This is an optimization exercise on Yosys and OpenROAD, whose aim is small area, not a production implementation. The RTL was checked by simulation tests, not by an equivalence proof against the original design. Some runs may be left out. An edit can pass the tests and still lose a function that they never use.

<file path="design/flow/design.v">
module super_mario_music (
    input wire clk_1MHz,  
    input wire rst,
    output reg piezo      
);
    integer note_index;               
    reg [31:0] counter;               
    reg [31:0] duration_counter;      
    reg [15:0] tempo;
    reg [31:0] tempo_count;
    always @(posedge clk_1MHz or posedge rst) begin
        if(rst) begin
            note_index = 0;
            counter = 0;
            duration_counter = 0;
            tempo = 200;
            tempo_count = 0;
            piezo <= 0;
        end
        else begin
            if(frequency(notes(note_index))==0)begin
                piezo <= 0;
            end
            else if (counter >= ((10000 / frequency(notes(note_index))) / 2)) begin
                piezo <= ~piezo;  
                counter <= 0;
            end else begin
                counter <= counter + 1;
            end
            if (duration_counter >= (((4*60)*10000)/(durations(note_index)*tempo))) begin
                duration_counter <= 0;
                note_index <= note_index + 1;
                if (note_index == 308) begin  
                    note_index <= 0;
                end
            end else begin
                duration_counter <= duration_counter + 1;
            end
            if(tempo_count >= 50000) begin
                tempo_count <= 0;
                tempo = tempo + 2;
                if(tempo >= 400)
                    tempo = 400;
            end
            else begin
                tempo_count <= tempo_count + 1;
            end
        end
    end
    function [8*4-1:0] notes(input [31:0] idx);
        case (idx)
            0: notes = "E5";
            1: notes = "E5";
            2: notes = "REST";
            3: notes = "E5";
            4: notes = "REST";
            5: notes = "C5";
            6: notes = "E5";
            7: notes = "G5";
            8: notes = "REST";
            9: notes = "G4";
            10: notes = "REST";
            11: notes = "C5";
            12: notes = "G4";
            13: notes = "REST";
            14: notes = "E4";
            15: notes = "A4";
            16: notes = "B4";
            17: notes = "AS4";
            18: notes = "A4";
            19: notes = "G4";
            20: notes = "E5";
            21: notes = "G5";
            22: notes = "A5";
            23: notes = "F5";
            24: notes = "G5";
            25: notes = "REST";
            26: notes = "E5";
            27: notes = "C5";
            28: notes = "D5";
            29: notes = "B4";
            30: notes = "C5";
            31: notes = "G4";
            32: notes = "REST";
            33: notes = "E4";
            34: notes = "A4";
            35: notes = "B4";
            36: notes = "AS4";
            37: notes = "A4";
            38: notes = "G4";
            39: notes = "E5";
            40: notes = "G5";
            41: notes = "A5";
            42: notes = "F5";
            43: notes = "G5";
            44: notes = "REST";
            45: notes = "E5";
            46: notes = "C5";
            47: notes = "D5";
            48: notes = "B4";
            49: notes = "REST";
            50: notes = "G5";
            51: notes = "FS5";
            52: notes = "F5";
            53: notes = "DS5";
            54: notes = "E5";
            55: notes = "REST";
            56: notes = "GS4";
            57: notes = "A4";
            58: notes = "C4";
            59: notes = "REST";
            60: notes = "A4";
            61: notes = "C5";
            62: notes = "D5";
            63: notes = "REST";
            64: notes = "DS5";
            65: notes = "REST";
            66: notes = "D5";
            67: notes = "C5";
            68: notes = "REST";
            69: notes = "REST";
            70: notes = "G5";
            71: notes = "FS5";
            72: notes = "F5";
            73: notes = "DS5";
            74: notes = "E5";
            75: notes = "REST";
            76: notes = "GS4";
            77: notes = "A4";
            78: notes = "C4";
            79: notes = "REST";
            80: notes = "A4";
            81: notes = "C5";
            82: notes = "D5";
            83: notes = "REST";
            84: notes = "DS5";
            85: notes = "REST";
            86: notes = "D5";
            87: notes = "C5";
            88: notes = "REST";
            89: notes = "C5";
            90: notes = "C5";
            91: notes = "C5";
            92: notes = "REST";
            93: notes = "C5";
            94: notes = "D5";
            95: notes = "E5";
            96: notes = "C5";
            97: notes = "A4";
            98: notes = "G4";
            99: notes = "C5";
            100: notes = "C5";
            101: notes = "C5";
            102: notes = "REST";
            103: notes = "C5";
            104: notes = "D5";
            105: notes = "E5";
            106: notes = "REST";
            107: notes = "C5";
            108: notes = "C5";
            109: notes = "C5";
            110: notes = "REST";
            111: notes = "C5";
            112: notes = "D5";
            113: notes = "E5";
            114: notes = "C5";
            115: notes = "A4";
            116: notes = "G4";
            117: notes = "E5";
            118: notes = "E5";
            119: notes = "REST";
            120: notes = "E5";
            121: notes = "REST";
            122: notes = "C5";
            123: notes = "E5";
            124: notes = "G5";
            125: notes = "REST";
            126: notes = "G4";
            127: notes = "REST";
            128: notes = "C5";
            129: notes = "G4";
            130: notes = "REST";
            131: notes = "E4";
            132: notes = "A4";
            133: notes = "B4";
            134: notes = "AS4";
            135: notes = "A4";
            136: notes = "G4";
            137: notes = "E5";
            138: notes = "G5";
            139: notes = "A5";
            140: notes = "F5";
            141: notes = "G5";
            142: notes = "REST";
            143: notes = "E5";
            144: notes = "C5";
            145: notes = "D5";
            146: notes = "B4";
            147: notes = "C5";
            148: notes = "G4";
            149: notes = "REST";
            150: notes = "E4";
            151: notes = "A4";
            152: notes = "B4";
            153: notes = "AS4";
            154: notes = "A4";
            155: notes = "G4";
            156: notes = "E5";
            157: notes = "G5";
            158: notes = "A5";
            159: notes = "F5";
            160: notes = "G5";
            161: notes = "REST";
            162: notes = "E5";
            163: notes = "C5";
            164: notes = "D5";
            165: notes = "B4";
            166: notes = "E5";
            167: notes = "C5";
            168: notes = "G4";
            169: notes = "REST";
            170: notes = "GS4";
            171: notes = "A4";
            172: notes = "F5";
            173: notes = "F5";
            174: notes = "A4";
            175: notes = "D5";
            176: notes = "A5";
            177: notes = "A5";
            178: notes = "A5";
            179: notes = "G5";
            180: notes = "F5";
            181: notes = "E5";
            182: notes = "C5";
            183: notes = "A4";
            184: notes = "G4";
            185: notes = "E5";
            186: notes = "C5";
            187: notes = "G4";
            188: notes = "REST";
            189: notes = "GS4";
            190: notes = "A4";
            191: notes = "F5";
            192: notes = "F5";
            193: notes = "A4";
            194: notes = "B4";
            195: notes = "F5";
            196: notes = "F5";
            197: notes = "F5";
            198: notes = "E5";
            199: notes = "D5";
            200: notes = "C5";
            201: notes = "E4";
            202: notes = "E4";
            203: notes = "C4";
            204: notes = "E5";
            205: notes = "C5";
            206: notes = "G4";
            207: notes = "REST";
            208: notes = "GS4";
            209: notes = "A4";
            210: notes = "F5";
            211: notes = "F5";
            212: notes = "A4";
            213: notes = "D5";
            214: notes = "A5";
            215: notes = "A5";
            216: notes = "A5";
            217: notes = "G5";
            218: notes = "F5";
            219: notes = "E5";
            220: notes = "C5";
            221: notes = "A4";
            222: notes = "G4";
            223: notes = "E5";
            224: notes = "C5";
            225: notes = "G4";
            226: notes = "REST";
            227: notes = "GS4";
            228: notes = "A4";
            229: notes = "F5";
            230: notes = "F5";
            231: notes = "A4";
            232: notes = "B4";
            233: notes = "F5";
            234: notes = "F5";
            235: notes = "F5";
            236: notes = "E5";
            237: notes = "D5";
            238: notes = "C5";
            239: notes = "E4";
            240: notes = "E4";
            241: notes = "C4";
            242: notes = "C5";
            243: notes = "C5";
            244: notes = "C5";
            245: notes = "REST";
            246: notes = "C5";
            247: notes = "D5";
            248: notes = "E5";
            249: notes = "REST";
            250: notes = "C5";
            251: notes = "C5";
            252: notes = "C5";
            253: notes = "REST";
            254: notes = "C5";
            255: notes = "D5";
            256: notes = "E5";
            257: notes = "C5";
            258: notes = "A4";
            259: notes = "G4";
            260: notes = "E5";
            261: notes = "E5";
            262: notes = "REST";
            263: notes = "E5";
            264: notes = "REST";
            265: notes = "C5";
            266: notes = "E5";
            267: notes = "G5";
            268: notes = "REST";
            269: notes = "G4";
            270: notes = "REST";
            271: notes = "E5";
            272: notes = "C5";
            273: notes = "G4";
            274: notes = "REST";
            275: notes = "GS4";
            276: notes = "A4";
            277: notes = "F5";
            278: notes = "F5";
            279: notes = "A4";
            280: notes = "D5";
            281: notes = "A5";
            282: notes = "A5";
            283: notes = "A5";
            284: notes = "G5";
            285: notes = "F5";
            286: notes = "E5";
            287: notes = "C5";
            288: notes = "A4";
            289: notes = "G4";
            290: notes = "E5";
            291: notes = "C5";
            292: notes = "G4";
            293: notes = "REST";
            294: notes = "GS4";
            295: notes = "A4";
            296: notes = "F5";
            297: notes = "F5";
            298: notes = "A4";
            299: notes = "B4";
            300: notes = "F5";
            301: notes = "F5";
            302: notes = "F5";
            303: notes = "E5";
            304: notes = "D5";
            305: notes = "C5";
            306: notes = "E4";
            307: notes = "E4";
            308: notes = "C4";
            default: notes = 0;
        endcase
    endfunction
    function [31:0] durations(input [31:0] idx);
        case (idx)
            0: durations = 8;
            1: durations = 8;
            2: durations = 8;
            3: durations = 8;
            4: durations = 8;
            5: durations = 8;
            6: durations = 8;
            7: durations = 4;
            8: durations = 4;
            9: durations = 8;
            10: durations = 4;
            11: durations = 6;
            12: durations = 8;
            13: durations = 4;
            14: durations = 6;
            15: durations = 4;
            16: durations = 4;
            17: durations = 8;
            18: durations = 4;
            19: durations = 12;
            20: durations = 12;
            21: durations = 12;
            22: durations = 4;
            23: durations = 8;
            24: durations = 8;
            25: durations = 8;
            26: durations = 4;
            27: durations = 8;
            28: durations = 8;
            29: durations = 6;
            30: durations = 6;
            31: durations = 8;
            32: durations = 4;
            33: durations = 6;
            34: durations = 4;
            35: durations = 4;
            36: durations = 8;
            37: durations = 4;
            38: durations = 12;
            39: durations = 12;
            40: durations = 12;
            41: durations = 4;
            42: durations = 8;
            43: durations = 8;
            44: durations = 8;
            45: durations = 4;
            46: durations = 8;
            47: durations = 8;
            48: durations = 6;
            49: durations = 4;
            50: durations = 8;
            51: durations = 8;
            52: durations = 8;
            53: durations = 4;
            54: durations = 8;
            55: durations = 8;
            56: durations = 8;
            57: durations = 8;
            58: durations = 8;
            59: durations = 8;
            60: durations = 8;
            61: durations = 8;
            62: durations = 8;
            63: durations = 4;
            64: durations = 4;
            65: durations = 8;
            66: durations = 6;
            67: durations = 2;
            68: durations = 2;
            69: durations = 4;
            70: durations = 8;
            71: durations = 8;
            72: durations = 8;
            73: durations = 4;
            74: durations = 8;
            75: durations = 8;
            76: durations = 8;
            77: durations = 8;
            78: durations = 8;
            79: durations = 8;
            80: durations = 8;
            81: durations = 8;
            82: durations = 8;
            83: durations = 4;
            84: durations = 4;
            85: durations = 8;
            86: durations = 6;
            87: durations = 2;
            88: durations = 2;
            89: durations = 8;
            90: durations = 4;
            91: durations = 8;
            92: durations = 8;
            93: durations = 8;
            94: durations = 4;
            95: durations = 8;
            96: durations = 4;
            97: durations = 8;
            98: durations = 2;
            99: durations = 8;
            100: durations = 4;
            101: durations = 8;
            102: durations = 8;
            103: durations = 8;
            104: durations = 8;
            105: durations = 8;
            106: durations = 1;
            107: durations = 8;
            108: durations = 4;
            109: durations = 8;
            110: durations = 8;
            111: durations = 8;
            112: durations = 4;
            113: durations = 8;
            114: durations = 4;
            115: durations = 8;
            116: durations = 2;
            117: durations = 8;
            118: durations = 8;
            119: durations = 8;
            120: durations = 8;
            121: durations = 8;
            122: durations = 8;
            123: durations = 4;
            124: durations = 4;
            125: durations = 4;
            126: durations = 4;
            127: durations = 4;
            128: durations = 6;
            129: durations = 8;
            130: durations = 4;
            131: durations = 6;
            132: durations = 4;
            133: durations = 4;
            134: durations = 8;
            135: durations = 4;
            136: durations = 12;
            137: durations = 12;
            138: durations = 12;
            139: durations = 4;
            140: durations = 8;
            141: durations = 8;
            142: durations = 8;
            143: durations = 4;
            144: durations = 8;
            145: durations = 8;
            146: durations = 6;
            147: durations = 6;
            148: durations = 8;
            149: durations = 4;
            150: durations = 6;
            151: durations = 4;
            152: durations = 4;
            153: durations = 8;
            154: durations = 4;
            155: durations = 12;
            156: durations = 12;
            157: durations = 12;
            158: durations = 4;
            159: durations = 8;
            160: durations = 8;
            161: durations = 8;
            162: durations = 4;
            163: durations = 8;
            164: durations = 8;
            165: durations = 6;
            166: durations = 8;
            167: durations = 4;
            168: durations = 8;
            169: durations = 4;
            170: durations = 4;
            171: durations = 8;
            172: durations = 4;
            173: durations = 8;
            174: durations = 2;
            175: durations = 12;
            176: durations = 12;
            177: durations = 12;
            178: durations = 12;
            179: durations = 12;
            180: durations = 12;
            181: durations = 8;
            182: durations = 4;
            183: durations = 8;
            184: durations = 2;
            185: durations = 8;
            186: durations = 4;
            187: durations = 8;
            188: durations = 4;
            189: durations = 4;
            190: durations = 8;
            191: durations = 4;
            192: durations = 8;
            193: durations = 2;
            194: durations = 8;
            195: durations = 4;
            196: durations = 8;
            197: durations = 12;
            198: durations = 12;
            199: durations = 12;
            200: durations = 8;
            201: durations = 4;
            202: durations = 8;
            203: durations = 2;
            204: durations = 8;
            205: durations = 4;
            206: durations = 8;
            207: durations = 4;
            208: durations = 4;
            209: durations = 8;
            210: durations = 4;
            211: durations = 8;
            212: durations = 2;
            213: durations = 12;
            214: durations = 12;
            215: durations = 12;
            216: durations = 12;
            217: durations = 12;
            218: durations = 12;
            219: durations = 8;
            220: durations = 4;
            221: durations = 8;
            222: durations = 2;
            223: durations = 8;
            224: durations = 4;
            225: durations = 8;
            226: durations = 4;
            227: durations = 4;
            228: durations = 8;
            229: durations = 4;
            230: durations = 8;
            231: durations = 2;
            232: durations = 8;
            233: durations = 4;
            234: durations = 8;
            235: durations = 12;
            236: durations = 12;
            237: durations = 12;
            238: durations = 8;
            239: durations = 4;
            240: durations = 8;
            241: durations = 2;
            242: durations = 8;
            243: durations = 4;
            244: durations = 8;
            245: durations = 8;
            246: durations = 8;
            247: durations = 8;
            248: durations = 8;
            249: durations = 1;
            250: durations = 8;
            251: durations = 4;
            252: durations = 8;
            253: durations = 8;
            254: durations = 8;
            255: durations = 4;
            256: durations = 8;
            257: durations = 4;
            258: durations = 8;
            259: durations = 2;
            260: durations = 8;
            261: durations = 8;
            262: durations = 8;
            263: durations = 8;
            264: durations = 8;
            265: durations = 8;
            266: durations = 4;
            267: durations = 4;
            268: durations = 4;
            269: durations = 4;
            270: durations = 4;
            271: durations = 8;
            272: durations = 4;
            273: durations = 8;
            274: durations = 4;
            275: durations = 4;
            276: durations = 8;
            277: durations = 4;
            278: durations = 8;
            279: durations = 2;
            280: durations = 12;
            281: durations = 12;
            282: durations = 12;
            283: durations = 12;
            284: durations = 12;
            285: durations = 12;
            286: durations = 8;
            287: durations = 4;
            288: durations = 8;
            289: durations = 2;
            290: durations = 8;
            291: durations = 4;
            292: durations = 8;
            293: durations = 4;
            294: durations = 4;
            295: durations = 8;
            296: durations = 4;
            297: durations = 8;
            298: durations = 2;
            299: durations = 8;
            300: durations = 4;
            301: durations = 8;
            302: durations = 12;
            303: durations = 12;
            304: durations = 12;
            305: durations = 8;
            306: durations = 4;
            307: durations = 8;
            308: durations = 2;
            default: durations = 0;
        endcase
    endfunction
    function [31:0] frequency(input [8*4-1:0] note);
        case (note)
            "B0": frequency = 31;
            "C1": frequency = 33;
            "CS1": frequency = 35;
            "D1": frequency = 37;
            "DS1": frequency = 39;
            "E1": frequency = 41;
            "F1": frequency = 44;
            "FS1": frequency = 46;
            "G1": frequency = 49;
            "GS1": frequency = 52;
            "A1": frequency = 55;
            "AS1": frequency = 58;
            "B1": frequency = 62;
            "C2": frequency = 65;
            "CS2": frequency = 69;
            "D2": frequency = 73;
            "DS2": frequency = 78;
            "E2": frequency = 82;
            "F2": frequency = 87;
            "FS2": frequency = 93;
            "G2": frequency = 98;
            "GS2": frequency = 104;
            "A2": frequency = 110;
            "AS2": frequency = 117;
            "B2": frequency = 123;
            "C3": frequency = 131;
            "CS3": frequency = 139;
            "D3": frequency = 147;
            "DS3": frequency = 156;
            "E3": frequency = 165;
            "F3": frequency = 175;
            "FS3": frequency = 185;
            "G3": frequency = 196;
            "GS3": frequency = 208;
            "A3": frequency = 220;
            "AS3": frequency = 233;
            "B3": frequency = 247;
            "C4": frequency = 262;
            "CS4": frequency = 277;
            "D4": frequency = 294;
            "DS4": frequency = 311;
            "E4": frequency = 330;
            "F4": frequency = 349;
            "FS4": frequency = 370;
            "G4": frequency = 392;
            "GS4": frequency = 415;
            "A4": frequency = 440;
            "AS4": frequency = 466;
            "B4": frequency = 494;
            "C5": frequency = 523;
            "CS5": frequency = 554;
            "D5": frequency = 587;
            "DS5": frequency = 622;
            "E5": frequency = 659;
            "F5": frequency = 698;
            "FS5": frequency = 740;
            "G5": frequency = 784;
            "GS5": frequency = 831;
            "A5": frequency = 880;
            "AS5": frequency = 932;
            "B5": frequency = 988;
            "C6": frequency = 1047;
            "CS6": frequency = 1109;
            "D6": frequency = 1175;
            "DS6": frequency = 1245;
            "E6": frequency = 1319;
            "F6": frequency = 1397;
            "FS6": frequency = 1480;
            "G6": frequency = 1568;
            "GS6": frequency = 1661;
            "A6": frequency = 1760;
            "AS6": frequency = 1865;
            "B6": frequency = 1976;
            "C7": frequency = 2093;
            "CS7": frequency = 2217;
            "D7": frequency = 2349;
            "DS7": frequency = 2489;
            "E7": frequency = 2637;
            "F7": frequency = 2794;
            "FS7": frequency = 2960;
            "G7": frequency = 3136;
            "GS7": frequency = 3322;
            "A7": frequency = 3520;
            "AS7": frequency = 3729;
            "B7": frequency = 3951;
            "C8": frequency = 4186;
            "CS8": frequency = 4435;
            "D8": frequency = 4699;
            "DS8": frequency = 4978;
            "REST": frequency = 0;
            default: frequency = 0;
        endcase
    endfunction
endmodule
</file>
<file path="design/flow/config.mk">
export PLATFORM = sky130hd
export DESIGN_NAME = super_mario_music
export DESIGN_NICKNAME = super_mario_music
export VERILOG_FILES = /design/flow/design.v
export SDC_FILE = /design/flow/constraint.sdc
export NUM_CORES = 4
export LEC_CHECK = 0
export CAP_MARGIN = 20
export CORE_MARGIN = 2
export CORE_UTILIZATION = 40
export SLEW_MARGIN = 20
export SYNTH_MEMORY_MAX_BITS = 65536
</file>
<file path="design/flow/constraint.sdc">
create_clock -name core_clock -period 125.0 [get_ports {clk_1MHz}]
set_input_delay 25.0000 -clock core_clock [delete_from_list [all_inputs] [get_ports {clk_1MHz}]]
set_output_delay 25.0000 -clock core_clock [all_outputs]
set_load 0.01 [all_outputs]
</file>
<file path="design/flow/run.sh">
#!/bin/bash
# synth_recipe.tcl (not shown) runs the flow's synth.tcl, then flattens the netlist and writes it again
# the make line also repeats each setting of config.mk as NAME=value (left out here)
make -C /OpenROAD-flow-scripts/flow DESIGN_CONFIG=/design/flow/config.mk WORK_HOME=/design/flow/orfs CLKGATE_MAP_FILE= SYNTH_SCRIPT=/design/flow/synth_recipe.tcl finish
</file>
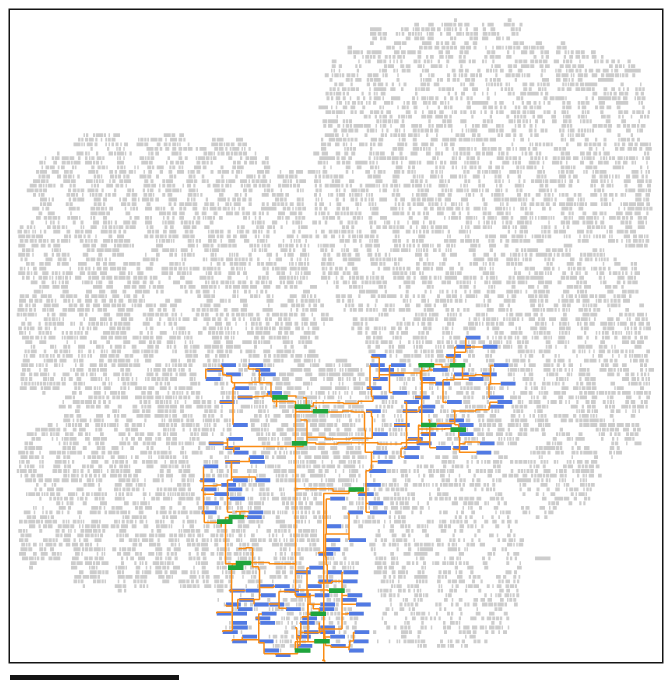
run_1/clock_wires.png
Bar = 100 µm.
legend:
  flip-flops:
    color: blue
    count: 144
  clock-net drivers:
    color: green
    count: 17
  clock wires:
    color: orange
    length: 2320 µm
routed clock nets: 18

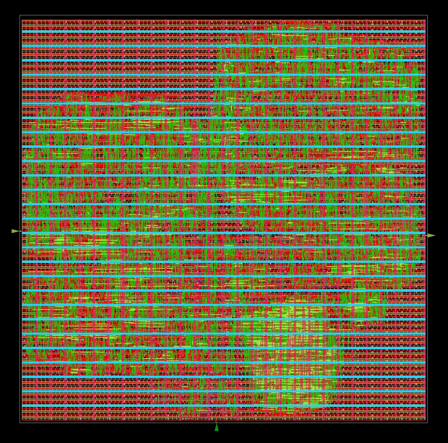
run_1/top_view.png
Horiz. Die Dim: 385 µm
number of placed I/O pins: 3

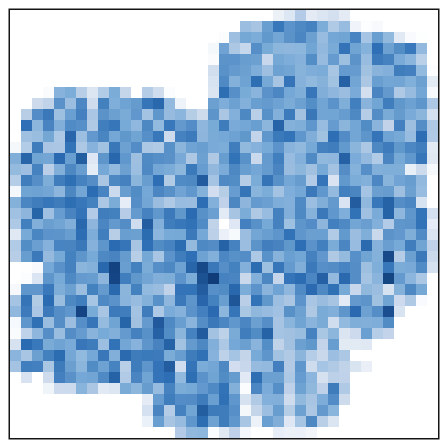
run_1/util_map.png
The die is cut into 39 by 39 equal tiles; white is low, dark blue is high, 0 to 100% covered.
tiles over 75% full: 4.2%
nearly empty tiles: 21%
fullest tile: 95%
mean over tiles: 40%

==> impl_metrics.xml, run 1 <==
<?xml version="1.0" encoding="UTF-8"?>
<metrics>
  <group name="placed_design">
    <metric name="dp.cells" unit="">9897</metric>
    <metric name="post_dp_cell_area" unit="µm²">60400</metric>
    <metric name="placement.setup.worst_slack" unit="ns">3.31</metric>
    <metric name="dpl.hpwl" unit="µm">145000</metric>
    <metric name="place.gp.congestion" unit="">0.991</metric>
    <metric name="place.port_buffers" unit="">2</metric>
  </group>
  <group name="synth">
    <metric name="netlist-cell-type-count" unit="">155</metric>
    <metric name="synth_edf_count" unit="">0</metric>
    <metric name="synth-warning-count" unit="">1</metric>
    <metric name="seq_area_frac_synth" unit="%">6.20</metric>
    <metric name="postSynth.asyncResetShare" unit="%">100</metric>
    <metric name="main_combinational_cell_family_by_area_after_synthesis" unit="">compound AO/OA/AOI/OAI gates</metric>
    <metric name="synth_seq_cells" unit="">144</metric>
    <metric name="syn-mean-instance-area" unit="µm²">7.16</metric>
    <metric name="yosys.cell_count.top_type" unit="">ha_1</metric>
    <metric name="yosys.area.top_type" unit="">ha_1</metric>
    <metric name="top_cell_type_s_share_of_synthesized_area" unit="%">18.5</metric>
    <metric name="synth_cells" unit="">8127</metric>
    <metric name="synth-simple-area-share" unit="%">26.3</metric>
    <metric name="yosys-top-cells-count" unit="">ha_1 (862), nor2_1 (772), nand2_1 (651)</metric>
    <metric name="synth_compound_gate_area_share" unit="%">31.6</metric>
    <metric name="dominant_register_cell_in_the_synthesized_netlist" unit="">dfrtp_1</metric>
    <metric name="synth.cell_area" unit="µm²">58200</metric>
    <metric name="synthXorXnorAreaFrac" unit="%">8.42</metric>
    <metric name="synth.top_cells.by_area" unit="">ha_1 (19%), dfrtp_1 (6.1%), xnor2_1 (5.3%), a21oi_1 (5.2%), nor2_1 (5.0%)</metric>
    <metric name="synth_mux_area_share" unit="%">3.65</metric>
    <metric name="yosys.area_share.adder" unit="%">19.5</metric>
  </group>
  <group name="global_routing">
    <metric name="number_of_global_route_vias_before_repair" unit="">57696</metric>
    <metric name="grt_antenna_before_repair" unit="">0</metric>
    <metric name="grt_start_max_net_pins" unit="">77</metric>
    <metric name="grt-ovfl-total" unit="">0</metric>
    <metric name="global_route.usage.total" unit="%">24.8</metric>
    <metric name="first_pass_grt_wire_length" unit="µm">307000</metric>
  </group>
  <group name="drt">
    <metric name="drt_first_pass_iters" unit="">7</metric>
    <metric name="totalWireLength" unit="µm">191000</metric>
    <metric name="route.antenna.remaining_nets" unit="">0</metric>
    <metric name="detail_route.vias_per_cell" unit="">6.12</metric>
    <metric name="drt_drc_violations_left" unit="">0</metric>
    <metric name="drt-initial-drc-count" unit="">5457</metric>
    <metric name="drt-wirelength-per-cell" unit="µm">19.2</metric>
    <metric name="via_count" unit="">60952</metric>
  </group>
  <group name="sta">
    <metric name="whs" unit="ns">0.491</metric>
    <metric name="worst_slew_pin_slew" unit="ns">1.01</metric>
    <metric name="final-max-slew-violation-count" unit="">0</metric>
    <metric name="timing.max_slew.rel_slack" unit="%">31.1</metric>
    <metric name="hold_viol_final" unit="">0</metric>
    <metric name="final_period_minus_worst_setup_slack" unit="ns">115.58</metric>
    <metric name="final_setup_violations" unit="">0</metric>
    <metric name="tns" unit="ns">0</metric>
    <metric name="max_clock_freq" unit="MHz">8.65</metric>
    <metric name="final_worst_path_cycle_share" unit="%">92.5</metric>
    <metric name="finalWorstSetupSlack" unit="ns">9.42</metric>
    <metric name="clock_skew" unit="ns">0.0119</metric>
  </group>
  <group name="die">
    <metric name="initial_core_util" unit="%">40.4</metric>
    <metric name="num_rows" unit="">139</metric>
    <metric name="core_footprint" unit="µm²">144000</metric>
    <metric name="dieArea" unit="µm²">149000</metric>
  </group>
  <group name="finish">
    <metric name="layout_commonest_cell" unit="">ha_1</metric>
    <metric name="nNetsFinal" unit="">8930</metric>
    <metric name="utilization" unit="%">42.6</metric>
    <metric name="final-instance-count-excl-fill" unit="">9956</metric>
    <metric name="final_design_area_no_fill" unit="µm²">61400</metric>
    <metric name="filler_cell_count" unit="">14808</metric>
    <metric name="layout.cells.most_common_list" unit="">ha_1 (861), nor2_1 (766), nand2_1 (650), a21oi_1 (601), o21ai_0 (505)</metric>
    <metric name="flow.area_growth_from_synthesis" unit="%">5.54</metric>
    <metric name="share_of_final_layout_standard_cells_stronger_than_drive_strength_1" unit="%">6.68</metric>
  </group>
  <group name="critical_path">
    <metric name="slowest_stage" unit="">dfrtp_4</metric>
    <metric name="path_max_fanout" unit="">42</metric>
    <metric name="critical_path.endpoint" unit="">note_index[31]$_DFFE_PP0P_</metric>
    <metric name="critical_path_arrival" unit="ns">115.96</metric>
    <metric name="crit_cells" unit="">655</metric>
    <metric name="critical_path.most_common_cell" unit="">o21a_1</metric>
    <metric name="timing.critical_path.slowest_cell_delay" unit="ns">0.63</metric>
    <metric name="cp-end-kind" unit="">flip-flop</metric>
    <metric name="setup.worst_path.class" unit="">reg -&gt; reg</metric>
    <metric name="critical_path_required_time" unit="ns">125.38</metric>
    <metric name="cp.buffers_inverters" unit="">36</metric>
    <metric name="crit_path_start" unit="">note_index[2]$_DFFE_PP0P_</metric>
    <metric name="regToRegEndpoint" unit="">note_index[31]$_DFFE_PP0P_</metric>
    <metric name="rrSetupSlack" unit="ns">9.42</metric>
    <metric name="crit_family" unit="">compound AO/OA/AOI/OAI gates</metric>
    <metric name="critical_path.startpoint_type" unit="">flip-flop</metric>
    <metric name="worstReg2RegStart" unit="">note_index[2]$_DFFE_PP0P_</metric>
    <metric name="ff2ff_path_depth" unit="">655</metric>
  </group>
  <group name="clocking">
    <metric name="clockRootBuffer" unit="">clkbuf_16</metric>
    <metric name="cts_num_sinks" unit="">144</metric>
    <metric name="h_tree_levels" unit="">4</metric>
    <metric name="cts-root-to-sink-buffers" unit="">2</metric>
    <metric name="ctsHoldBuffers" unit="">0</metric>
    <metric name="clock_insertion_delay_worst_skew" unit="ns">0.46</metric>
    <metric name="cts_tree" unit="">built</metric>
    <metric name="cts-buffers-inserted" unit="">17</metric>
    <metric name="path_clk_slew" unit="ns">0.07</metric>
  </group>
  <group name="hold_path">
    <metric name="hold-path-endpoint" unit="">note_index[31]$_DFFE_PP0P_</metric>
    <metric name="hold_wc_path_type" unit="">reg -&gt; reg</metric>
    <metric name="worst_hold_path.num_cells" unit="">1</metric>
    <metric name="min_from" unit="">note_index[31]$_DFFE_PP0P_</metric>
  </group>
  <group name="outcome">
    <metric name="status" unit="">finished clean</metric>
  </group>
  <group name="run">
    <metric name="maxCapViolCount" unit="">0</metric>
  </group>
</metrics>
run 1: state kept, by name (all words and copies together), names as in the netlist:
name	flops
counter	32
duration_counter	32
note_index	32
piezo	1
tempo	15
tempo_count	32
run 1: cell type report:
class | instances | area, µm² | share of cell area, %
repair buffers | 127 | 1000 | 1.63
flip-flops and latches | 144 | 3620 | 5.90
clock buffers | 17 | 425 | 0.693
well taps | 1903 | 2380 | 3.88
diodes | 1 | 2.50 | 0.00408
repair inverters | 1 | 5.00 | 0.00815
multi-input cells | 7435 | 52600 | 85.6
inverters | 313 | 1240 | 2.03
clock inverters | 15 | 145 | 0.236
run 1: routing by layer:
metal	part of all wire (%)	GRT usage (%)
met1	46	33.5
met2	45	41.6
met3	5.8	2.19
met4	3.3	7.72
met5	0	0
run 1: cells by family after synthesis:
kind of cell / after synthesis
and+or+nand+nor: 3019
AOI/OAI and AO/OA: 2722
adders and majority gates: 891
buffers and inverters: 604
xor gates and xnor gates: 556
muxes: 189
DFF: 144
other: 2
run 1: timing repair:
item,4_1_cts,5_1_grt
endpoints found under the setup margin,0,64
gates resized for setup,0,60
setup buffers,0,24
--- run 2 (changed files replaced; the others as in run 1) ---
==> design/flow/design.v <==
module super_mario_music (
    input wire clk_1MHz,  
    input wire rst,
    output reg piezo      
);
    reg [6:0]  a;         
    reg [4:0]  p;         
    reg [4:0]  cnt;       
    reg [13:0] b;         
    reg [13:0] t0;        
    reg [15:0] tc;        
    wire [8:0] u_o;
    smm_u u_rom (.i(a), .o(u_o));
    wire [3:0] tcode = u_o[3:0];
    wire [3:0] dv    = u_o[7:4];
    wire       last  = u_o[8];
    wire [6:0] nstart;
    smm_p p_rom (.i(p), .o(nstart));
    wire [5:0] t_o;
    smm_t t_rom (.i({piezo, tcode, cnt}), .o(t_o));
    wire [6:0] dl;
    smm_d d_rom (.i(t0[12:5]), .o(dl));
    function [13:0] add14_4(input [13:0] x, input [3:0] y);
        integer i; reg c;
        begin
            c = 1'b0;
            for (i = 0; i < 14; i = i + 1) begin
                add14_4[i] = x[i] ^ (i < 4 ? y[i] : 1'b0) ^ c;
                c = (x[i] & (i < 4 ? y[i] : 1'b0)) | (c & (x[i] ^ (i < 4 ? y[i] : 1'b0)));
            end
        end
    endfunction
    function gt14(input [13:0] x, input [13:0] y);  
        integer i; reg g;
        begin
            g = 1'b0;
            for (i = 0; i < 14; i = i + 1)
                g = (x[i] & ~y[i]) | (~(x[i] ^ y[i]) & g);
            gt14 = g;
        end
    endfunction
    function [13:0] sub14_7(input [13:0] x, input [6:0] y);
        integer i; reg bw; reg yi;
        begin
            bw = 1'b0;
            for (i = 0; i < 14; i = i + 1) begin
                yi = (i < 7) ? y[i] : 1'b0;
                sub14_7[i] = x[i] ^ yi ^ bw;
                bw = (~x[i] & yi) | (bw & ~(x[i] ^ yi));
            end
        end
    endfunction
    function [6:0] inc7(input [6:0] x);
        integer i; reg c;
        begin
            c = 1'b1;
            for (i = 0; i < 7; i = i + 1) begin
                inc7[i] = x[i] ^ c;
                c = c & x[i];
            end
        end
    endfunction
    function [4:0] inc5(input [4:0] x);
        integer i; reg c;
        begin
            c = 1'b1;
            for (i = 0; i < 5; i = i + 1) begin
                inc5[i] = x[i] ^ c;
                c = c & x[i];
            end
        end
    endfunction
    wire [13:0] bn   = add14_4(b, dv);
    wire        nend = gt14(bn, t0);                    
    wire        tend = (tc == 16'd6656);               
    wire        inc  = tend & (t0 != 14'd6000);
    wire        fb   = tc[15] ^ tc[13] ^ tc[12] ^ tc[10] ^ tend;
    always @(posedge clk_1MHz or posedge rst) begin
        if (rst) begin
            a <= 7'd0; p <= 5'd0; cnt <= 5'd0; piezo <= 1'b0;
            b <= 14'd0; t0 <= 14'd12000; tc <= 16'd13312;
        end else begin
            cnt   <= t_o[4:0];
            piezo <= t_o[5];
            b     <= nend ? 14'd0 : bn;
            if (nend) begin
                if (last) begin
                    a <= nstart;
                    p <= (p == 5'd25) ? 5'd0 : inc5(p);
                end else begin
                    a <= inc7(a);
                end
            end
            t0 <= sub14_7(t0, inc ? dl : 7'd0);
            tc <= {tc[14:0], fb};
        end
    end
endmodule
module smm_u (
    input  wire [6:0] i,
    output wire [8:0] o
);
  wire new_n17, new_n18, new_n19, new_n20, new_n21, new_n22, new_n23,
  new_n24, new_n25, new_n26, new_n27, new_n28, new_n29, new_n30, new_n31,
  new_n32, new_n33, new_n34, new_n35, new_n36, new_n37, new_n38, new_n39,
  new_n40, new_n41, new_n42, new_n43, new_n44, new_n45, new_n46, new_n47,
  new_n48, new_n49, new_n50, new_n51, new_n52, new_n53, new_n54, new_n55,
  new_n56, new_n57, new_n58, new_n59, new_n60, new_n61, new_n62, new_n63,
  new_n65, new_n66, new_n67, new_n68, new_n69, new_n70, new_n71, new_n72,
  new_n73, new_n74, new_n75, new_n76, new_n77, new_n78, new_n79, new_n80,
  new_n81, new_n82, new_n83, new_n84, new_n85, new_n86, new_n87, new_n88,
  new_n89, new_n90, new_n91, new_n92, new_n93, new_n94, new_n95, new_n96,
  new_n97, new_n98, new_n99, new_n100, new_n101, new_n102, new_n103,
  new_n104, new_n105, new_n106, new_n107, new_n108, new_n109, new_n110,
  new_n111, new_n112, new_n113, new_n114, new_n115, new_n116, new_n117,
  new_n118, new_n119, new_n120, new_n121, new_n122, new_n123, new_n124,
  new_n125, new_n126, new_n127, new_n129, new_n130, new_n131, new_n132,
  new_n133, new_n134, new_n135, new_n136, new_n137, new_n138, new_n139,
  new_n140, new_n141, new_n142, new_n143, new_n144, new_n145, new_n146,
  new_n148, new_n149, new_n150, new_n151, new_n152, new_n153, new_n154,
  new_n155, new_n156, new_n157, new_n158, new_n159, new_n160, new_n161,
  new_n162, new_n163, new_n164, new_n165, new_n166, new_n167, new_n168,
  new_n169, new_n170, new_n171, new_n173, new_n174, new_n175, new_n176,
  new_n177, new_n178, new_n179, new_n180, new_n181, new_n182, new_n183,
  new_n184, new_n185, new_n186, new_n187, new_n188, new_n189, new_n190,
  new_n191, new_n192, new_n193, new_n194, new_n195, new_n196, new_n197,
  new_n198, new_n199, new_n200, new_n202, new_n203, new_n206, new_n207,
  new_n208, new_n209, new_n210, new_n211, new_n212, new_n213, new_n214,
  new_n215, new_n217, new_n218, new_n219, new_n220, new_n221;
  assign new_n17 = ~i[0] & i[1];
  assign new_n18 = i[5] & new_n17;
  assign new_n19 = i[0] & i[3];
  assign new_n20 = ~i[0] & ~i[2];
  assign new_n21 = ~new_n19 & ~new_n20;
  assign new_n22 = i[4] & ~new_n21;
  assign new_n23 = i[3] & ~new_n22;
  assign new_n24 = ~i[0] & i[5];
  assign new_n25 = ~i[3] & i[4];
  assign new_n26 = i[1] & ~new_n25;
  assign new_n27 = i[2] & ~new_n26;
  assign new_n28 = ~new_n24 & ~new_n27;
  assign new_n29 = ~new_n23 & new_n28;
  assign new_n30 = i[3] & ~i[4];
  assign new_n31 = i[0] & i[1];
  assign new_n32 = new_n30 & ~new_n31;
  assign new_n33 = i[6] & ~new_n32;
  assign new_n34 = ~new_n29 & new_n33;
  assign new_n35 = ~i[4] & ~i[6];
  assign new_n36 = ~i[1] & ~i[3];
  assign new_n37 = ~i[2] & new_n36;
  assign new_n38 = ~i[2] & i[5];
  assign new_n39 = ~i[1] & ~new_n38;
  assign new_n40 = ~new_n20 & ~new_n39;
  assign new_n41 = ~new_n37 & ~new_n40;
  assign new_n42 = new_n35 & ~new_n41;
  assign new_n43 = i[1] & i[3];
  assign new_n44 = new_n42 & ~new_n43;
  assign new_n45 = i[6] & new_n38;
  assign new_n46 = new_n31 & new_n45;
  assign new_n47 = i[0] & i[2];
  assign new_n48 = ~new_n20 & ~new_n47;
  assign new_n49 = ~i[0] & ~i[6];
  assign new_n50 = ~i[4] & ~i[5];
  assign new_n51 = i[1] & new_n50;
  assign new_n52 = ~new_n49 & new_n51;
  assign new_n53 = ~new_n48 & new_n52;
  assign new_n54 = ~new_n46 & ~new_n53;
  assign new_n55 = ~new_n36 & new_n48;
  assign new_n56 = i[4] & i[5];
  assign new_n57 = ~i[2] & i[3];
  assign new_n58 = new_n56 & ~new_n57;
  assign new_n59 = i[4] & ~i[6];
  assign new_n60 = ~new_n58 & new_n59;
  assign new_n61 = ~new_n55 & new_n60;
  assign new_n62 = new_n54 & ~new_n61;
  assign new_n63 = ~new_n44 & new_n62;
  assign o[1] = new_n34 | ~new_n63;
  assign new_n65 = ~i[2] & i[4];
  assign new_n66 = o[1] & ~new_n65;
  assign new_n67 = i[5] & new_n31;
  assign new_n68 = ~i[5] & ~i[6];
  assign new_n69 = i[0] & ~i[1];
  assign new_n70 = new_n68 & new_n69;
  assign new_n71 = ~new_n67 & ~new_n70;
  assign new_n72 = ~o[1] & new_n71;
  assign new_n73 = ~i[3] & ~new_n72;
  assign new_n74 = ~new_n66 & new_n73;
  assign new_n75 = ~new_n18 & ~new_n74;
  assign new_n76 = ~new_n17 & ~new_n69;
  assign new_n77 = ~new_n68 & ~new_n76;
  assign new_n78 = new_n31 & new_n68;
  assign new_n79 = ~new_n77 & ~new_n78;
  assign new_n80 = i[3] & ~new_n79;
  assign new_n81 = ~i[3] & new_n67;
  assign new_n82 = i[1] & i[4];
  assign new_n83 = new_n49 & new_n82;
  assign new_n84 = ~new_n81 & ~new_n83;
  assign new_n85 = ~new_n80 & new_n84;
  assign new_n86 = ~new_n75 & new_n85;
  assign new_n87 = i[1] & i[5];
  assign new_n88 = i[0] & ~new_n87;
  assign new_n89 = ~new_n25 & ~new_n88;
  assign new_n90 = ~i[1] & ~i[2];
  assign new_n91 = ~new_n87 & ~new_n90;
  assign new_n92 = new_n32 & new_n91;
  assign new_n93 = i[6] & ~new_n92;
  assign new_n94 = ~i[5] & ~new_n69;
  assign new_n95 = new_n25 & new_n94;
  assign new_n96 = ~new_n93 & ~new_n95;
  assign new_n97 = ~new_n89 & ~new_n96;
  assign new_n98 = ~new_n86 & ~new_n97;
  assign new_n99 = i[2] & ~new_n98;
  assign new_n100 = ~i[2] & ~new_n85;
  assign new_n101 = ~new_n99 & ~new_n100;
  assign new_n102 = ~new_n19 & ~new_n24;
  assign new_n103 = ~new_n47 & new_n102;
  assign new_n104 = new_n42 & new_n103;
  assign new_n105 = ~i[0] & new_n56;
  assign new_n106 = ~new_n104 & ~new_n105;
  assign new_n107 = new_n101 & new_n106;
  assign new_n108 = ~new_n24 & ~new_n82;
  assign new_n109 = i[3] & ~new_n108;
  assign new_n110 = ~i[2] & ~i[3];
  assign new_n111 = new_n50 & new_n110;
  assign new_n112 = ~new_n36 & ~new_n111;
  assign new_n113 = ~i[0] & ~new_n112;
  assign new_n114 = ~new_n109 & ~new_n113;
  assign new_n115 = new_n58 & new_n114;
  assign new_n116 = ~new_n50 & ~new_n115;
  assign new_n117 = ~i[1] & ~i[5];
  assign new_n118 = new_n19 & ~new_n117;
  assign new_n119 = i[2] & i[3];
  assign new_n120 = ~new_n18 & ~new_n119;
  assign new_n121 = i[2] & new_n30;
  assign new_n122 = ~new_n120 & ~new_n121;
  assign new_n123 = ~new_n118 & ~new_n122;
  assign new_n124 = ~i[6] & ~new_n123;
  assign new_n125 = ~new_n116 & new_n124;
  assign new_n126 = i[6] & ~new_n114;
  assign new_n127 = ~new_n125 & ~new_n126;
  assign o[0] = ~new_n107 | ~new_n127;
  assign new_n129 = new_n82 & new_n101;
  assign new_n130 = new_n124 & ~new_n129;
  assign new_n131 = i[2] & ~new_n25;
  assign new_n132 = ~i[1] & ~new_n131;
  assign new_n133 = i[5] & new_n110;
  assign new_n134 = ~new_n132 & ~new_n133;
  assign new_n135 = i[6] & ~new_n134;
  assign new_n136 = i[0] & ~new_n50;
  assign new_n137 = ~new_n58 & ~new_n136;
  assign new_n138 = ~new_n135 & new_n137;
  assign new_n139 = i[2] & i[6];
  assign new_n140 = ~new_n69 & new_n139;
  assign new_n141 = new_n136 & ~new_n140;
  assign new_n142 = ~i[0] & new_n50;
  assign new_n143 = new_n114 & new_n142;
  assign new_n144 = ~new_n141 & ~new_n143;
  assign new_n145 = ~new_n138 & new_n144;
  assign new_n146 = ~new_n74 & ~new_n145;
  assign o[2] = new_n130 | ~new_n146;
  assign new_n148 = new_n31 & new_n110;
  assign new_n149 = ~new_n35 & ~new_n148;
  assign new_n150 = i[2] & new_n19;
  assign new_n151 = ~i[4] & ~new_n150;
  assign new_n152 = ~new_n149 & new_n151;
  assign new_n153 = i[0] & ~i[2];
  assign new_n154 = new_n117 & new_n153;
  assign new_n155 = i[2] & ~i[5];
  assign new_n156 = ~new_n154 & ~new_n155;
  assign new_n157 = new_n152 & ~new_n156;
  assign new_n158 = ~i[6] & ~new_n65;
  assign new_n159 = new_n87 & ~new_n158;
  assign new_n160 = ~new_n61 & new_n159;
  assign new_n161 = ~new_n157 & ~new_n160;
  assign new_n162 = i[3] & ~new_n161;
  assign new_n163 = new_n25 & new_n153;
  assign new_n164 = ~new_n96 & new_n163;
  assign new_n165 = i[5] & new_n47;
  assign new_n166 = new_n152 & new_n165;
  assign new_n167 = ~new_n38 & ~new_n121;
  assign new_n168 = i[6] & new_n69;
  assign new_n169 = ~new_n167 & new_n168;
  assign new_n170 = ~new_n166 & ~new_n169;
  assign new_n171 = ~new_n164 & new_n170;
  assign o[3] = new_n162 | ~new_n171;
  assign new_n173 = i[1] & ~i[5];
  assign new_n174 = ~new_n36 & ~new_n173;
  assign new_n175 = ~new_n139 & ~new_n174;
  assign new_n176 = ~i[0] & ~new_n175;
  assign new_n177 = ~new_n78 & ~new_n176;
  assign new_n178 = i[4] & ~new_n177;
  assign new_n179 = ~i[4] & new_n153;
  assign new_n180 = new_n82 & new_n155;
  assign new_n181 = ~new_n25 & ~new_n180;
  assign new_n182 = ~new_n179 & new_n181;
  assign new_n183 = new_n93 & new_n182;
  assign new_n184 = ~new_n154 & ~new_n183;
  assign new_n185 = ~new_n178 & new_n184;
  assign new_n186 = new_n85 & ~new_n117;
  assign new_n187 = new_n185 & ~new_n186;
  assign new_n188 = new_n149 & ~new_n187;
  assign new_n189 = new_n20 & new_n114;
  assign new_n190 = new_n54 & new_n152;
  assign new_n191 = ~new_n189 & new_n190;
  assign new_n192 = ~new_n188 & ~new_n191;
  assign new_n193 = i[2] & new_n174;
  assign new_n194 = ~new_n22 & ~new_n165;
  assign new_n195 = ~new_n193 & new_n194;
  assign new_n196 = new_n93 & ~new_n195;
  assign new_n197 = ~new_n17 & new_n155;
  assign new_n198 = new_n30 & new_n91;
  assign new_n199 = ~new_n197 & new_n198;
  assign new_n200 = ~new_n196 & ~new_n199;
  assign o[6] = new_n192 | ~new_n200;
  assign new_n202 = ~new_n36 & o[6];
  assign new_n203 = new_n158 & ~new_n202;
  assign o[7] = ~new_n185 | new_n203;
  assign o[4] = new_n111 & ~o[7];
  assign new_n206 = new_n69 & ~new_n139;
  assign new_n207 = ~new_n140 & ~new_n206;
  assign new_n208 = ~i[3] & ~new_n207;
  assign new_n209 = ~o[7] & new_n208;
  assign new_n210 = ~new_n71 & ~new_n123;
  assign new_n211 = ~new_n203 & new_n210;
  assign new_n212 = new_n37 & new_n56;
  assign new_n213 = new_n42 & new_n199;
  assign new_n214 = ~new_n212 & ~new_n213;
  assign new_n215 = ~new_n211 & new_n214;
  assign o[5] = new_n209 | ~new_n215;
  assign new_n217 = new_n17 & new_n30;
  assign new_n218 = new_n107 & new_n217;
  assign new_n219 = ~new_n211 & ~new_n218;
  assign new_n220 = ~new_n42 & ~new_n219;
  assign new_n221 = ~o[4] & ~new_n209;
  assign o[8] = new_n220 | ~new_n221;
endmodule
module smm_p (
    input  wire [4:0] i,
    output wire [6:0] o
);
  wire new_n13, new_n14, new_n15, new_n16, new_n17, new_n18, new_n19,
  new_n20, new_n21, new_n22, new_n23, new_n24, new_n25, new_n26, new_n27,
  new_n28, new_n29, new_n30, new_n32, new_n33, new_n34, new_n35, new_n36,
  new_n37, new_n38, new_n39, new_n40, new_n41, new_n43, new_n44, new_n45,
  new_n46, new_n48, new_n49, new_n50, new_n51, new_n54, new_n56;
  assign new_n13 = ~i[2] & i[4];
  assign new_n14 = ~i[3] & ~new_n13;
  assign new_n15 = i[0] & ~new_n14;
  assign new_n16 = ~i[0] & i[2];
  assign new_n17 = ~i[3] & new_n16;
  assign new_n18 = ~new_n15 & ~new_n17;
  assign new_n19 = ~i[0] & i[4];
  assign new_n20 = ~i[3] & ~new_n19;
  assign new_n21 = ~new_n18 & new_n20;
  assign new_n22 = i[0] & i[2];
  assign new_n23 = ~i[4] & new_n22;
  assign new_n24 = ~new_n13 & ~new_n23;
  assign new_n25 = i[1] & ~i[4];
  assign new_n26 = ~i[1] & i[4];
  assign new_n27 = ~new_n25 & ~new_n26;
  assign new_n28 = ~new_n24 & new_n27;
  assign new_n29 = i[3] & new_n19;
  assign new_n30 = ~new_n28 & ~new_n29;
  assign o[5] = new_n21 | ~new_n30;
  assign new_n32 = i[2] & ~o[5];
  assign new_n33 = ~i[1] & ~i[2];
  assign new_n34 = ~i[3] & ~new_n33;
  assign new_n35 = ~new_n32 & new_n34;
  assign new_n36 = ~i[3] & new_n23;
  assign new_n37 = new_n19 & ~new_n33;
  assign new_n38 = ~new_n36 & ~new_n37;
  assign new_n39 = ~new_n13 & ~new_n25;
  assign new_n40 = i[0] & i[3];
  assign new_n41 = ~new_n39 & new_n40;
  assign o[1] = new_n38 & ~new_n41;
  assign new_n43 = ~i[1] & i[3];
  assign new_n44 = ~new_n24 & new_n43;
  assign new_n45 = ~new_n21 & ~new_n44;
  assign new_n46 = o[1] & new_n45;
  assign o[0] = ~new_n35 & new_n46;
  assign new_n48 = ~new_n27 & ~new_n38;
  assign new_n49 = ~new_n18 & ~new_n48;
  assign new_n50 = ~i[3] & i[4];
  assign new_n51 = new_n33 & ~new_n50;
  assign o[2] = ~new_n49 & ~new_n51;
  assign o[3] = new_n45 & ~new_n48;
  assign new_n54 = i[1] & ~new_n18;
  assign o[4] = new_n35 | new_n54;
  assign new_n56 = ~new_n19 & new_n51;
  assign o[6] = ~new_n35 & ~new_n56;
endmodule
module smm_t (
    input  wire [9:0] i,
    output wire [5:0] o
);
  wire new_n17, new_n18, new_n19, new_n20, new_n21, new_n22, new_n23,
  new_n24, new_n25, new_n26, new_n27, new_n28, new_n29, new_n30, new_n31,
  new_n32, new_n33, new_n34, new_n35, new_n36, new_n37, new_n38, new_n39,
  new_n40, new_n41, new_n42, new_n43, new_n44, new_n45, new_n46, new_n47,
  new_n48, new_n49, new_n50, new_n51, new_n52, new_n53, new_n54, new_n55,
  new_n56, new_n57, new_n58, new_n59, new_n60, new_n61, new_n62, new_n63,
  new_n64, new_n65, new_n66, new_n67, new_n68, new_n69, new_n71, new_n72,
  new_n73, new_n74, new_n75, new_n76, new_n77, new_n78, new_n79, new_n80,
  new_n81, new_n82, new_n83, new_n84, new_n85, new_n86, new_n87, new_n89,
  new_n90, new_n91, new_n92, new_n93, new_n94, new_n95, new_n96, new_n97,
  new_n98, new_n99, new_n100, new_n102, new_n103, new_n104, new_n105,
  new_n106, new_n108, new_n109, new_n110, new_n111, new_n113, new_n114,
  new_n115, new_n116, new_n117;
  assign new_n17 = ~i[7] & ~i[8];
  assign new_n18 = ~i[5] & ~i[6];
  assign new_n19 = new_n17 & new_n18;
  assign new_n20 = i[0] & new_n19;
  assign new_n21 = ~i[0] & ~i[1];
  assign new_n22 = i[5] & new_n21;
  assign new_n23 = new_n17 & ~new_n22;
  assign new_n24 = ~i[3] & ~i[4];
  assign new_n25 = i[3] & i[8];
  assign new_n26 = i[3] & i[7];
  assign new_n27 = new_n22 & new_n26;
  assign new_n28 = ~new_n25 & ~new_n27;
  assign new_n29 = ~i[2] & ~new_n28;
  assign new_n30 = ~new_n24 & ~new_n29;
  assign new_n31 = ~new_n23 & ~new_n30;
  assign new_n32 = i[0] & i[1];
  assign new_n33 = i[2] & i[5];
  assign new_n34 = ~i[4] & ~new_n33;
  assign new_n35 = new_n32 & ~new_n34;
  assign new_n36 = i[4] & i[5];
  assign new_n37 = i[8] & ~new_n36;
  assign new_n38 = ~new_n35 & new_n37;
  assign new_n39 = ~i[0] & new_n25;
  assign new_n40 = ~i[2] & new_n24;
  assign new_n41 = ~new_n39 & ~new_n40;
  assign new_n42 = ~new_n38 & new_n41;
  assign new_n43 = i[5] & ~new_n42;
  assign new_n44 = ~new_n31 & ~new_n43;
  assign new_n45 = i[6] & ~new_n38;
  assign new_n46 = ~i[7] & ~new_n45;
  assign new_n47 = i[1] & ~i[5];
  assign new_n48 = ~new_n32 & ~new_n47;
  assign new_n49 = ~i[7] & ~new_n48;
  assign new_n50 = new_n24 & ~new_n49;
  assign new_n51 = ~i[2] & ~i[4];
  assign new_n52 = i[7] & new_n48;
  assign new_n53 = i[3] & ~new_n52;
  assign new_n54 = new_n51 & ~new_n53;
  assign new_n55 = ~new_n50 & ~new_n54;
  assign new_n56 = ~new_n46 & new_n55;
  assign new_n57 = ~i[2] & new_n26;
  assign new_n58 = ~i[1] & new_n57;
  assign new_n59 = i[8] & ~new_n32;
  assign new_n60 = ~new_n25 & ~new_n59;
  assign new_n61 = ~new_n58 & new_n60;
  assign new_n62 = new_n56 & new_n61;
  assign new_n63 = i[6] & ~new_n62;
  assign new_n64 = new_n44 & ~new_n63;
  assign new_n65 = i[2] & ~i[6];
  assign new_n66 = i[8] & ~new_n65;
  assign new_n67 = i[4] & ~new_n66;
  assign new_n68 = ~i[0] & ~new_n67;
  assign new_n69 = ~new_n64 & new_n68;
  assign o[0] = new_n20 | new_n69;
  assign new_n71 = ~new_n22 & new_n26;
  assign new_n72 = ~i[4] & ~new_n44;
  assign new_n73 = i[8] & ~new_n72;
  assign new_n74 = ~new_n71 & ~new_n73;
  assign new_n75 = ~i[6] & ~new_n74;
  assign new_n76 = ~new_n64 & ~new_n75;
  assign new_n77 = ~new_n33 & ~new_n51;
  assign new_n78 = i[8] & ~new_n77;
  assign new_n79 = ~i[1] & ~new_n78;
  assign new_n80 = ~new_n76 & new_n79;
  assign new_n81 = i[6] & ~new_n47;
  assign new_n82 = ~new_n32 & new_n57;
  assign new_n83 = new_n81 & new_n82;
  assign new_n84 = i[1] & ~new_n19;
  assign new_n85 = ~new_n83 & new_n84;
  assign new_n86 = ~new_n69 & new_n85;
  assign new_n87 = ~new_n21 & ~new_n86;
  assign o[1] = ~new_n80 & new_n87;
  assign new_n89 = new_n32 & new_n51;
  assign new_n90 = ~new_n64 & new_n89;
  assign new_n91 = ~new_n18 & new_n59;
  assign new_n92 = ~new_n19 & ~new_n91;
  assign new_n93 = i[2] & ~new_n92;
  assign new_n94 = ~i[7] & ~new_n18;
  assign new_n95 = ~new_n21 & new_n94;
  assign new_n96 = ~new_n81 & new_n95;
  assign new_n97 = i[2] & ~i[3];
  assign new_n98 = ~new_n32 & new_n97;
  assign new_n99 = ~new_n96 & new_n98;
  assign new_n100 = ~new_n93 & ~new_n99;
  assign o[2] = new_n90 | ~new_n100;
  assign new_n102 = i[3] & ~new_n92;
  assign new_n103 = ~new_n17 & new_n32;
  assign new_n104 = new_n97 & new_n103;
  assign new_n105 = ~new_n83 & ~new_n104;
  assign new_n106 = ~new_n29 & new_n105;
  assign o[3] = new_n102 | ~new_n106;
  assign new_n108 = i[6] & new_n25;
  assign new_n109 = ~o[3] & new_n108;
  assign new_n110 = i[4] & ~new_n92;
  assign new_n111 = ~new_n75 & new_n110;
  assign o[4] = new_n109 | new_n111;
  assign new_n113 = i[9] & ~new_n64;
  assign new_n114 = i[5] & new_n64;
  assign new_n115 = ~new_n56 & ~new_n114;
  assign new_n116 = ~new_n75 & new_n115;
  assign new_n117 = ~i[9] & ~new_n116;
  assign o[5] = new_n113 | new_n117;
endmodule
module smm_d (
    input  wire [7:0] i,
    output wire [6:0] o
);
  wire new_n16, new_n17, new_n18, new_n19, new_n20, new_n21, new_n22,
  new_n23, new_n24, new_n25, new_n26, new_n27, new_n28, new_n29, new_n30,
  new_n31, new_n32, new_n33, new_n34, new_n35, new_n36, new_n37, new_n38,
  new_n39, new_n40, new_n41, new_n42, new_n43, new_n44, new_n45, new_n46,
  new_n47, new_n48, new_n49, new_n50, new_n51, new_n52, new_n53, new_n54,
  new_n55, new_n56, new_n57, new_n58, new_n59, new_n60, new_n61, new_n62,
  new_n63, new_n64, new_n65, new_n66, new_n67, new_n68, new_n69, new_n70,
  new_n71, new_n72, new_n73, new_n75, new_n76, new_n77, new_n78, new_n79,
  new_n80, new_n81, new_n82, new_n83, new_n84, new_n85, new_n86, new_n87,
  new_n88, new_n89, new_n90, new_n91, new_n92, new_n93, new_n94, new_n95,
  new_n96, new_n97, new_n98, new_n100, new_n101, new_n102, new_n103,
  new_n104, new_n105, new_n106, new_n107, new_n108, new_n109, new_n110,
  new_n111, new_n112, new_n113, new_n114, new_n115, new_n116, new_n117,
  new_n118, new_n119, new_n120, new_n121, new_n122, new_n123, new_n124,
  new_n126, new_n127, new_n128, new_n129, new_n130, new_n131, new_n132,
  new_n133, new_n134, new_n135, new_n136, new_n138, new_n139, new_n140,
  new_n141, new_n142, new_n143, new_n144, new_n145, new_n147, new_n148,
  new_n149;
  assign new_n16 = ~i[0] & ~i[2];
  assign new_n17 = ~i[6] & new_n16;
  assign new_n18 = ~i[2] & ~i[4];
  assign new_n19 = i[7] & new_n18;
  assign new_n20 = ~new_n17 & ~new_n19;
  assign new_n21 = i[3] & ~new_n20;
  assign new_n22 = ~i[0] & ~new_n21;
  assign new_n23 = ~i[5] & ~new_n22;
  assign new_n24 = ~i[1] & ~i[2];
  assign new_n25 = ~i[0] & ~i[3];
  assign new_n26 = new_n24 & new_n25;
  assign new_n27 = i[6] & new_n26;
  assign new_n28 = ~i[6] & i[7];
  assign new_n29 = i[5] & ~new_n28;
  assign new_n30 = i[2] & i[6];
  assign new_n31 = ~new_n29 & ~new_n30;
  assign new_n32 = i[4] & ~new_n31;
  assign new_n33 = ~new_n27 & ~new_n32;
  assign new_n34 = ~new_n23 & new_n33;
  assign new_n35 = ~i[6] & new_n25;
  assign new_n36 = i[3] & ~i[5];
  assign new_n37 = i[7] & new_n36;
  assign new_n38 = ~new_n35 & ~new_n37;
  assign new_n39 = i[4] & ~new_n38;
  assign new_n40 = ~i[2] & new_n39;
  assign new_n41 = i[1] & i[7];
  assign new_n42 = new_n18 & new_n41;
  assign new_n43 = i[2] & ~i[3];
  assign new_n44 = i[5] & i[6];
  assign new_n45 = i[0] & ~new_n44;
  assign new_n46 = ~new_n43 & new_n45;
  assign new_n47 = ~new_n42 & new_n46;
  assign new_n48 = ~new_n40 & new_n47;
  assign new_n49 = ~new_n34 & ~new_n48;
  assign new_n50 = ~i[1] & i[7];
  assign new_n51 = ~i[3] & ~new_n50;
  assign new_n52 = ~i[4] & ~i[5];
  assign new_n53 = ~i[6] & new_n24;
  assign new_n54 = i[0] & ~i[1];
  assign new_n55 = ~i[4] & new_n54;
  assign new_n56 = i[3] & ~new_n55;
  assign new_n57 = ~new_n53 & new_n56;
  assign new_n58 = ~new_n52 & ~new_n57;
  assign new_n59 = ~i[0] & ~i[1];
  assign new_n60 = ~new_n41 & ~new_n59;
  assign new_n61 = ~i[0] & ~i[4];
  assign new_n62 = new_n60 & new_n61;
  assign new_n63 = i[1] & new_n18;
  assign new_n64 = i[5] & new_n41;
  assign new_n65 = ~new_n17 & ~new_n64;
  assign new_n66 = ~new_n63 & new_n65;
  assign new_n67 = ~new_n62 & new_n66;
  assign new_n68 = ~new_n58 & new_n67;
  assign new_n69 = ~new_n51 & ~new_n68;
  assign new_n70 = ~i[2] & i[5];
  assign new_n71 = ~i[6] & ~new_n70;
  assign new_n72 = new_n29 & new_n71;
  assign new_n73 = ~new_n69 & ~new_n72;
  assign o[0] = new_n49 | ~new_n73;
  assign new_n75 = ~i[0] & new_n50;
  assign new_n76 = i[2] & ~new_n75;
  assign new_n77 = ~new_n27 & ~new_n76;
  assign new_n78 = i[6] & ~i[7];
  assign new_n79 = ~i[4] & ~new_n78;
  assign new_n80 = i[1] & ~new_n79;
  assign new_n81 = i[0] & i[7];
  assign new_n82 = ~new_n52 & ~new_n81;
  assign new_n83 = ~new_n80 & new_n82;
  assign new_n84 = i[7] & new_n52;
  assign new_n85 = ~new_n25 & new_n84;
  assign new_n86 = ~new_n83 & ~new_n85;
  assign new_n87 = ~new_n77 & new_n86;
  assign new_n88 = ~new_n30 & ~new_n41;
  assign new_n89 = ~i[3] & ~new_n88;
  assign new_n90 = new_n36 & new_n60;
  assign new_n91 = ~new_n89 & ~new_n90;
  assign new_n92 = i[4] & ~new_n91;
  assign new_n93 = i[4] & i[7];
  assign new_n94 = i[5] & new_n24;
  assign new_n95 = ~new_n93 & new_n94;
  assign new_n96 = ~new_n28 & ~new_n95;
  assign new_n97 = ~new_n21 & new_n96;
  assign new_n98 = ~new_n92 & new_n97;
  assign o[1] = new_n87 | ~new_n98;
  assign new_n100 = ~i[3] & ~i[5];
  assign new_n101 = ~new_n93 & new_n100;
  assign new_n102 = ~new_n37 & ~new_n101;
  assign new_n103 = ~new_n27 & ~new_n102;
  assign new_n104 = i[3] & ~new_n50;
  assign new_n105 = ~i[2] & i[6];
  assign new_n106 = new_n104 & ~new_n105;
  assign new_n107 = ~i[4] & new_n30;
  assign new_n108 = ~i[3] & ~new_n53;
  assign new_n109 = ~new_n107 & new_n108;
  assign new_n110 = ~new_n106 & ~new_n109;
  assign new_n111 = i[4] & new_n78;
  assign new_n112 = ~new_n42 & ~new_n100;
  assign new_n113 = ~new_n111 & new_n112;
  assign new_n114 = ~new_n110 & new_n113;
  assign new_n115 = ~new_n103 & ~new_n114;
  assign new_n116 = i[2] & i[3];
  assign new_n117 = i[6] & ~new_n52;
  assign new_n118 = new_n116 & ~new_n117;
  assign new_n119 = ~i[6] & new_n52;
  assign new_n120 = i[4] & i[5];
  assign new_n121 = i[3] & new_n120;
  assign new_n122 = ~new_n119 & ~new_n121;
  assign new_n123 = i[0] & ~new_n122;
  assign new_n124 = ~new_n118 & ~new_n123;
  assign o[2] = new_n115 | ~new_n124;
  assign new_n126 = ~new_n54 & new_n116;
  assign new_n127 = new_n44 & ~new_n126;
  assign new_n128 = i[7] & new_n26;
  assign new_n129 = ~new_n71 & ~new_n128;
  assign new_n130 = ~new_n127 & new_n129;
  assign new_n131 = ~i[4] & ~new_n130;
  assign new_n132 = ~i[7] & new_n18;
  assign new_n133 = ~new_n25 & new_n132;
  assign new_n134 = ~new_n28 & ~new_n62;
  assign new_n135 = ~new_n133 & new_n134;
  assign new_n136 = ~new_n39 & new_n135;
  assign o[3] = new_n131 | ~new_n136;
  assign new_n138 = i[7] & ~new_n26;
  assign new_n139 = new_n52 & ~new_n138;
  assign new_n140 = i[1] & ~i[5];
  assign new_n141 = new_n30 & ~new_n140;
  assign new_n142 = new_n104 & new_n141;
  assign new_n143 = ~i[7] & new_n25;
  assign new_n144 = new_n120 & ~new_n143;
  assign new_n145 = ~new_n142 & ~new_n144;
  assign o[4] = new_n139 | ~new_n145;
  assign new_n147 = i[4] & ~new_n43;
  assign new_n148 = new_n138 & ~new_n147;
  assign new_n149 = ~new_n117 & ~new_n119;
  assign o[5] = new_n148 | ~new_n149;
  assign o[6] = ~i[7] & ~new_n119;
endmodule
==> design/flow/config.mk <==
export PLATFORM = sky130hd
export DESIGN_NAME = super_mario_music
export DESIGN_NICKNAME = super_mario_music
export VERILOG_FILES = /design/flow/design.v
export SDC_FILE = /design/flow/constraint.sdc
export NUM_CORES = 4
export LEC_CHECK = 0
export ABC_AREA = 1
export CAP_MARGIN = 20
export CORE_MARGIN = 2
export CORE_UTILIZATION = 40
export CTS_BUF_LIST = sky130_fd_sc_hd__clkbuf_4
export CTS_CLUSTER_DIAMETER = 500
export CTS_CLUSTER_SIZE = 64
export SLEW_MARGIN = 20
export SYNTH_MEMORY_MAX_BITS = 65536
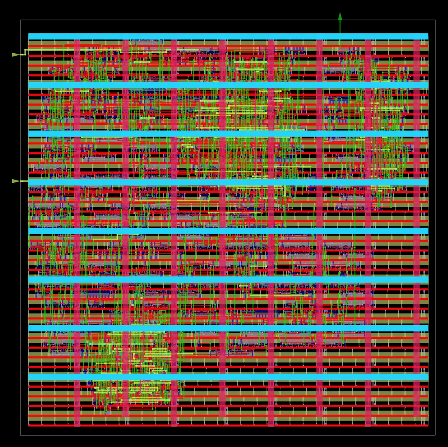
run_2/top_view.png
end-of-flow core utilization: 44.0%
DIE HEIGHT: 116 µm
final instance area: 5350 µm²
number of placement rows: 40

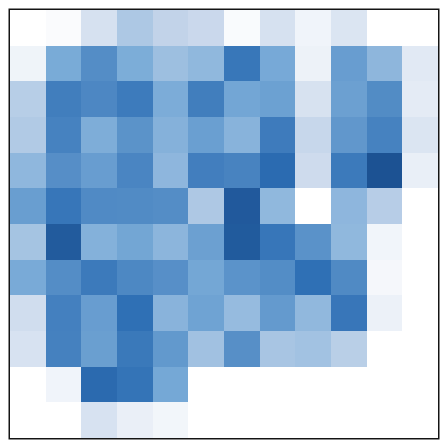
run_2/util_map.png
The die is cut into 12 by 12 equal tiles; white is low, dark blue is high, 0 to 100% covered.
mean over tiles: 38%
nearly empty tiles: 19%
fullest tile: 86%

==> run 2 against run 1 <==
Compared with the run above: wire length shrank 94%; clock skew is essentially flat; core utilization grew 1.3 points; fmax grew to 4.4 times the previous value; critical path type is now reg -> out; highest routed layer unchanged.
==> impl_metrics.xml, run 2 <==
<?xml version="1.0" encoding="UTF-8"?>
<metrics>
  <group name="synth">
    <metric name="syn-mean-instance-area" unit="µm²">7.37</metric>
    <metric name="yosys.cell_count.top_type" unit="">nand2_1</metric>
    <metric name="synth.top_cells.by_area" unit="">dfrtp_1 (26%), ha_1 (12%), nand2_1 (11%), inv_1 (8.7%), dfstp_2 (5.2%)</metric>
    <metric name="synth_seq_cells" unit="">62</metric>
    <metric name="yosys.area_share.adder" unit="%">15.3</metric>
    <metric name="synth.cell_area" unit="µm²">5030</metric>
    <metric name="main_combinational_cell_family_by_area_after_synthesis" unit="">simple AND/OR/NAND/NOR gates</metric>
    <metric name="dominant_register_cell_in_the_synthesized_netlist" unit="">dfrtp_1</metric>
    <metric name="synth_mux_area_share" unit="%">0</metric>
    <metric name="synth-simple-area-share" unit="%">28.2</metric>
    <metric name="synthXorXnorAreaFrac" unit="%">0.871</metric>
    <metric name="yosys-top-cells-count" unit="">nand2_1 (154), inv_1 (117), nor2_1 (66)</metric>
    <metric name="synth_compound_gate_area_share" unit="%">13.2</metric>
    <metric name="top_cell_type_s_share_of_synthesized_area" unit="%">25.9</metric>
    <metric name="yosys.area.top_type" unit="">dfrtp_1</metric>
    <metric name="seq_area_frac_synth" unit="%">31.1</metric>
    <metric name="synth_edf_count" unit="">0</metric>
    <metric name="synth_cells" unit="">682</metric>
    <metric name="postSynth.asyncResetShare" unit="%">100</metric>
    <metric name="netlist-cell-type-count" unit="">54</metric>
    <metric name="synth-warning-count" unit="">1</metric>
  </group>
  <group name="finish">
    <metric name="flow.area_growth_from_synthesis" unit="%">6.37</metric>
    <metric name="layout_commonest_cell" unit="">nand2_1</metric>
    <metric name="antenna_cells_inserted" unit="">0</metric>
    <metric name="filler_cell_count" unit="">1223</metric>
    <metric name="nNetsFinal" unit="">738</metric>
    <metric name="top_register" unit="">tc</metric>
    <metric name="largest_register_ffs" unit="">16</metric>
    <metric name="share_of_final_layout_standard_cells_stronger_than_drive_strength_1" unit="%">10.2</metric>
    <metric name="layout.cells.most_common_list" unit="">nand2_1 (154), inv_1 (116), nor2_1 (66), dfrtp_1 (52), ha_1 (47)</metric>
    <metric name="top_regs" unit="">tc: 16 flops, b: 14 flops, t0: 14 flops</metric>
  </group>
  <group name="clocking">
    <metric name="cts_num_sinks" unit="">62</metric>
    <metric name="post-cts-setup-buffer-count" unit="">0</metric>
    <metric name="cts-buffers-inserted" unit="">9</metric>
    <metric name="clockRootBuffer" unit="">clkbuf_4</metric>
    <metric name="path_clk_slew" unit="ns">0.11</metric>
    <metric name="cts-root-to-sink-buffers" unit="">2</metric>
    <metric name="h_tree_levels" unit="">3</metric>
    <metric name="cts_tree" unit="">built</metric>
    <metric name="clock_insertion_delay_worst_skew" unit="ns">0.42</metric>
    <metric name="ctsResizeCount" unit="">0</metric>
    <metric name="ctsHoldBuffers" unit="">0</metric>
  </group>
  <group name="critical_path">
    <metric name="worstReg2RegStart" unit="">a[3]$_DFFE_PP0P_</metric>
    <metric name="timing.critical_path.slowest_cell_delay" unit="ns">0.54</metric>
    <metric name="crit_family" unit="">buffers and inverters</metric>
    <metric name="critical_path_arrival" unit="ns">1.33</metric>
    <metric name="sequence_of_cells_on_the_critical_path" unit="">clkdlybuf4s50_1</metric>
    <metric name="crit_path_start" unit="">piezo$_DFF_PP0_</metric>
    <metric name="critical_path.endpoint" unit="">piezo</metric>
    <metric name="regToRegEndpoint" unit="">p[3]$_DFFE_PP0P_</metric>
    <metric name="critical_path_required_time" unit="ns">100.00</metric>
    <metric name="critical_path.startpoint_type" unit="">flip-flop</metric>
    <metric name="crit_cells" unit="">1</metric>
    <metric name="setup.worst_path.class" unit="">reg -&gt; out</metric>
    <metric name="ff2ff_path_depth" unit="">35</metric>
    <metric name="rrSetupSlack" unit="ns">117.70</metric>
    <metric name="cp.buffers_inverters" unit="">1</metric>
    <metric name="path_max_fanout" unit="">3</metric>
    <metric name="cp-end-kind" unit="">output pin</metric>
    <metric name="slowest_stage" unit="">clkdlybuf4s50_1</metric>
  </group>
  <group name="placed_design">
    <metric name="dpl.hpwl" unit="µm">8410</metric>
    <metric name="place.port_buffers" unit="">2</metric>
    <metric name="place.gp.congestion" unit="">0.990</metric>
  </group>
  <group name="sta">
    <metric name="final_worst_path_cycle_share" unit="%">21.1</metric>
    <metric name="tns" unit="ns">0</metric>
    <metric name="max_clock_freq" unit="MHz">38.0</metric>
    <metric name="rsz0062_at_grt" unit="">false</metric>
    <metric name="final-max-slew-violation-count" unit="">0</metric>
    <metric name="worst_slew_pin_slew" unit="ns">0.901</metric>
    <metric name="timing.max_slew.rel_slack" unit="%">39.8</metric>
    <metric name="final_period_minus_worst_setup_slack" unit="ns">26.33</metric>
    <metric name="final_setup_violations" unit="">0</metric>
    <metric name="hold_viol_final" unit="">0</metric>
    <metric name="clock_skew" unit="ns">0.0120</metric>
  </group>
  <group name="hold_path">
    <metric name="hold-path-endpoint" unit="">tc[5]$_DFF_PP0_</metric>
    <metric name="worst_hold_path.num_cells" unit="">0</metric>
    <metric name="min_from" unit="">tc[4]$_DFF_PP0_</metric>
    <metric name="hold_wc_path_type" unit="">reg -&gt; reg</metric>
  </group>
  <group name="global_routing">
    <metric name="grt_start_max_net_pins" unit="">63</metric>
    <metric name="grt-busiest-layer" unit="">met2</metric>
    <metric name="groute.layer.met1.usage" unit="%">25.1</metric>
    <metric name="global_route.usage.total" unit="%">18.2</metric>
    <metric name="number_of_global_route_vias_before_repair" unit="">4181</metric>
    <metric name="first_pass_grt_wire_length" unit="µm">19600</metric>
    <metric name="grt_antenna_before_repair" unit="">0</metric>
    <metric name="grt-ovfl-total" unit="">0</metric>
    <metric name="grt.met2_usage" unit="%">28.7</metric>
    <metric name="use_met3" unit="%">3.74</metric>
  </group>
  <group name="run">
    <metric name="maxCapViolCount" unit="">0</metric>
  </group>
  <group name="die">
    <metric name="dieArea" unit="µm²">13500</metric>
    <metric name="io-pin-count" unit="">3</metric>
    <metric name="initial_core_util" unit="%">41.3</metric>
    <metric name="core_footprint" unit="µm²">12200</metric>
    <metric name="chipWidth" unit="µm">116</metric>
  </group>
  <group name="drt">
    <metric name="drt_drc_violations_left" unit="">0</metric>
    <metric name="detail_route.vias_per_cell" unit="">5.26</metric>
    <metric name="drt_first_pass_iters" unit="">7</metric>
    <metric name="route.antenna.remaining_nets" unit="">0</metric>
    <metric name="drt-initial-drc-count" unit="">395</metric>
    <metric name="totalWireLength" unit="µm">11200</metric>
    <metric name="via_count" unit="">4491</metric>
    <metric name="drt-wirelength-per-cell" unit="µm">13.2</metric>
  </group>
  <group name="outcome">
    <metric name="status" unit="">finished clean</metric>
  </group>
</metrics>
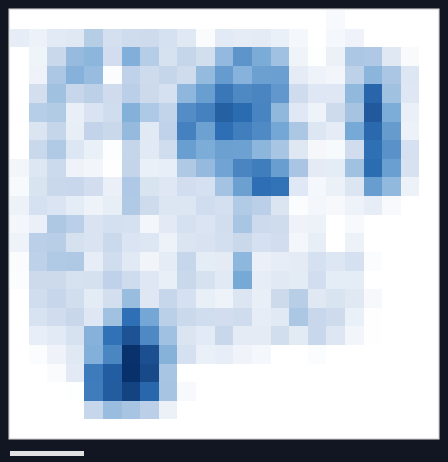
run_2/route_heat.png
Bar = 20 µm. The die is cut into 23 by 23 equal tiles; white is low, dark blue is high, scaled to the fullest tile. Values are wire area over tile area, all layers added.
mean over tiles: 0.14
nearly empty tiles: 31%
tiles over half the peak: 11%
densest ninth of the die: north
fullest tile: 0.72
emptiest ninth of the die: south-east

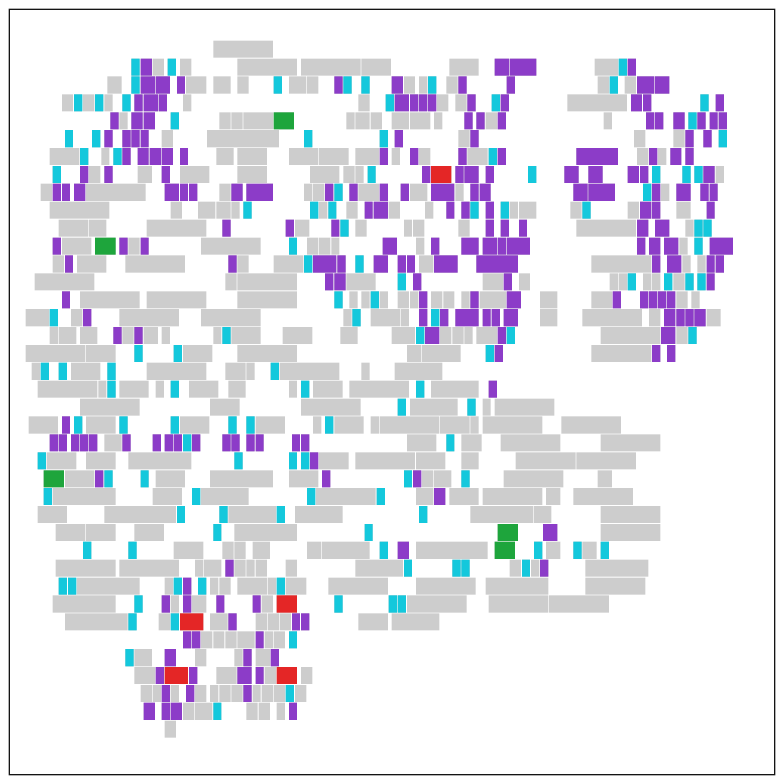
run_2/gates.png
legend:
  inv cells:
    color: cyan
    cells: 124
    most_used: inv_1
    where: widely spread
  xor and xnor cells:
    color: green
    cells: 5
    most_used: xor2_1
  non-inverting ao/oa cells:
    color: red
    cells: 5
    most_used: a32o_1
  nand cells:
    color: purple
    cells: 218
    most_used: nand2_1
    where: widely spread

## run 2: cell types whose count changed in the layout (fill, tap and decap cells not counted), sizes merged, moves of 373 or more
cell	change
a21o	-373
a21oi	-583
ha	-815
nand2	-487
nor2	-707
o21ai	-519
## run 2: metrics by stage
stage                     hold WS [ns]  cell area (µm²)  setup WS, ns  cells
after floorplan                  0.354             5030         98.48    682
after global placement           0.363             5160         98.86    837
after detailed placement         0.365             5160         98.87    837
after CTS                        0.385             5350         98.62    853
after global routing             0.389             5350         98.58    853
final                            0.388             5350         98.67    853
## run 2: area by class of cell
class / instances / area (µm²) / area share [%]
inverter: 124 / 465 / 8.70
timing repair buffer: 3 / 27.5 / 0.515
clock buffer: 9 / 67.6 / 1.26
sequential: 62 / 1560 / 29.2
clock inverter: 7 / 123 / 2.29
tap: 168 / 210 / 3.93
multi-input combinational: 480 / 2890 / 54.1
## run 2: per-layer routing
metal / vias to the layer above / wire length [µm]
met5: - / 0
met4: 0 / 292
met3: 35 / 775
met2: 195 / 5140
met1: 2048 / 5030
li1: 2213 / -
run_2/clock_wires.png
Bar = 20 µm.
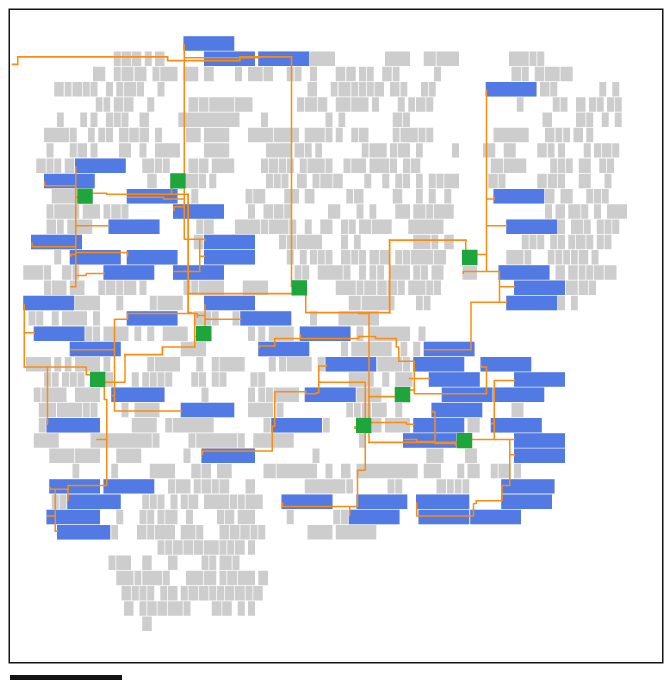

==> run 3, diff against run 2 <==
--- a/design/flow/config.mk
+++ b/design/flow/config.mk
@@ -11,5 +11,2 @@
 export CORE_UTILIZATION = 40
-export CTS_BUF_LIST = sky130_fd_sc_hd__clkbuf_4
-export CTS_CLUSTER_DIAMETER = 500
-export CTS_CLUSTER_SIZE = 64
 export SLEW_MARGIN = 20
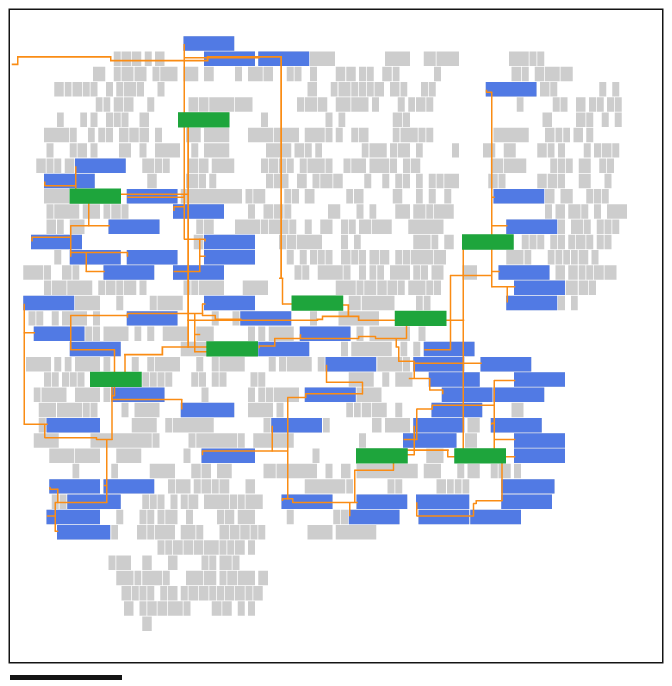
run_3/clock_wires.png
Bar = 20 µm.
legend:
  clock wires:
    color: orange
    length: 933 µm
  flip-flops:
    color: blue
    count: 62
  clock-net drivers:
    color: green
    count: 9
routed clock nets: 10

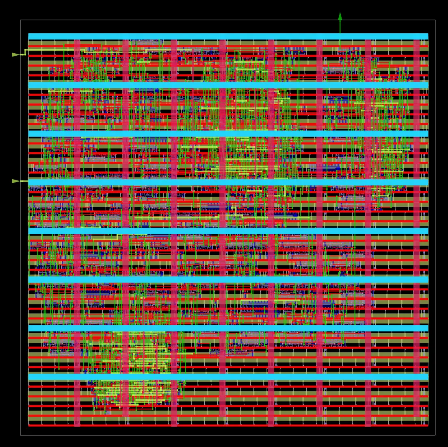
run_3/top_view.png
total detailed-routing wirelength: 11400 µm
final instance area: 5510 µm²

==> run 3 against run 2 <==
Compared with the run above: largest cell class unchanged; non-clock buffer count did not move; critical endpoint unchanged; register-to-register slack about the same; first-iteration DRC count fell by 4.3%; sequential share of layout area decreased by 0.84 points; wire length rose by 1.5%.
==> impl_metrics.xml, run 3 <==
<?xml version="1.0" encoding="UTF-8"?>
<metrics>
  <group name="drt">
    <metric name="via_count" unit="">4496</metric>
    <metric name="drt_first_pass_iters" unit="">5</metric>
    <metric name="drt_drc_violations_left" unit="">0</metric>
    <metric name="route.antenna.remaining_nets" unit="">0</metric>
    <metric name="drt-wirelength-per-cell" unit="µm">13.4</metric>
    <metric name="met2_length" unit="µm">5250</metric>
    <metric name="detail_route.vias_per_cell" unit="">5.27</metric>
    <metric name="drt-initial-drc-count" unit="">378</metric>
    <metric name="wl_met3" unit="µm">732</metric>
    <metric name="wirelength_met1" unit="µm">5160</metric>
    <metric name="highest_layer" unit="">met4</metric>
  </group>
  <group name="synth">
    <metric name="yosys.area.top_type" unit="">dfrtp_1</metric>
    <metric name="dominant_register_cell_in_the_synthesized_netlist" unit="">dfrtp_1</metric>
    <metric name="synth-warning-count" unit="">1</metric>
    <metric name="synth.cell_area" unit="µm²">5030</metric>
    <metric name="yosys.cell_count.top_type" unit="">nand2_1</metric>
    <metric name="top_cell_type_s_share_of_synthesized_area" unit="%">25.9</metric>
    <metric name="netlist-cell-type-count" unit="">54</metric>
    <metric name="synth_cells" unit="">682</metric>
    <metric name="seq_area_frac_synth" unit="%">31.1</metric>
    <metric name="synth_edf_count" unit="">0</metric>
    <metric name="synth_seq_cells" unit="">62</metric>
    <metric name="synth.top_cells.by_area" unit="">dfrtp_1 (26%), ha_1 (12%), nand2_1 (11%), inv_1 (8.7%), dfstp_2 (5.2%)</metric>
    <metric name="syn-mean-instance-area" unit="µm²">7.37</metric>
    <metric name="yosys-top-cells-count" unit="">nand2_1 (154), inv_1 (117), nor2_1 (66)</metric>
    <metric name="postSynth.asyncResetShare" unit="%">100</metric>
  </group>
  <group name="sta">
    <metric name="worst_slew_pin_slew" unit="ns">0.907</metric>
    <metric name="final-max-slew-violation-count" unit="">0</metric>
    <metric name="whs" unit="ns">0.376</metric>
    <metric name="hold_viol_final" unit="">0</metric>
    <metric name="tns" unit="ns">0</metric>
    <metric name="max_clock_freq" unit="MHz">38.1</metric>
    <metric name="final_period_minus_worst_setup_slack" unit="ns">26.22</metric>
    <metric name="timing.max_slew.rel_slack" unit="%">39.4</metric>
    <metric name="final_setup_violations" unit="">0</metric>
    <metric name="rsz0062_at_grt" unit="">false</metric>
    <metric name="final_worst_path_cycle_share" unit="%">21.0</metric>
    <metric name="clock_skew" unit="ns">0.00599</metric>
  </group>
  <group name="die">
    <metric name="initial_core_util" unit="%">41.3</metric>
    <metric name="core_footprint" unit="µm²">12200</metric>
    <metric name="dieHeight" unit="µm">116</metric>
    <metric name="num_rows" unit="">40</metric>
    <metric name="dieArea" unit="µm²">13500</metric>
    <metric name="io-pin-count" unit="">3</metric>
    <metric name="chipWidth" unit="µm">116</metric>
  </group>
  <group name="hold_path">
    <metric name="hold-path-endpoint" unit="">tc[5]$_DFF_PP0_</metric>
    <metric name="worst_hold_path.num_cells" unit="">0</metric>
    <metric name="min_from" unit="">tc[4]$_DFF_PP0_</metric>
    <metric name="hold_wc_path_type" unit="">reg -&gt; reg</metric>
  </group>
  <group name="run">
    <metric name="maxCapViolCount" unit="">0</metric>
  </group>
  <group name="critical_path">
    <metric name="slowest_stage" unit="">clkdlybuf4s50_1</metric>
    <metric name="regToRegEndpoint" unit="">p[3]$_DFFE_PP0P_</metric>
    <metric name="timing.critical_path.slowest_cell_delay" unit="ns">0.54</metric>
    <metric name="crit_path_start" unit="">piezo$_DFF_PP0_</metric>
    <metric name="ff2ff_path_depth" unit="">35</metric>
    <metric name="path_max_fanout" unit="">3</metric>
    <metric name="critical_path_required_time" unit="ns">100.00</metric>
    <metric name="cp-end-kind" unit="">output pin</metric>
    <metric name="rrSetupSlack" unit="ns">117.70</metric>
    <metric name="cp.buffers_inverters" unit="">1</metric>
    <metric name="critical_path.startpoint_type" unit="">flip-flop</metric>
    <metric name="critical_path.endpoint" unit="">piezo</metric>
    <metric name="critical_path_arrival" unit="ns">1.22</metric>
    <metric name="worstReg2RegStart" unit="">a[3]$_DFFE_PP0P_</metric>
    <metric name="sequence_of_cells_on_the_critical_path" unit="">clkdlybuf4s50_1</metric>
    <metric name="crit_cells" unit="">1</metric>
    <metric name="setup.worst_path.class" unit="">reg -&gt; out</metric>
    <metric name="crit_family" unit="">buffers and inverters</metric>
  </group>
  <group name="placed_design">
    <metric name="dpl.hpwl" unit="µm">8410</metric>
    <metric name="post_dp_cell_area" unit="µm²">5160</metric>
    <metric name="place.port_buffers" unit="">2</metric>
    <metric name="place.gp.congestion" unit="">0.990</metric>
  </group>
  <group name="clocking">
    <metric name="path_clk_slew" unit="ns">0.05</metric>
    <metric name="clockRootBuffer" unit="">clkbuf_16</metric>
    <metric name="clock_insertion_delay_worst_skew" unit="ns">0.33</metric>
    <metric name="cts-root-to-sink-buffers" unit="">2</metric>
    <metric name="h_tree_levels" unit="">3</metric>
    <metric name="cts-buffers-inserted" unit="">9</metric>
    <metric name="post-cts-setup-buffer-count" unit="">0</metric>
    <metric name="ctsResizeCount" unit="">0</metric>
    <metric name="cts_tree" unit="">built</metric>
    <metric name="ctsHoldBuffers" unit="">0</metric>
    <metric name="cts_num_sinks" unit="">62</metric>
  </group>
  <group name="outcome">
    <metric name="status" unit="">finished clean</metric>
  </group>
  <group name="finish">
    <metric name="layout_commonest_cell" unit="">nand2_1</metric>
    <metric name="layout.cells.most_common_list" unit="">nand2_1 (154), inv_1 (116), nor2_1 (66), dfrtp_1 (52), ha_1 (47)</metric>
    <metric name="share_of_final_layout_standard_cells_stronger_than_drive_strength_1" unit="%">10.2</metric>
    <metric name="nNetsFinal" unit="">738</metric>
    <metric name="largest_register_ffs" unit="">16</metric>
    <metric name="top_register" unit="">tc</metric>
    <metric name="flow.area_growth_from_synthesis" unit="%">9.50</metric>
    <metric name="top_regs" unit="">tc: 16 flops, b: 14 flops, t0: 14 flops</metric>
    <metric name="antenna_cells_inserted" unit="">0</metric>
  </group>
  <group name="global_routing">
    <metric name="global_route.usage.total" unit="%">18.4</metric>
    <metric name="grt_start_max_net_pins" unit="">63</metric>
    <metric name="first_pass_grt_wire_length" unit="µm">19800</metric>
    <metric name="grt_antenna_before_repair" unit="">0</metric>
    <metric name="grt-ovfl-total" unit="">0</metric>
    <metric name="number_of_global_route_vias_before_repair" unit="">4202</metric>
  </group>
</metrics>
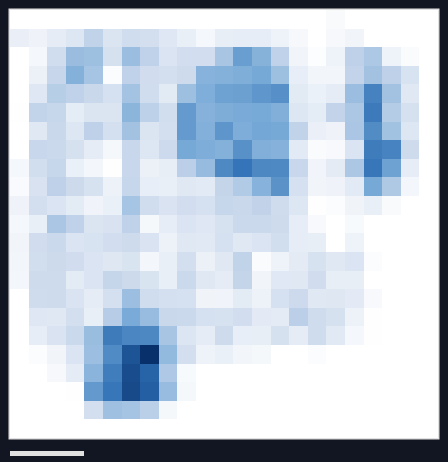
run_3/route_heat.png
Bar = 20 µm. The die is cut into 23 by 23 equal tiles; white is low, dark blue is high, scaled to the fullest tile. Values are wire area over tile area, all layers added.
tiles over half the peak: 7.6%
mean over tiles: 0.14
nearly empty tiles: 31%
densest ninth of the die: north
emptiest ninth of the die: south-east
fullest tile: 0.81

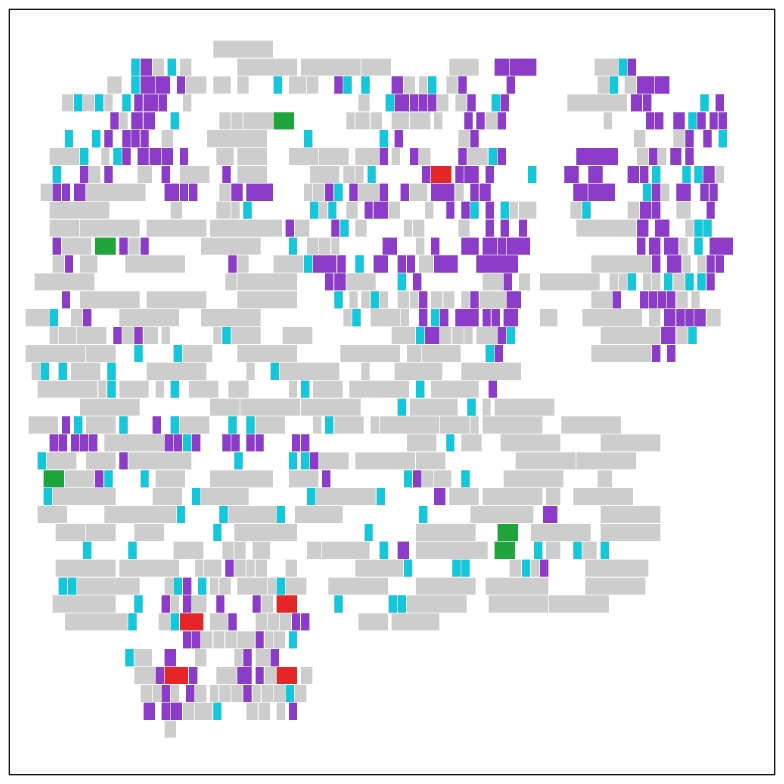
run_3/gates.png
legend:
  non-inverting ao/oa cells:
    color: red
    cells: 5
    most_used: a32o_1
  xor and xnor cells:
    color: green
    cells: 5
    most_used: xor2_1
  nand cells:
    color: purple
    cells: 218
    most_used: nand2_1
    where: widely spread
  inv cells:
    color: cyan
    cells: 124
    most_used: inv_1
    where: widely spread

## run 3: stage by stage
step,setup slack (ns),util [%],std cells
3_5_place_dp,98.87,42.4,837
5_1_grt,98.72,45.3,853
3_3_place_gp,98.86,42.4,837
6_report,98.78,45.3,853
4_1_cts,98.75,45.3,853
2_1_floorplan,98.48,-,682
## run 3: cell type report
type / count / area [µm²]
fill: 1200 / 6660
multi-input combinational: 480 / 2890
sequential: 62 / 1560
inverter: 124 / 465
clock buffer: 9 / 225
tap: 168 / 210
clock inverter: 7 / 123
timing repair buffer: 3 / 27.5
## run 3: cell families (layout without fill, tap and decap cells)
kind of cell,Yosys count,count (layout),share of synthesized area (%)
flops,62,62,31.1
buf+inv,140,143,11.4
fa+ha+maj,56,56,15.3
compound gates,111,111,13.2
xor+xnor,5,5,0.871
simple gates,308,308,28.2
## run 3: layer usage
| metal | up-vias | global-route usage [%] |
|---|---|---|
| met2 | 186 | 29.0 |
| met5 | - | 0 |
| met3 | 25 | 3.89 |
| li1 | 2215 | - |
| met4 | 0 | 6.35 |
| met1 | 2070 | 25.3 |
==> run 4, diff against run 3 <==
==> design/flow/flow/run.sh (new file) <==
#!/bin/bash
# standard layout, full log kept in the work folder
bash standard.sh > standard.log 2>&1
==> design/flow/standard.sh (new file) <==
#!/bin/bash
# synth_recipe.tcl (not shown) runs the flow's synth.tcl, then flattens the netlist and writes it again
# the make line also repeats each setting of config.mk as NAME=value (left out here)
make -C /OpenROAD-flow-scripts/flow DESIGN_CONFIG=/design/flow/config.mk WORK_HOME=/design/flow/orfs CLKGATE_MAP_FILE= SYNTH_SCRIPT=/design/flow/synth_recipe.tcl "${@:-finish}"
removed: design/flow/run.sh
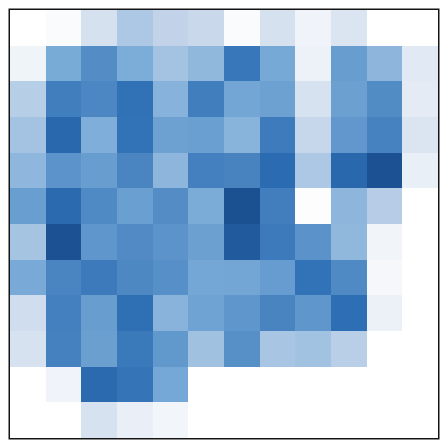
run_4/util_map.png
The die is cut into 12 by 12 equal tiles; white is low, dark blue is high, 0 to 100% covered.
mean over tiles: 39%
tiles over 75% full: 6.9%
emptiest ninth of the die: south-east
fullest tile: 87%

==> run 4 against run 3 <==
Compared with the run above: still clean on timing, DRC and antenna; critical path depth is the same; first-iteration DRC count is the same; non-clock buffer count is the same.
==> impl_metrics.xml, run 4 <==
<?xml version="1.0" encoding="UTF-8"?>
<metrics>
  <group name="outcome">
    <metric name="status" unit="">finished clean</metric>
  </group>
  <group name="finish">
    <metric name="antenna_cells_inserted" unit="">0</metric>
    <metric name="share_of_final_layout_standard_cells_stronger_than_drive_strength_1" unit="%">10.2</metric>
    <metric name="layout_commonest_cell" unit="">nand2_1</metric>
    <metric name="utilization" unit="%">45.3</metric>
    <metric name="final-instance-count-excl-fill" unit="">853</metric>
    <metric name="final_design_area_no_fill" unit="µm²">5510</metric>
    <metric name="nNetsFinal" unit="">738</metric>
    <metric name="top_regs" unit="">tc: 16 flops, b: 14 flops, t0: 14 flops</metric>
    <metric name="layout.cells.most_common_list" unit="">nand2_1 (154), inv_1 (116), nor2_1 (66), dfrtp_1 (52), ha_1 (47)</metric>
    <metric name="flow.area_growth_from_synthesis" unit="%">9.50</metric>
    <metric name="top_register" unit="">tc</metric>
    <metric name="largest_register_ffs" unit="">16</metric>
    <metric name="filler_cell_count" unit="">1200</metric>
  </group>
  <group name="synth">
    <metric name="synthXorXnorAreaFrac" unit="%">0.871</metric>
    <metric name="synth_mux_area_share" unit="%">0</metric>
    <metric name="postSynth.asyncResetShare" unit="%">100</metric>
    <metric name="synth_edf_count" unit="">0</metric>
    <metric name="top_cell_type_s_share_of_synthesized_area" unit="%">25.9</metric>
    <metric name="yosys-top-cells-count" unit="">nand2_1 (154), inv_1 (117), nor2_1 (66)</metric>
    <metric name="syn-mean-instance-area" unit="µm²">7.37</metric>
    <metric name="synth-simple-area-share" unit="%">28.2</metric>
    <metric name="synth_seq_cells" unit="">62</metric>
    <metric name="yosys.area_share.adder" unit="%">15.3</metric>
    <metric name="yosys.area.top_type" unit="">dfrtp_1</metric>
    <metric name="synth-warning-count" unit="">1</metric>
    <metric name="synth_cells" unit="">682</metric>
    <metric name="netlist-cell-type-count" unit="">54</metric>
    <metric name="main_combinational_cell_family_by_area_after_synthesis" unit="">simple AND/OR/NAND/NOR gates</metric>
    <metric name="synth_compound_gate_area_share" unit="%">13.2</metric>
    <metric name="yosys.cell_count.top_type" unit="">nand2_1</metric>
    <metric name="synth.top_cells.by_area" unit="">dfrtp_1 (26%), ha_1 (12%), nand2_1 (11%), inv_1 (8.7%), dfstp_2 (5.2%)</metric>
    <metric name="seq_area_frac_synth" unit="%">31.1</metric>
    <metric name="dominant_register_cell_in_the_synthesized_netlist" unit="">dfrtp_1</metric>
    <metric name="synth.cell_area" unit="µm²">5030</metric>
  </group>
  <group name="hold_path">
    <metric name="worst_hold_path.num_cells" unit="">0</metric>
    <metric name="hold-path-endpoint" unit="">tc[5]$_DFF_PP0_</metric>
    <metric name="hold_wc_path_type" unit="">reg -&gt; reg</metric>
    <metric name="min_from" unit="">tc[4]$_DFF_PP0_</metric>
  </group>
  <group name="drt">
    <metric name="met2_length" unit="µm">5250</metric>
    <metric name="via_count" unit="">4496</metric>
    <metric name="route.antenna.remaining_nets" unit="">0</metric>
    <metric name="drt_drc_violations_left" unit="">0</metric>
    <metric name="drt_first_pass_iters" unit="">5</metric>
    <metric name="detail_route.vias_per_cell" unit="">5.27</metric>
    <metric name="wl_met3" unit="µm">732</metric>
    <metric name="drt-wirelength-per-cell" unit="µm">13.4</metric>
    <metric name="drt-initial-drc-count" unit="">378</metric>
    <metric name="wirelength_met1" unit="µm">5160</metric>
    <metric name="highest_layer" unit="">met4</metric>
    <metric name="totalWireLength" unit="µm">11400</metric>
  </group>
  <group name="placed_design">
    <metric name="dpl.hpwl" unit="µm">8410</metric>
    <metric name="place.port_buffers" unit="">2</metric>
    <metric name="place.gp.congestion" unit="">0.990</metric>
    <metric name="dp.cells" unit="">837</metric>
    <metric name="post_dp_cell_area" unit="µm²">5160</metric>
  </group>
  <group name="clocking">
    <metric name="clockRootBuffer" unit="">clkbuf_16</metric>
    <metric name="cts-root-to-sink-buffers" unit="">2</metric>
    <metric name="ctsHoldBuffers" unit="">0</metric>
    <metric name="cts_tree" unit="">built</metric>
    <metric name="ctsResizeCount" unit="">0</metric>
    <metric name="cts-buffers-inserted" unit="">9</metric>
    <metric name="clock_insertion_delay_worst_skew" unit="ns">0.33</metric>
    <metric name="post-cts-setup-buffer-count" unit="">0</metric>
    <metric name="path_clk_slew" unit="ns">0.05</metric>
    <metric name="h_tree_levels" unit="">3</metric>
    <metric name="cts_num_sinks" unit="">62</metric>
  </group>
  <group name="die">
    <metric name="chipWidth" unit="µm">116</metric>
    <metric name="dieHeight" unit="µm">116</metric>
    <metric name="dieArea" unit="µm²">13500</metric>
    <metric name="num_rows" unit="">40</metric>
    <metric name="core_footprint" unit="µm²">12200</metric>
    <metric name="initial_core_util" unit="%">41.3</metric>
    <metric name="io-pin-count" unit="">3</metric>
  </group>
  <group name="critical_path">
    <metric name="critical_path.startpoint_type" unit="">flip-flop</metric>
    <metric name="path_max_fanout" unit="">3</metric>
    <metric name="worstReg2RegStart" unit="">a[3]$_DFFE_PP0P_</metric>
    <metric name="crit_path_start" unit="">piezo$_DFF_PP0_</metric>
    <metric name="rrSetupSlack" unit="ns">117.70</metric>
    <metric name="crit_family" unit="">buffers and inverters</metric>
    <metric name="crit_cells" unit="">1</metric>
    <metric name="critical_path_arrival" unit="ns">1.22</metric>
    <metric name="timing.critical_path.slowest_cell_delay" unit="ns">0.54</metric>
    <metric name="cp.buffers_inverters" unit="">1</metric>
    <metric name="critical_path_required_time" unit="ns">100.00</metric>
    <metric name="regToRegEndpoint" unit="">p[3]$_DFFE_PP0P_</metric>
    <metric name="setup.worst_path.class" unit="">reg -&gt; out</metric>
    <metric name="slowest_stage" unit="">clkdlybuf4s50_1</metric>
    <metric name="critical_path.endpoint" unit="">piezo</metric>
    <metric name="cp-end-kind" unit="">output pin</metric>
    <metric name="ff2ff_path_depth" unit="">35</metric>
    <metric name="sequence_of_cells_on_the_critical_path" unit="">clkdlybuf4s50_1</metric>
  </group>
  <group name="sta">
    <metric name="final_worst_path_cycle_share" unit="%">21.0</metric>
    <metric name="max_clock_freq" unit="MHz">38.1</metric>
    <metric name="tns" unit="ns">0</metric>
    <metric name="timing.max_slew.rel_slack" unit="%">39.4</metric>
    <metric name="rsz0062_at_grt" unit="">false</metric>
    <metric name="final_period_minus_worst_setup_slack" unit="ns">26.22</metric>
    <metric name="final_setup_violations" unit="">0</metric>
    <metric name="final-max-slew-violation-count" unit="">0</metric>
    <metric name="clock_skew" unit="ns">0.00599</metric>
    <metric name="hold_viol_final" unit="">0</metric>
    <metric name="worst_slew_pin_slew" unit="ns">0.907</metric>
  </group>
  <group name="global_routing">
    <metric name="grt-busiest-layer" unit="">met2</metric>
    <metric name="grt_start_max_net_pins" unit="">63</metric>
    <metric name="grt.met2_usage" unit="%">29.0</metric>
    <metric name="global_route.usage.total" unit="%">18.4</metric>
    <metric name="groute.layer.met1.usage" unit="%">25.3</metric>
    <metric name="use_met3" unit="%">3.89</metric>
    <metric name="grt-ovfl-total" unit="">0</metric>
    <metric name="number_of_global_route_vias_before_repair" unit="">4202</metric>
    <metric name="first_pass_grt_wire_length" unit="µm">19800</metric>
    <metric name="grt_antenna_before_repair" unit="">0</metric>
  </group>
  <group name="run">
    <metric name="maxCapViolCount" unit="">0</metric>
  </group>
</metrics>
==> run 4: logic make-up after synthesis <==
kind of cell	Yosys count
flip-flops	62
AND/OR/NAND/NOR	308
AO/OA/AOI/OAI	111
buffers and inverters	140
XOR/XNOR	5
adder cells (fa/ha/maj)	56
==> run 4: cell type report <==
class	count	area [µm²]	area share [%]
Clock buffer	9	225	4.09
Inverter	124	465	8.45
Clock inverter	7	123	2.23
Tap cell	168	210	3.82
Sequential cell	62	1560	28.4
Multi-Input combinational cell	480	2890	52.5
Timing Repair Buffer	3	27.5	0.500
==> run 4: metrics by stage <==
step / worst slack (ns) / hold WS [ns]
6_report: 98.78 / 0.376
5_1_grt: 98.72 / 0.382
4_1_cts: 98.75 / 0.379
3_5_place_dp: 98.87 / 0.365
3_3_place_gp: 98.86 / 0.363
2_1_floorplan: 98.48 / 0.354
==> run 5, diff against run 4 <==
==> design/flow/run.sh (new file) <==
#!/bin/bash
# synth_recipe.tcl (not shown) runs the flow's synth.tcl, then flattens the netlist and writes it again
# the make line also repeats each setting of config.mk as NAME=value (left out here)
make -C /OpenROAD-flow-scripts/flow DESIGN_CONFIG=/design/flow/config.mk WORK_HOME=/design/flow/orfs CLKGATE_MAP_FILE= SYNTH_SCRIPT=/design/flow/synth_recipe.tcl finish
--- a/design/flow/config.mk
+++ b/design/flow/config.mk
@@ -10,3 +10,6 @@
 export CORE_MARGIN = 2
-export CORE_UTILIZATION = 40
+export CORE_UTILIZATION = 70
+export CTS_BUF_LIST = sky130_fd_sc_hd__clkbuf_8
+export CTS_CLUSTER_DIAMETER = 500
+export CTS_CLUSTER_SIZE = 100
 export SLEW_MARGIN = 20
removed: design/flow/flow/run.sh
removed: design/flow/standard.sh
==> run 5 against run 4 <==
Compared with the run above: core utilization rose by 31 points; critical path depth did not move; die area fell by 42%; sequential share of layout area rose by 1.3 points; sequential cell count did not move; still clean on timing, DRC and antenna; setup slack got worse by 0.019 ns; clock skew fell by 0.00083 ns; wire length rose by 1.4%; via count rose by 3.2%; register-to-register slack got worse by 0.11 ns.
==> impl_metrics.xml, run 5 <==
<?xml version="1.0" encoding="UTF-8"?>
<metrics>
  <group name="global_routing">
    <metric name="global_route.usage.total" unit="%">32.0</metric>
    <metric name="grt.met2_usage" unit="%">50.7</metric>
    <metric name="first_pass_grt_wire_length" unit="µm">19700</metric>
    <metric name="groute.layer.met1.usage" unit="%">44.1</metric>
    <metric name="number_of_global_route_vias_before_repair" unit="">4331</metric>
    <metric name="grt-busiest-layer" unit="">met2</metric>
    <metric name="grt_antenna_before_repair" unit="">0</metric>
    <metric name="grt-ovfl-total" unit="">0</metric>
    <metric name="use_met3" unit="%">5.60</metric>
  </group>
  <group name="synth">
    <metric name="synthXorXnorAreaFrac" unit="%">0.871</metric>
    <metric name="yosys-top-cells-count" unit="">nand2_1 (154), inv_1 (117), nor2_1 (66)</metric>
    <metric name="synth-warning-count" unit="">1</metric>
    <metric name="seq_area_frac_synth" unit="%">31.1</metric>
    <metric name="synth_mux_area_share" unit="%">0</metric>
    <metric name="top_cell_type_s_share_of_synthesized_area" unit="%">25.9</metric>
    <metric name="synth_compound_gate_area_share" unit="%">13.2</metric>
    <metric name="postSynth.asyncResetShare" unit="%">100</metric>
    <metric name="synth-simple-area-share" unit="%">28.2</metric>
    <metric name="main_combinational_cell_family_by_area_after_synthesis" unit="">simple AND/OR/NAND/NOR gates</metric>
    <metric name="synth_edf_count" unit="">0</metric>
    <metric name="synth.top_cells.by_area" unit="">dfrtp_1 (26%), ha_1 (12%), nand2_1 (11%), inv_1 (8.7%), dfstp_2 (5.2%)</metric>
    <metric name="yosys.area.top_type" unit="">dfrtp_1</metric>
    <metric name="yosys.cell_count.top_type" unit="">nand2_1</metric>
    <metric name="synth.cell_area" unit="µm²">5030</metric>
  </group>
  <group name="sta">
    <metric name="finalWorstSetupSlack" unit="ns">98.76</metric>
    <metric name="timing.max_slew.rel_slack" unit="%">39.9</metric>
    <metric name="tns" unit="ns">0</metric>
    <metric name="final-max-slew-violation-count" unit="">0</metric>
    <metric name="final_setup_violations" unit="">0</metric>
    <metric name="max_clock_freq" unit="MHz">38.1</metric>
    <metric name="worst_slew_pin_slew" unit="ns">0.899</metric>
    <metric name="whs" unit="ns">0.375</metric>
    <metric name="final_worst_path_cycle_share" unit="%">21.0</metric>
    <metric name="final_period_minus_worst_setup_slack" unit="ns">26.24</metric>
    <metric name="hold_viol_final" unit="">0</metric>
    <metric name="clock_skew" unit="ns">0.00516</metric>
  </group>
  <group name="clocking">
    <metric name="cts-root-to-sink-buffers" unit="">2</metric>
    <metric name="path_clk_slew" unit="ns">0.07</metric>
    <metric name="post-cts-setup-buffer-count" unit="">0</metric>
    <metric name="cts_tree" unit="">built</metric>
    <metric name="cts-buffers-inserted" unit="">9</metric>
    <metric name="ctsResizeCount" unit="">0</metric>
    <metric name="ctsHoldBuffers" unit="">0</metric>
  </group>
  <group name="critical_path">
    <metric name="critical_path.startpoint_type" unit="">flip-flop</metric>
    <metric name="cp-end-kind" unit="">output pin</metric>
    <metric name="cp.buffers_inverters" unit="">1</metric>
    <metric name="path_max_fanout" unit="">3</metric>
    <metric name="setup.worst_path.class" unit="">reg -&gt; out</metric>
    <metric name="slowest_stage" unit="">clkdlybuf4s50_1</metric>
    <metric name="critical_path_required_time" unit="ns">100.00</metric>
    <metric name="timing.critical_path.slowest_cell_delay" unit="ns">0.55</metric>
    <metric name="critical_path_arrival" unit="ns">1.24</metric>
  </group>
  <group name="drt">
    <metric name="drt_first_pass_iters" unit="">5</metric>
    <metric name="drt-wirelength-per-cell" unit="µm">14.8</metric>
    <metric name="via_count" unit="">4642</metric>
    <metric name="wl_met3" unit="µm">1030</metric>
    <metric name="wirelength_met1" unit="µm">4920</metric>
    <metric name="detail_route.vias_per_cell" unit="">5.94</metric>
    <metric name="met2_length" unit="µm">5330</metric>
    <metric name="drt_drc_violations_left" unit="">0</metric>
    <metric name="drt-initial-drc-count" unit="">410</metric>
    <metric name="totalWireLength" unit="µm">11600</metric>
    <metric name="route.antenna.remaining_nets" unit="">0</metric>
  </group>
  <group name="die">
    <metric name="num_rows" unit="">30</metric>
    <metric name="io-pin-count" unit="">3</metric>
    <metric name="dieArea" unit="µm²">7880</metric>
    <metric name="core_footprint" unit="µm²">6870</metric>
    <metric name="chipWidth" unit="µm">88.8</metric>
  </group>
  <group name="placed_design">
    <metric name="dpl.hpwl" unit="µm">8480</metric>
    <metric name="placement.setup.worst_slack" unit="ns">98.90</metric>
    <metric name="dp.cells" unit="">765</metric>
    <metric name="post_dp_cell_area" unit="µm²">5070</metric>
  </group>
  <group name="finish">
    <metric name="largest_register_ffs" unit="">16</metric>
    <metric name="top_regs" unit="">tc: 16 flops, b: 14 flops, t0: 14 flops</metric>
    <metric name="flow.area_growth_from_synthesis" unit="%">4.55</metric>
    <metric name="share_of_final_layout_standard_cells_stronger_than_drive_strength_1" unit="%">10.1</metric>
    <metric name="layout_commonest_cell" unit="">nand2_1</metric>
    <metric name="nNetsFinal" unit="">738</metric>
    <metric name="layout.cells.most_common_list" unit="">nand2_1 (154), inv_1 (117), nor2_1 (66), dfrtp_1 (52), ha_1 (47)</metric>
    <metric name="utilization" unit="%">76.5</metric>
    <metric name="antenna_cells_inserted" unit="">0</metric>
    <metric name="top_register" unit="">tc</metric>
  </group>
  <group name="outcome">
    <metric name="status" unit="">finished clean</metric>
  </group>
  <group name="hold_path">
    <metric name="hold_wc_path_type" unit="">reg -&gt; reg</metric>
  </group>
  <group name="run">
    <metric name="maxCapViolCount" unit="">0</metric>
  </group>
</metrics>
==> run 5: layout make-up <==
class                   instances  area [µm²]
clock buffers                   9         124
clock inverters                 7        65.1
fillers                       503        1610
inverters                     124         465
multi-input cells             480        2890
flip-flops and latches         62        1560
well taps                      96         120
repair buffers                  3        27.5
==> run 5: worst reg2reg max path, delay by kind of cell, from the launching register on <==
| family | cells | cell delay (ns) |
|---|---|---|
| compound gates | 4 | 0.40 |
| fa+ha+maj | 13 | 3.31 |
| buf+inv | 2 | 0.37 |
| flops | 1 | 0.64 |
| simple gates | 16 | 2.58 |
==> run 5: path summary, 6_finish.rpt <==
kind,from,endpoint,slack (ns),cells past startpoint
min reg2reg,tc[3]$_DFF_PP0_,tc[4]$_DFF_PP0_,0.38,0
max in group asynchronous,rst,tc[3]$_DFF_PP0_,99.29,3
min,tc[3]$_DFF_PP0_,tc[4]$_DFF_PP0_,0.38,0
max reg2reg,a[3]$_DFFE_PP0P_,p[2]$_DFFE_PP0P_,117.59,35
min in group asynchronous,rst,a[1]$_DFFE_PP0P_,25.19,3
max,piezo$_DFF_PP0_,piezo,98.76,1
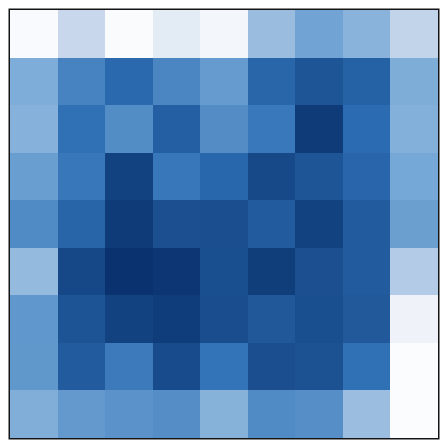
run_5/util_map.png
The die is cut into 9 by 9 equal tiles; white is low, dark blue is high, 0 to 100% covered.
fullest tile: 99%
tiles over 75% full: 46%
nearly empty tiles: 1.2%

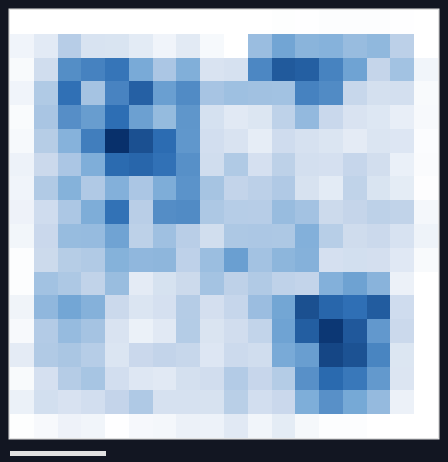
run_5/route_heat.png
Bar = 20 µm. The die is cut into 18 by 18 equal tiles; white is low, dark blue is high, scaled to the fullest tile. Values are wire area over tile area, all layers added.
densest ninth of the die: south-east
mean over tiles: 0.25
nearly empty tiles: 11%

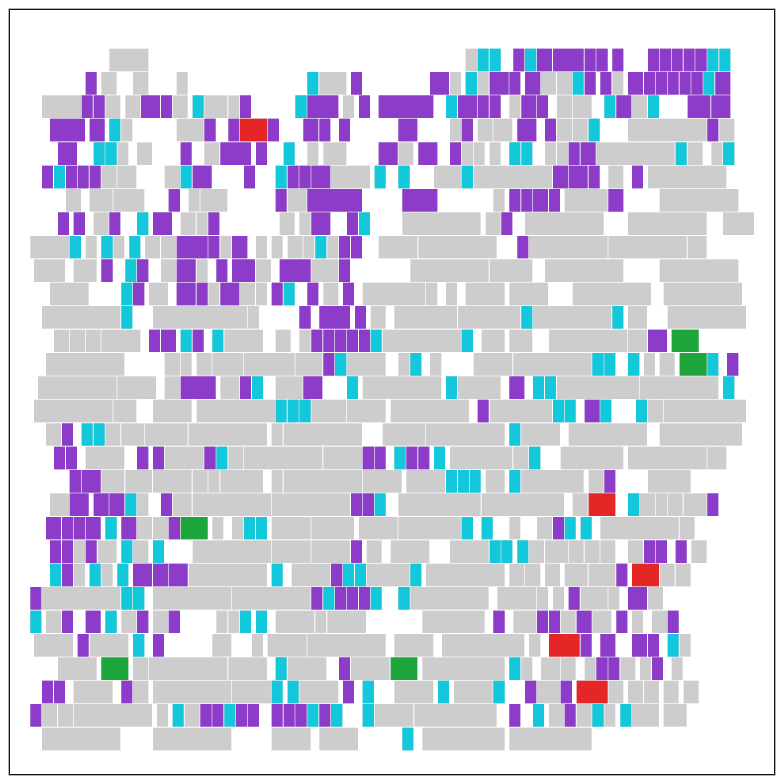
run_5/gates.png
legend:
  nand cells:
    color: purple
    cells: 218
    most_used: nand2_1
    where: widely spread
  non-inverting ao/oa cells:
    color: red
    cells: 5
    most_used: a32o_1
  inv cells:
    color: cyan
    cells: 124
    most_used: inv_1
    where: widely spread
  xor and xnor cells:
    color: green
    cells: 5
    most_used: xor2_1

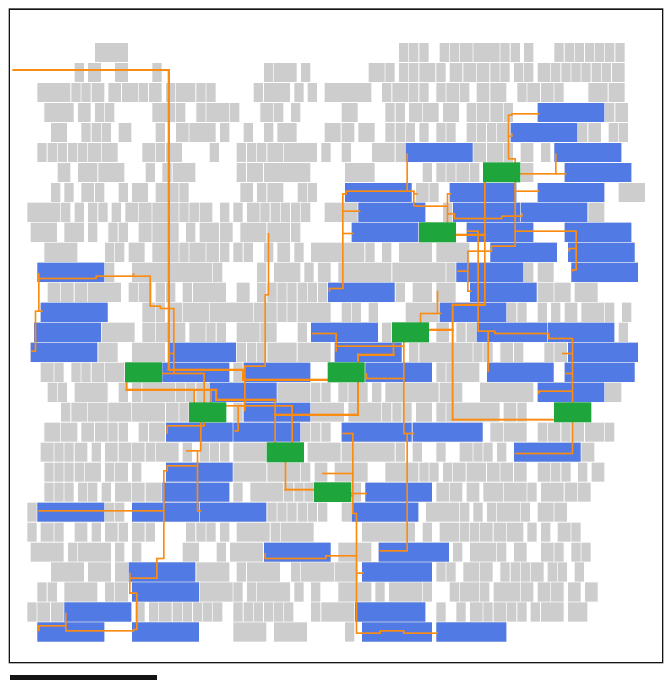
run_5/clock_wires.png
Bar = 20 µm.
legend:
  flip-flops:
    color: blue
    count: 62
  clock-net drivers:
    color: green
    count: 9
  clock wires:
    color: orange
    length: 753 µm
flops lie: widely spread

==> port drivers added, routing unchanged <==
How much do the figures lean on ideal ports? The routed layouts below were timed once more, with nothing changed but the port constraints. Step 1, drivers: a clkbuf_16 drives clk_1MHz and a buf_2 each remaining input, both assumed. Step 2 moves the port delays by t, midway between the first and last clock arrival at a register: inputs arrive t later, outputs are due t later. That takes back most of the time a late clock gives input paths. Slacks: ideal ports / drivers / drivers and shift; pairs: ideal ports / drivers.
| run | t (ns) | setup slack, ns | latest minus earliest clock arrival (ns) | worst register clock-pin slew, ns | worst slew at a driven data input, ns |
|---|---|---|---|---|---|
| run 1 | 0.491 | 9.418 / 9.418 / 9.418 | 0.013 / 0.013 | 0.07 / 0.07 | 0.03 |
| run 2 | 0.447 | 98.671 / 98.641 / 98.951 | 0.012 / 0.012 | 0.12 / 0.12 | 0.03 |
| run 3 | 0.366 | 98.778 / 98.740 / 98.934 | 0.007 / 0.006 | 0.06 / 0.06 | 0.03 |
| run 4 | 0.366 | 98.778 / 98.740 / 98.934 | 0.007 / 0.006 | 0.06 / 0.06 | 0.03 |
| run 5 | 0.365 | 98.760 / 98.725 / 98.941 | 0.006 / 0.005 | 0.07 / 0.07 | 0.03 |
After both steps every run listed still meets setup and hold. The worst setup slack also covers recovery checks on asynchronous resets.
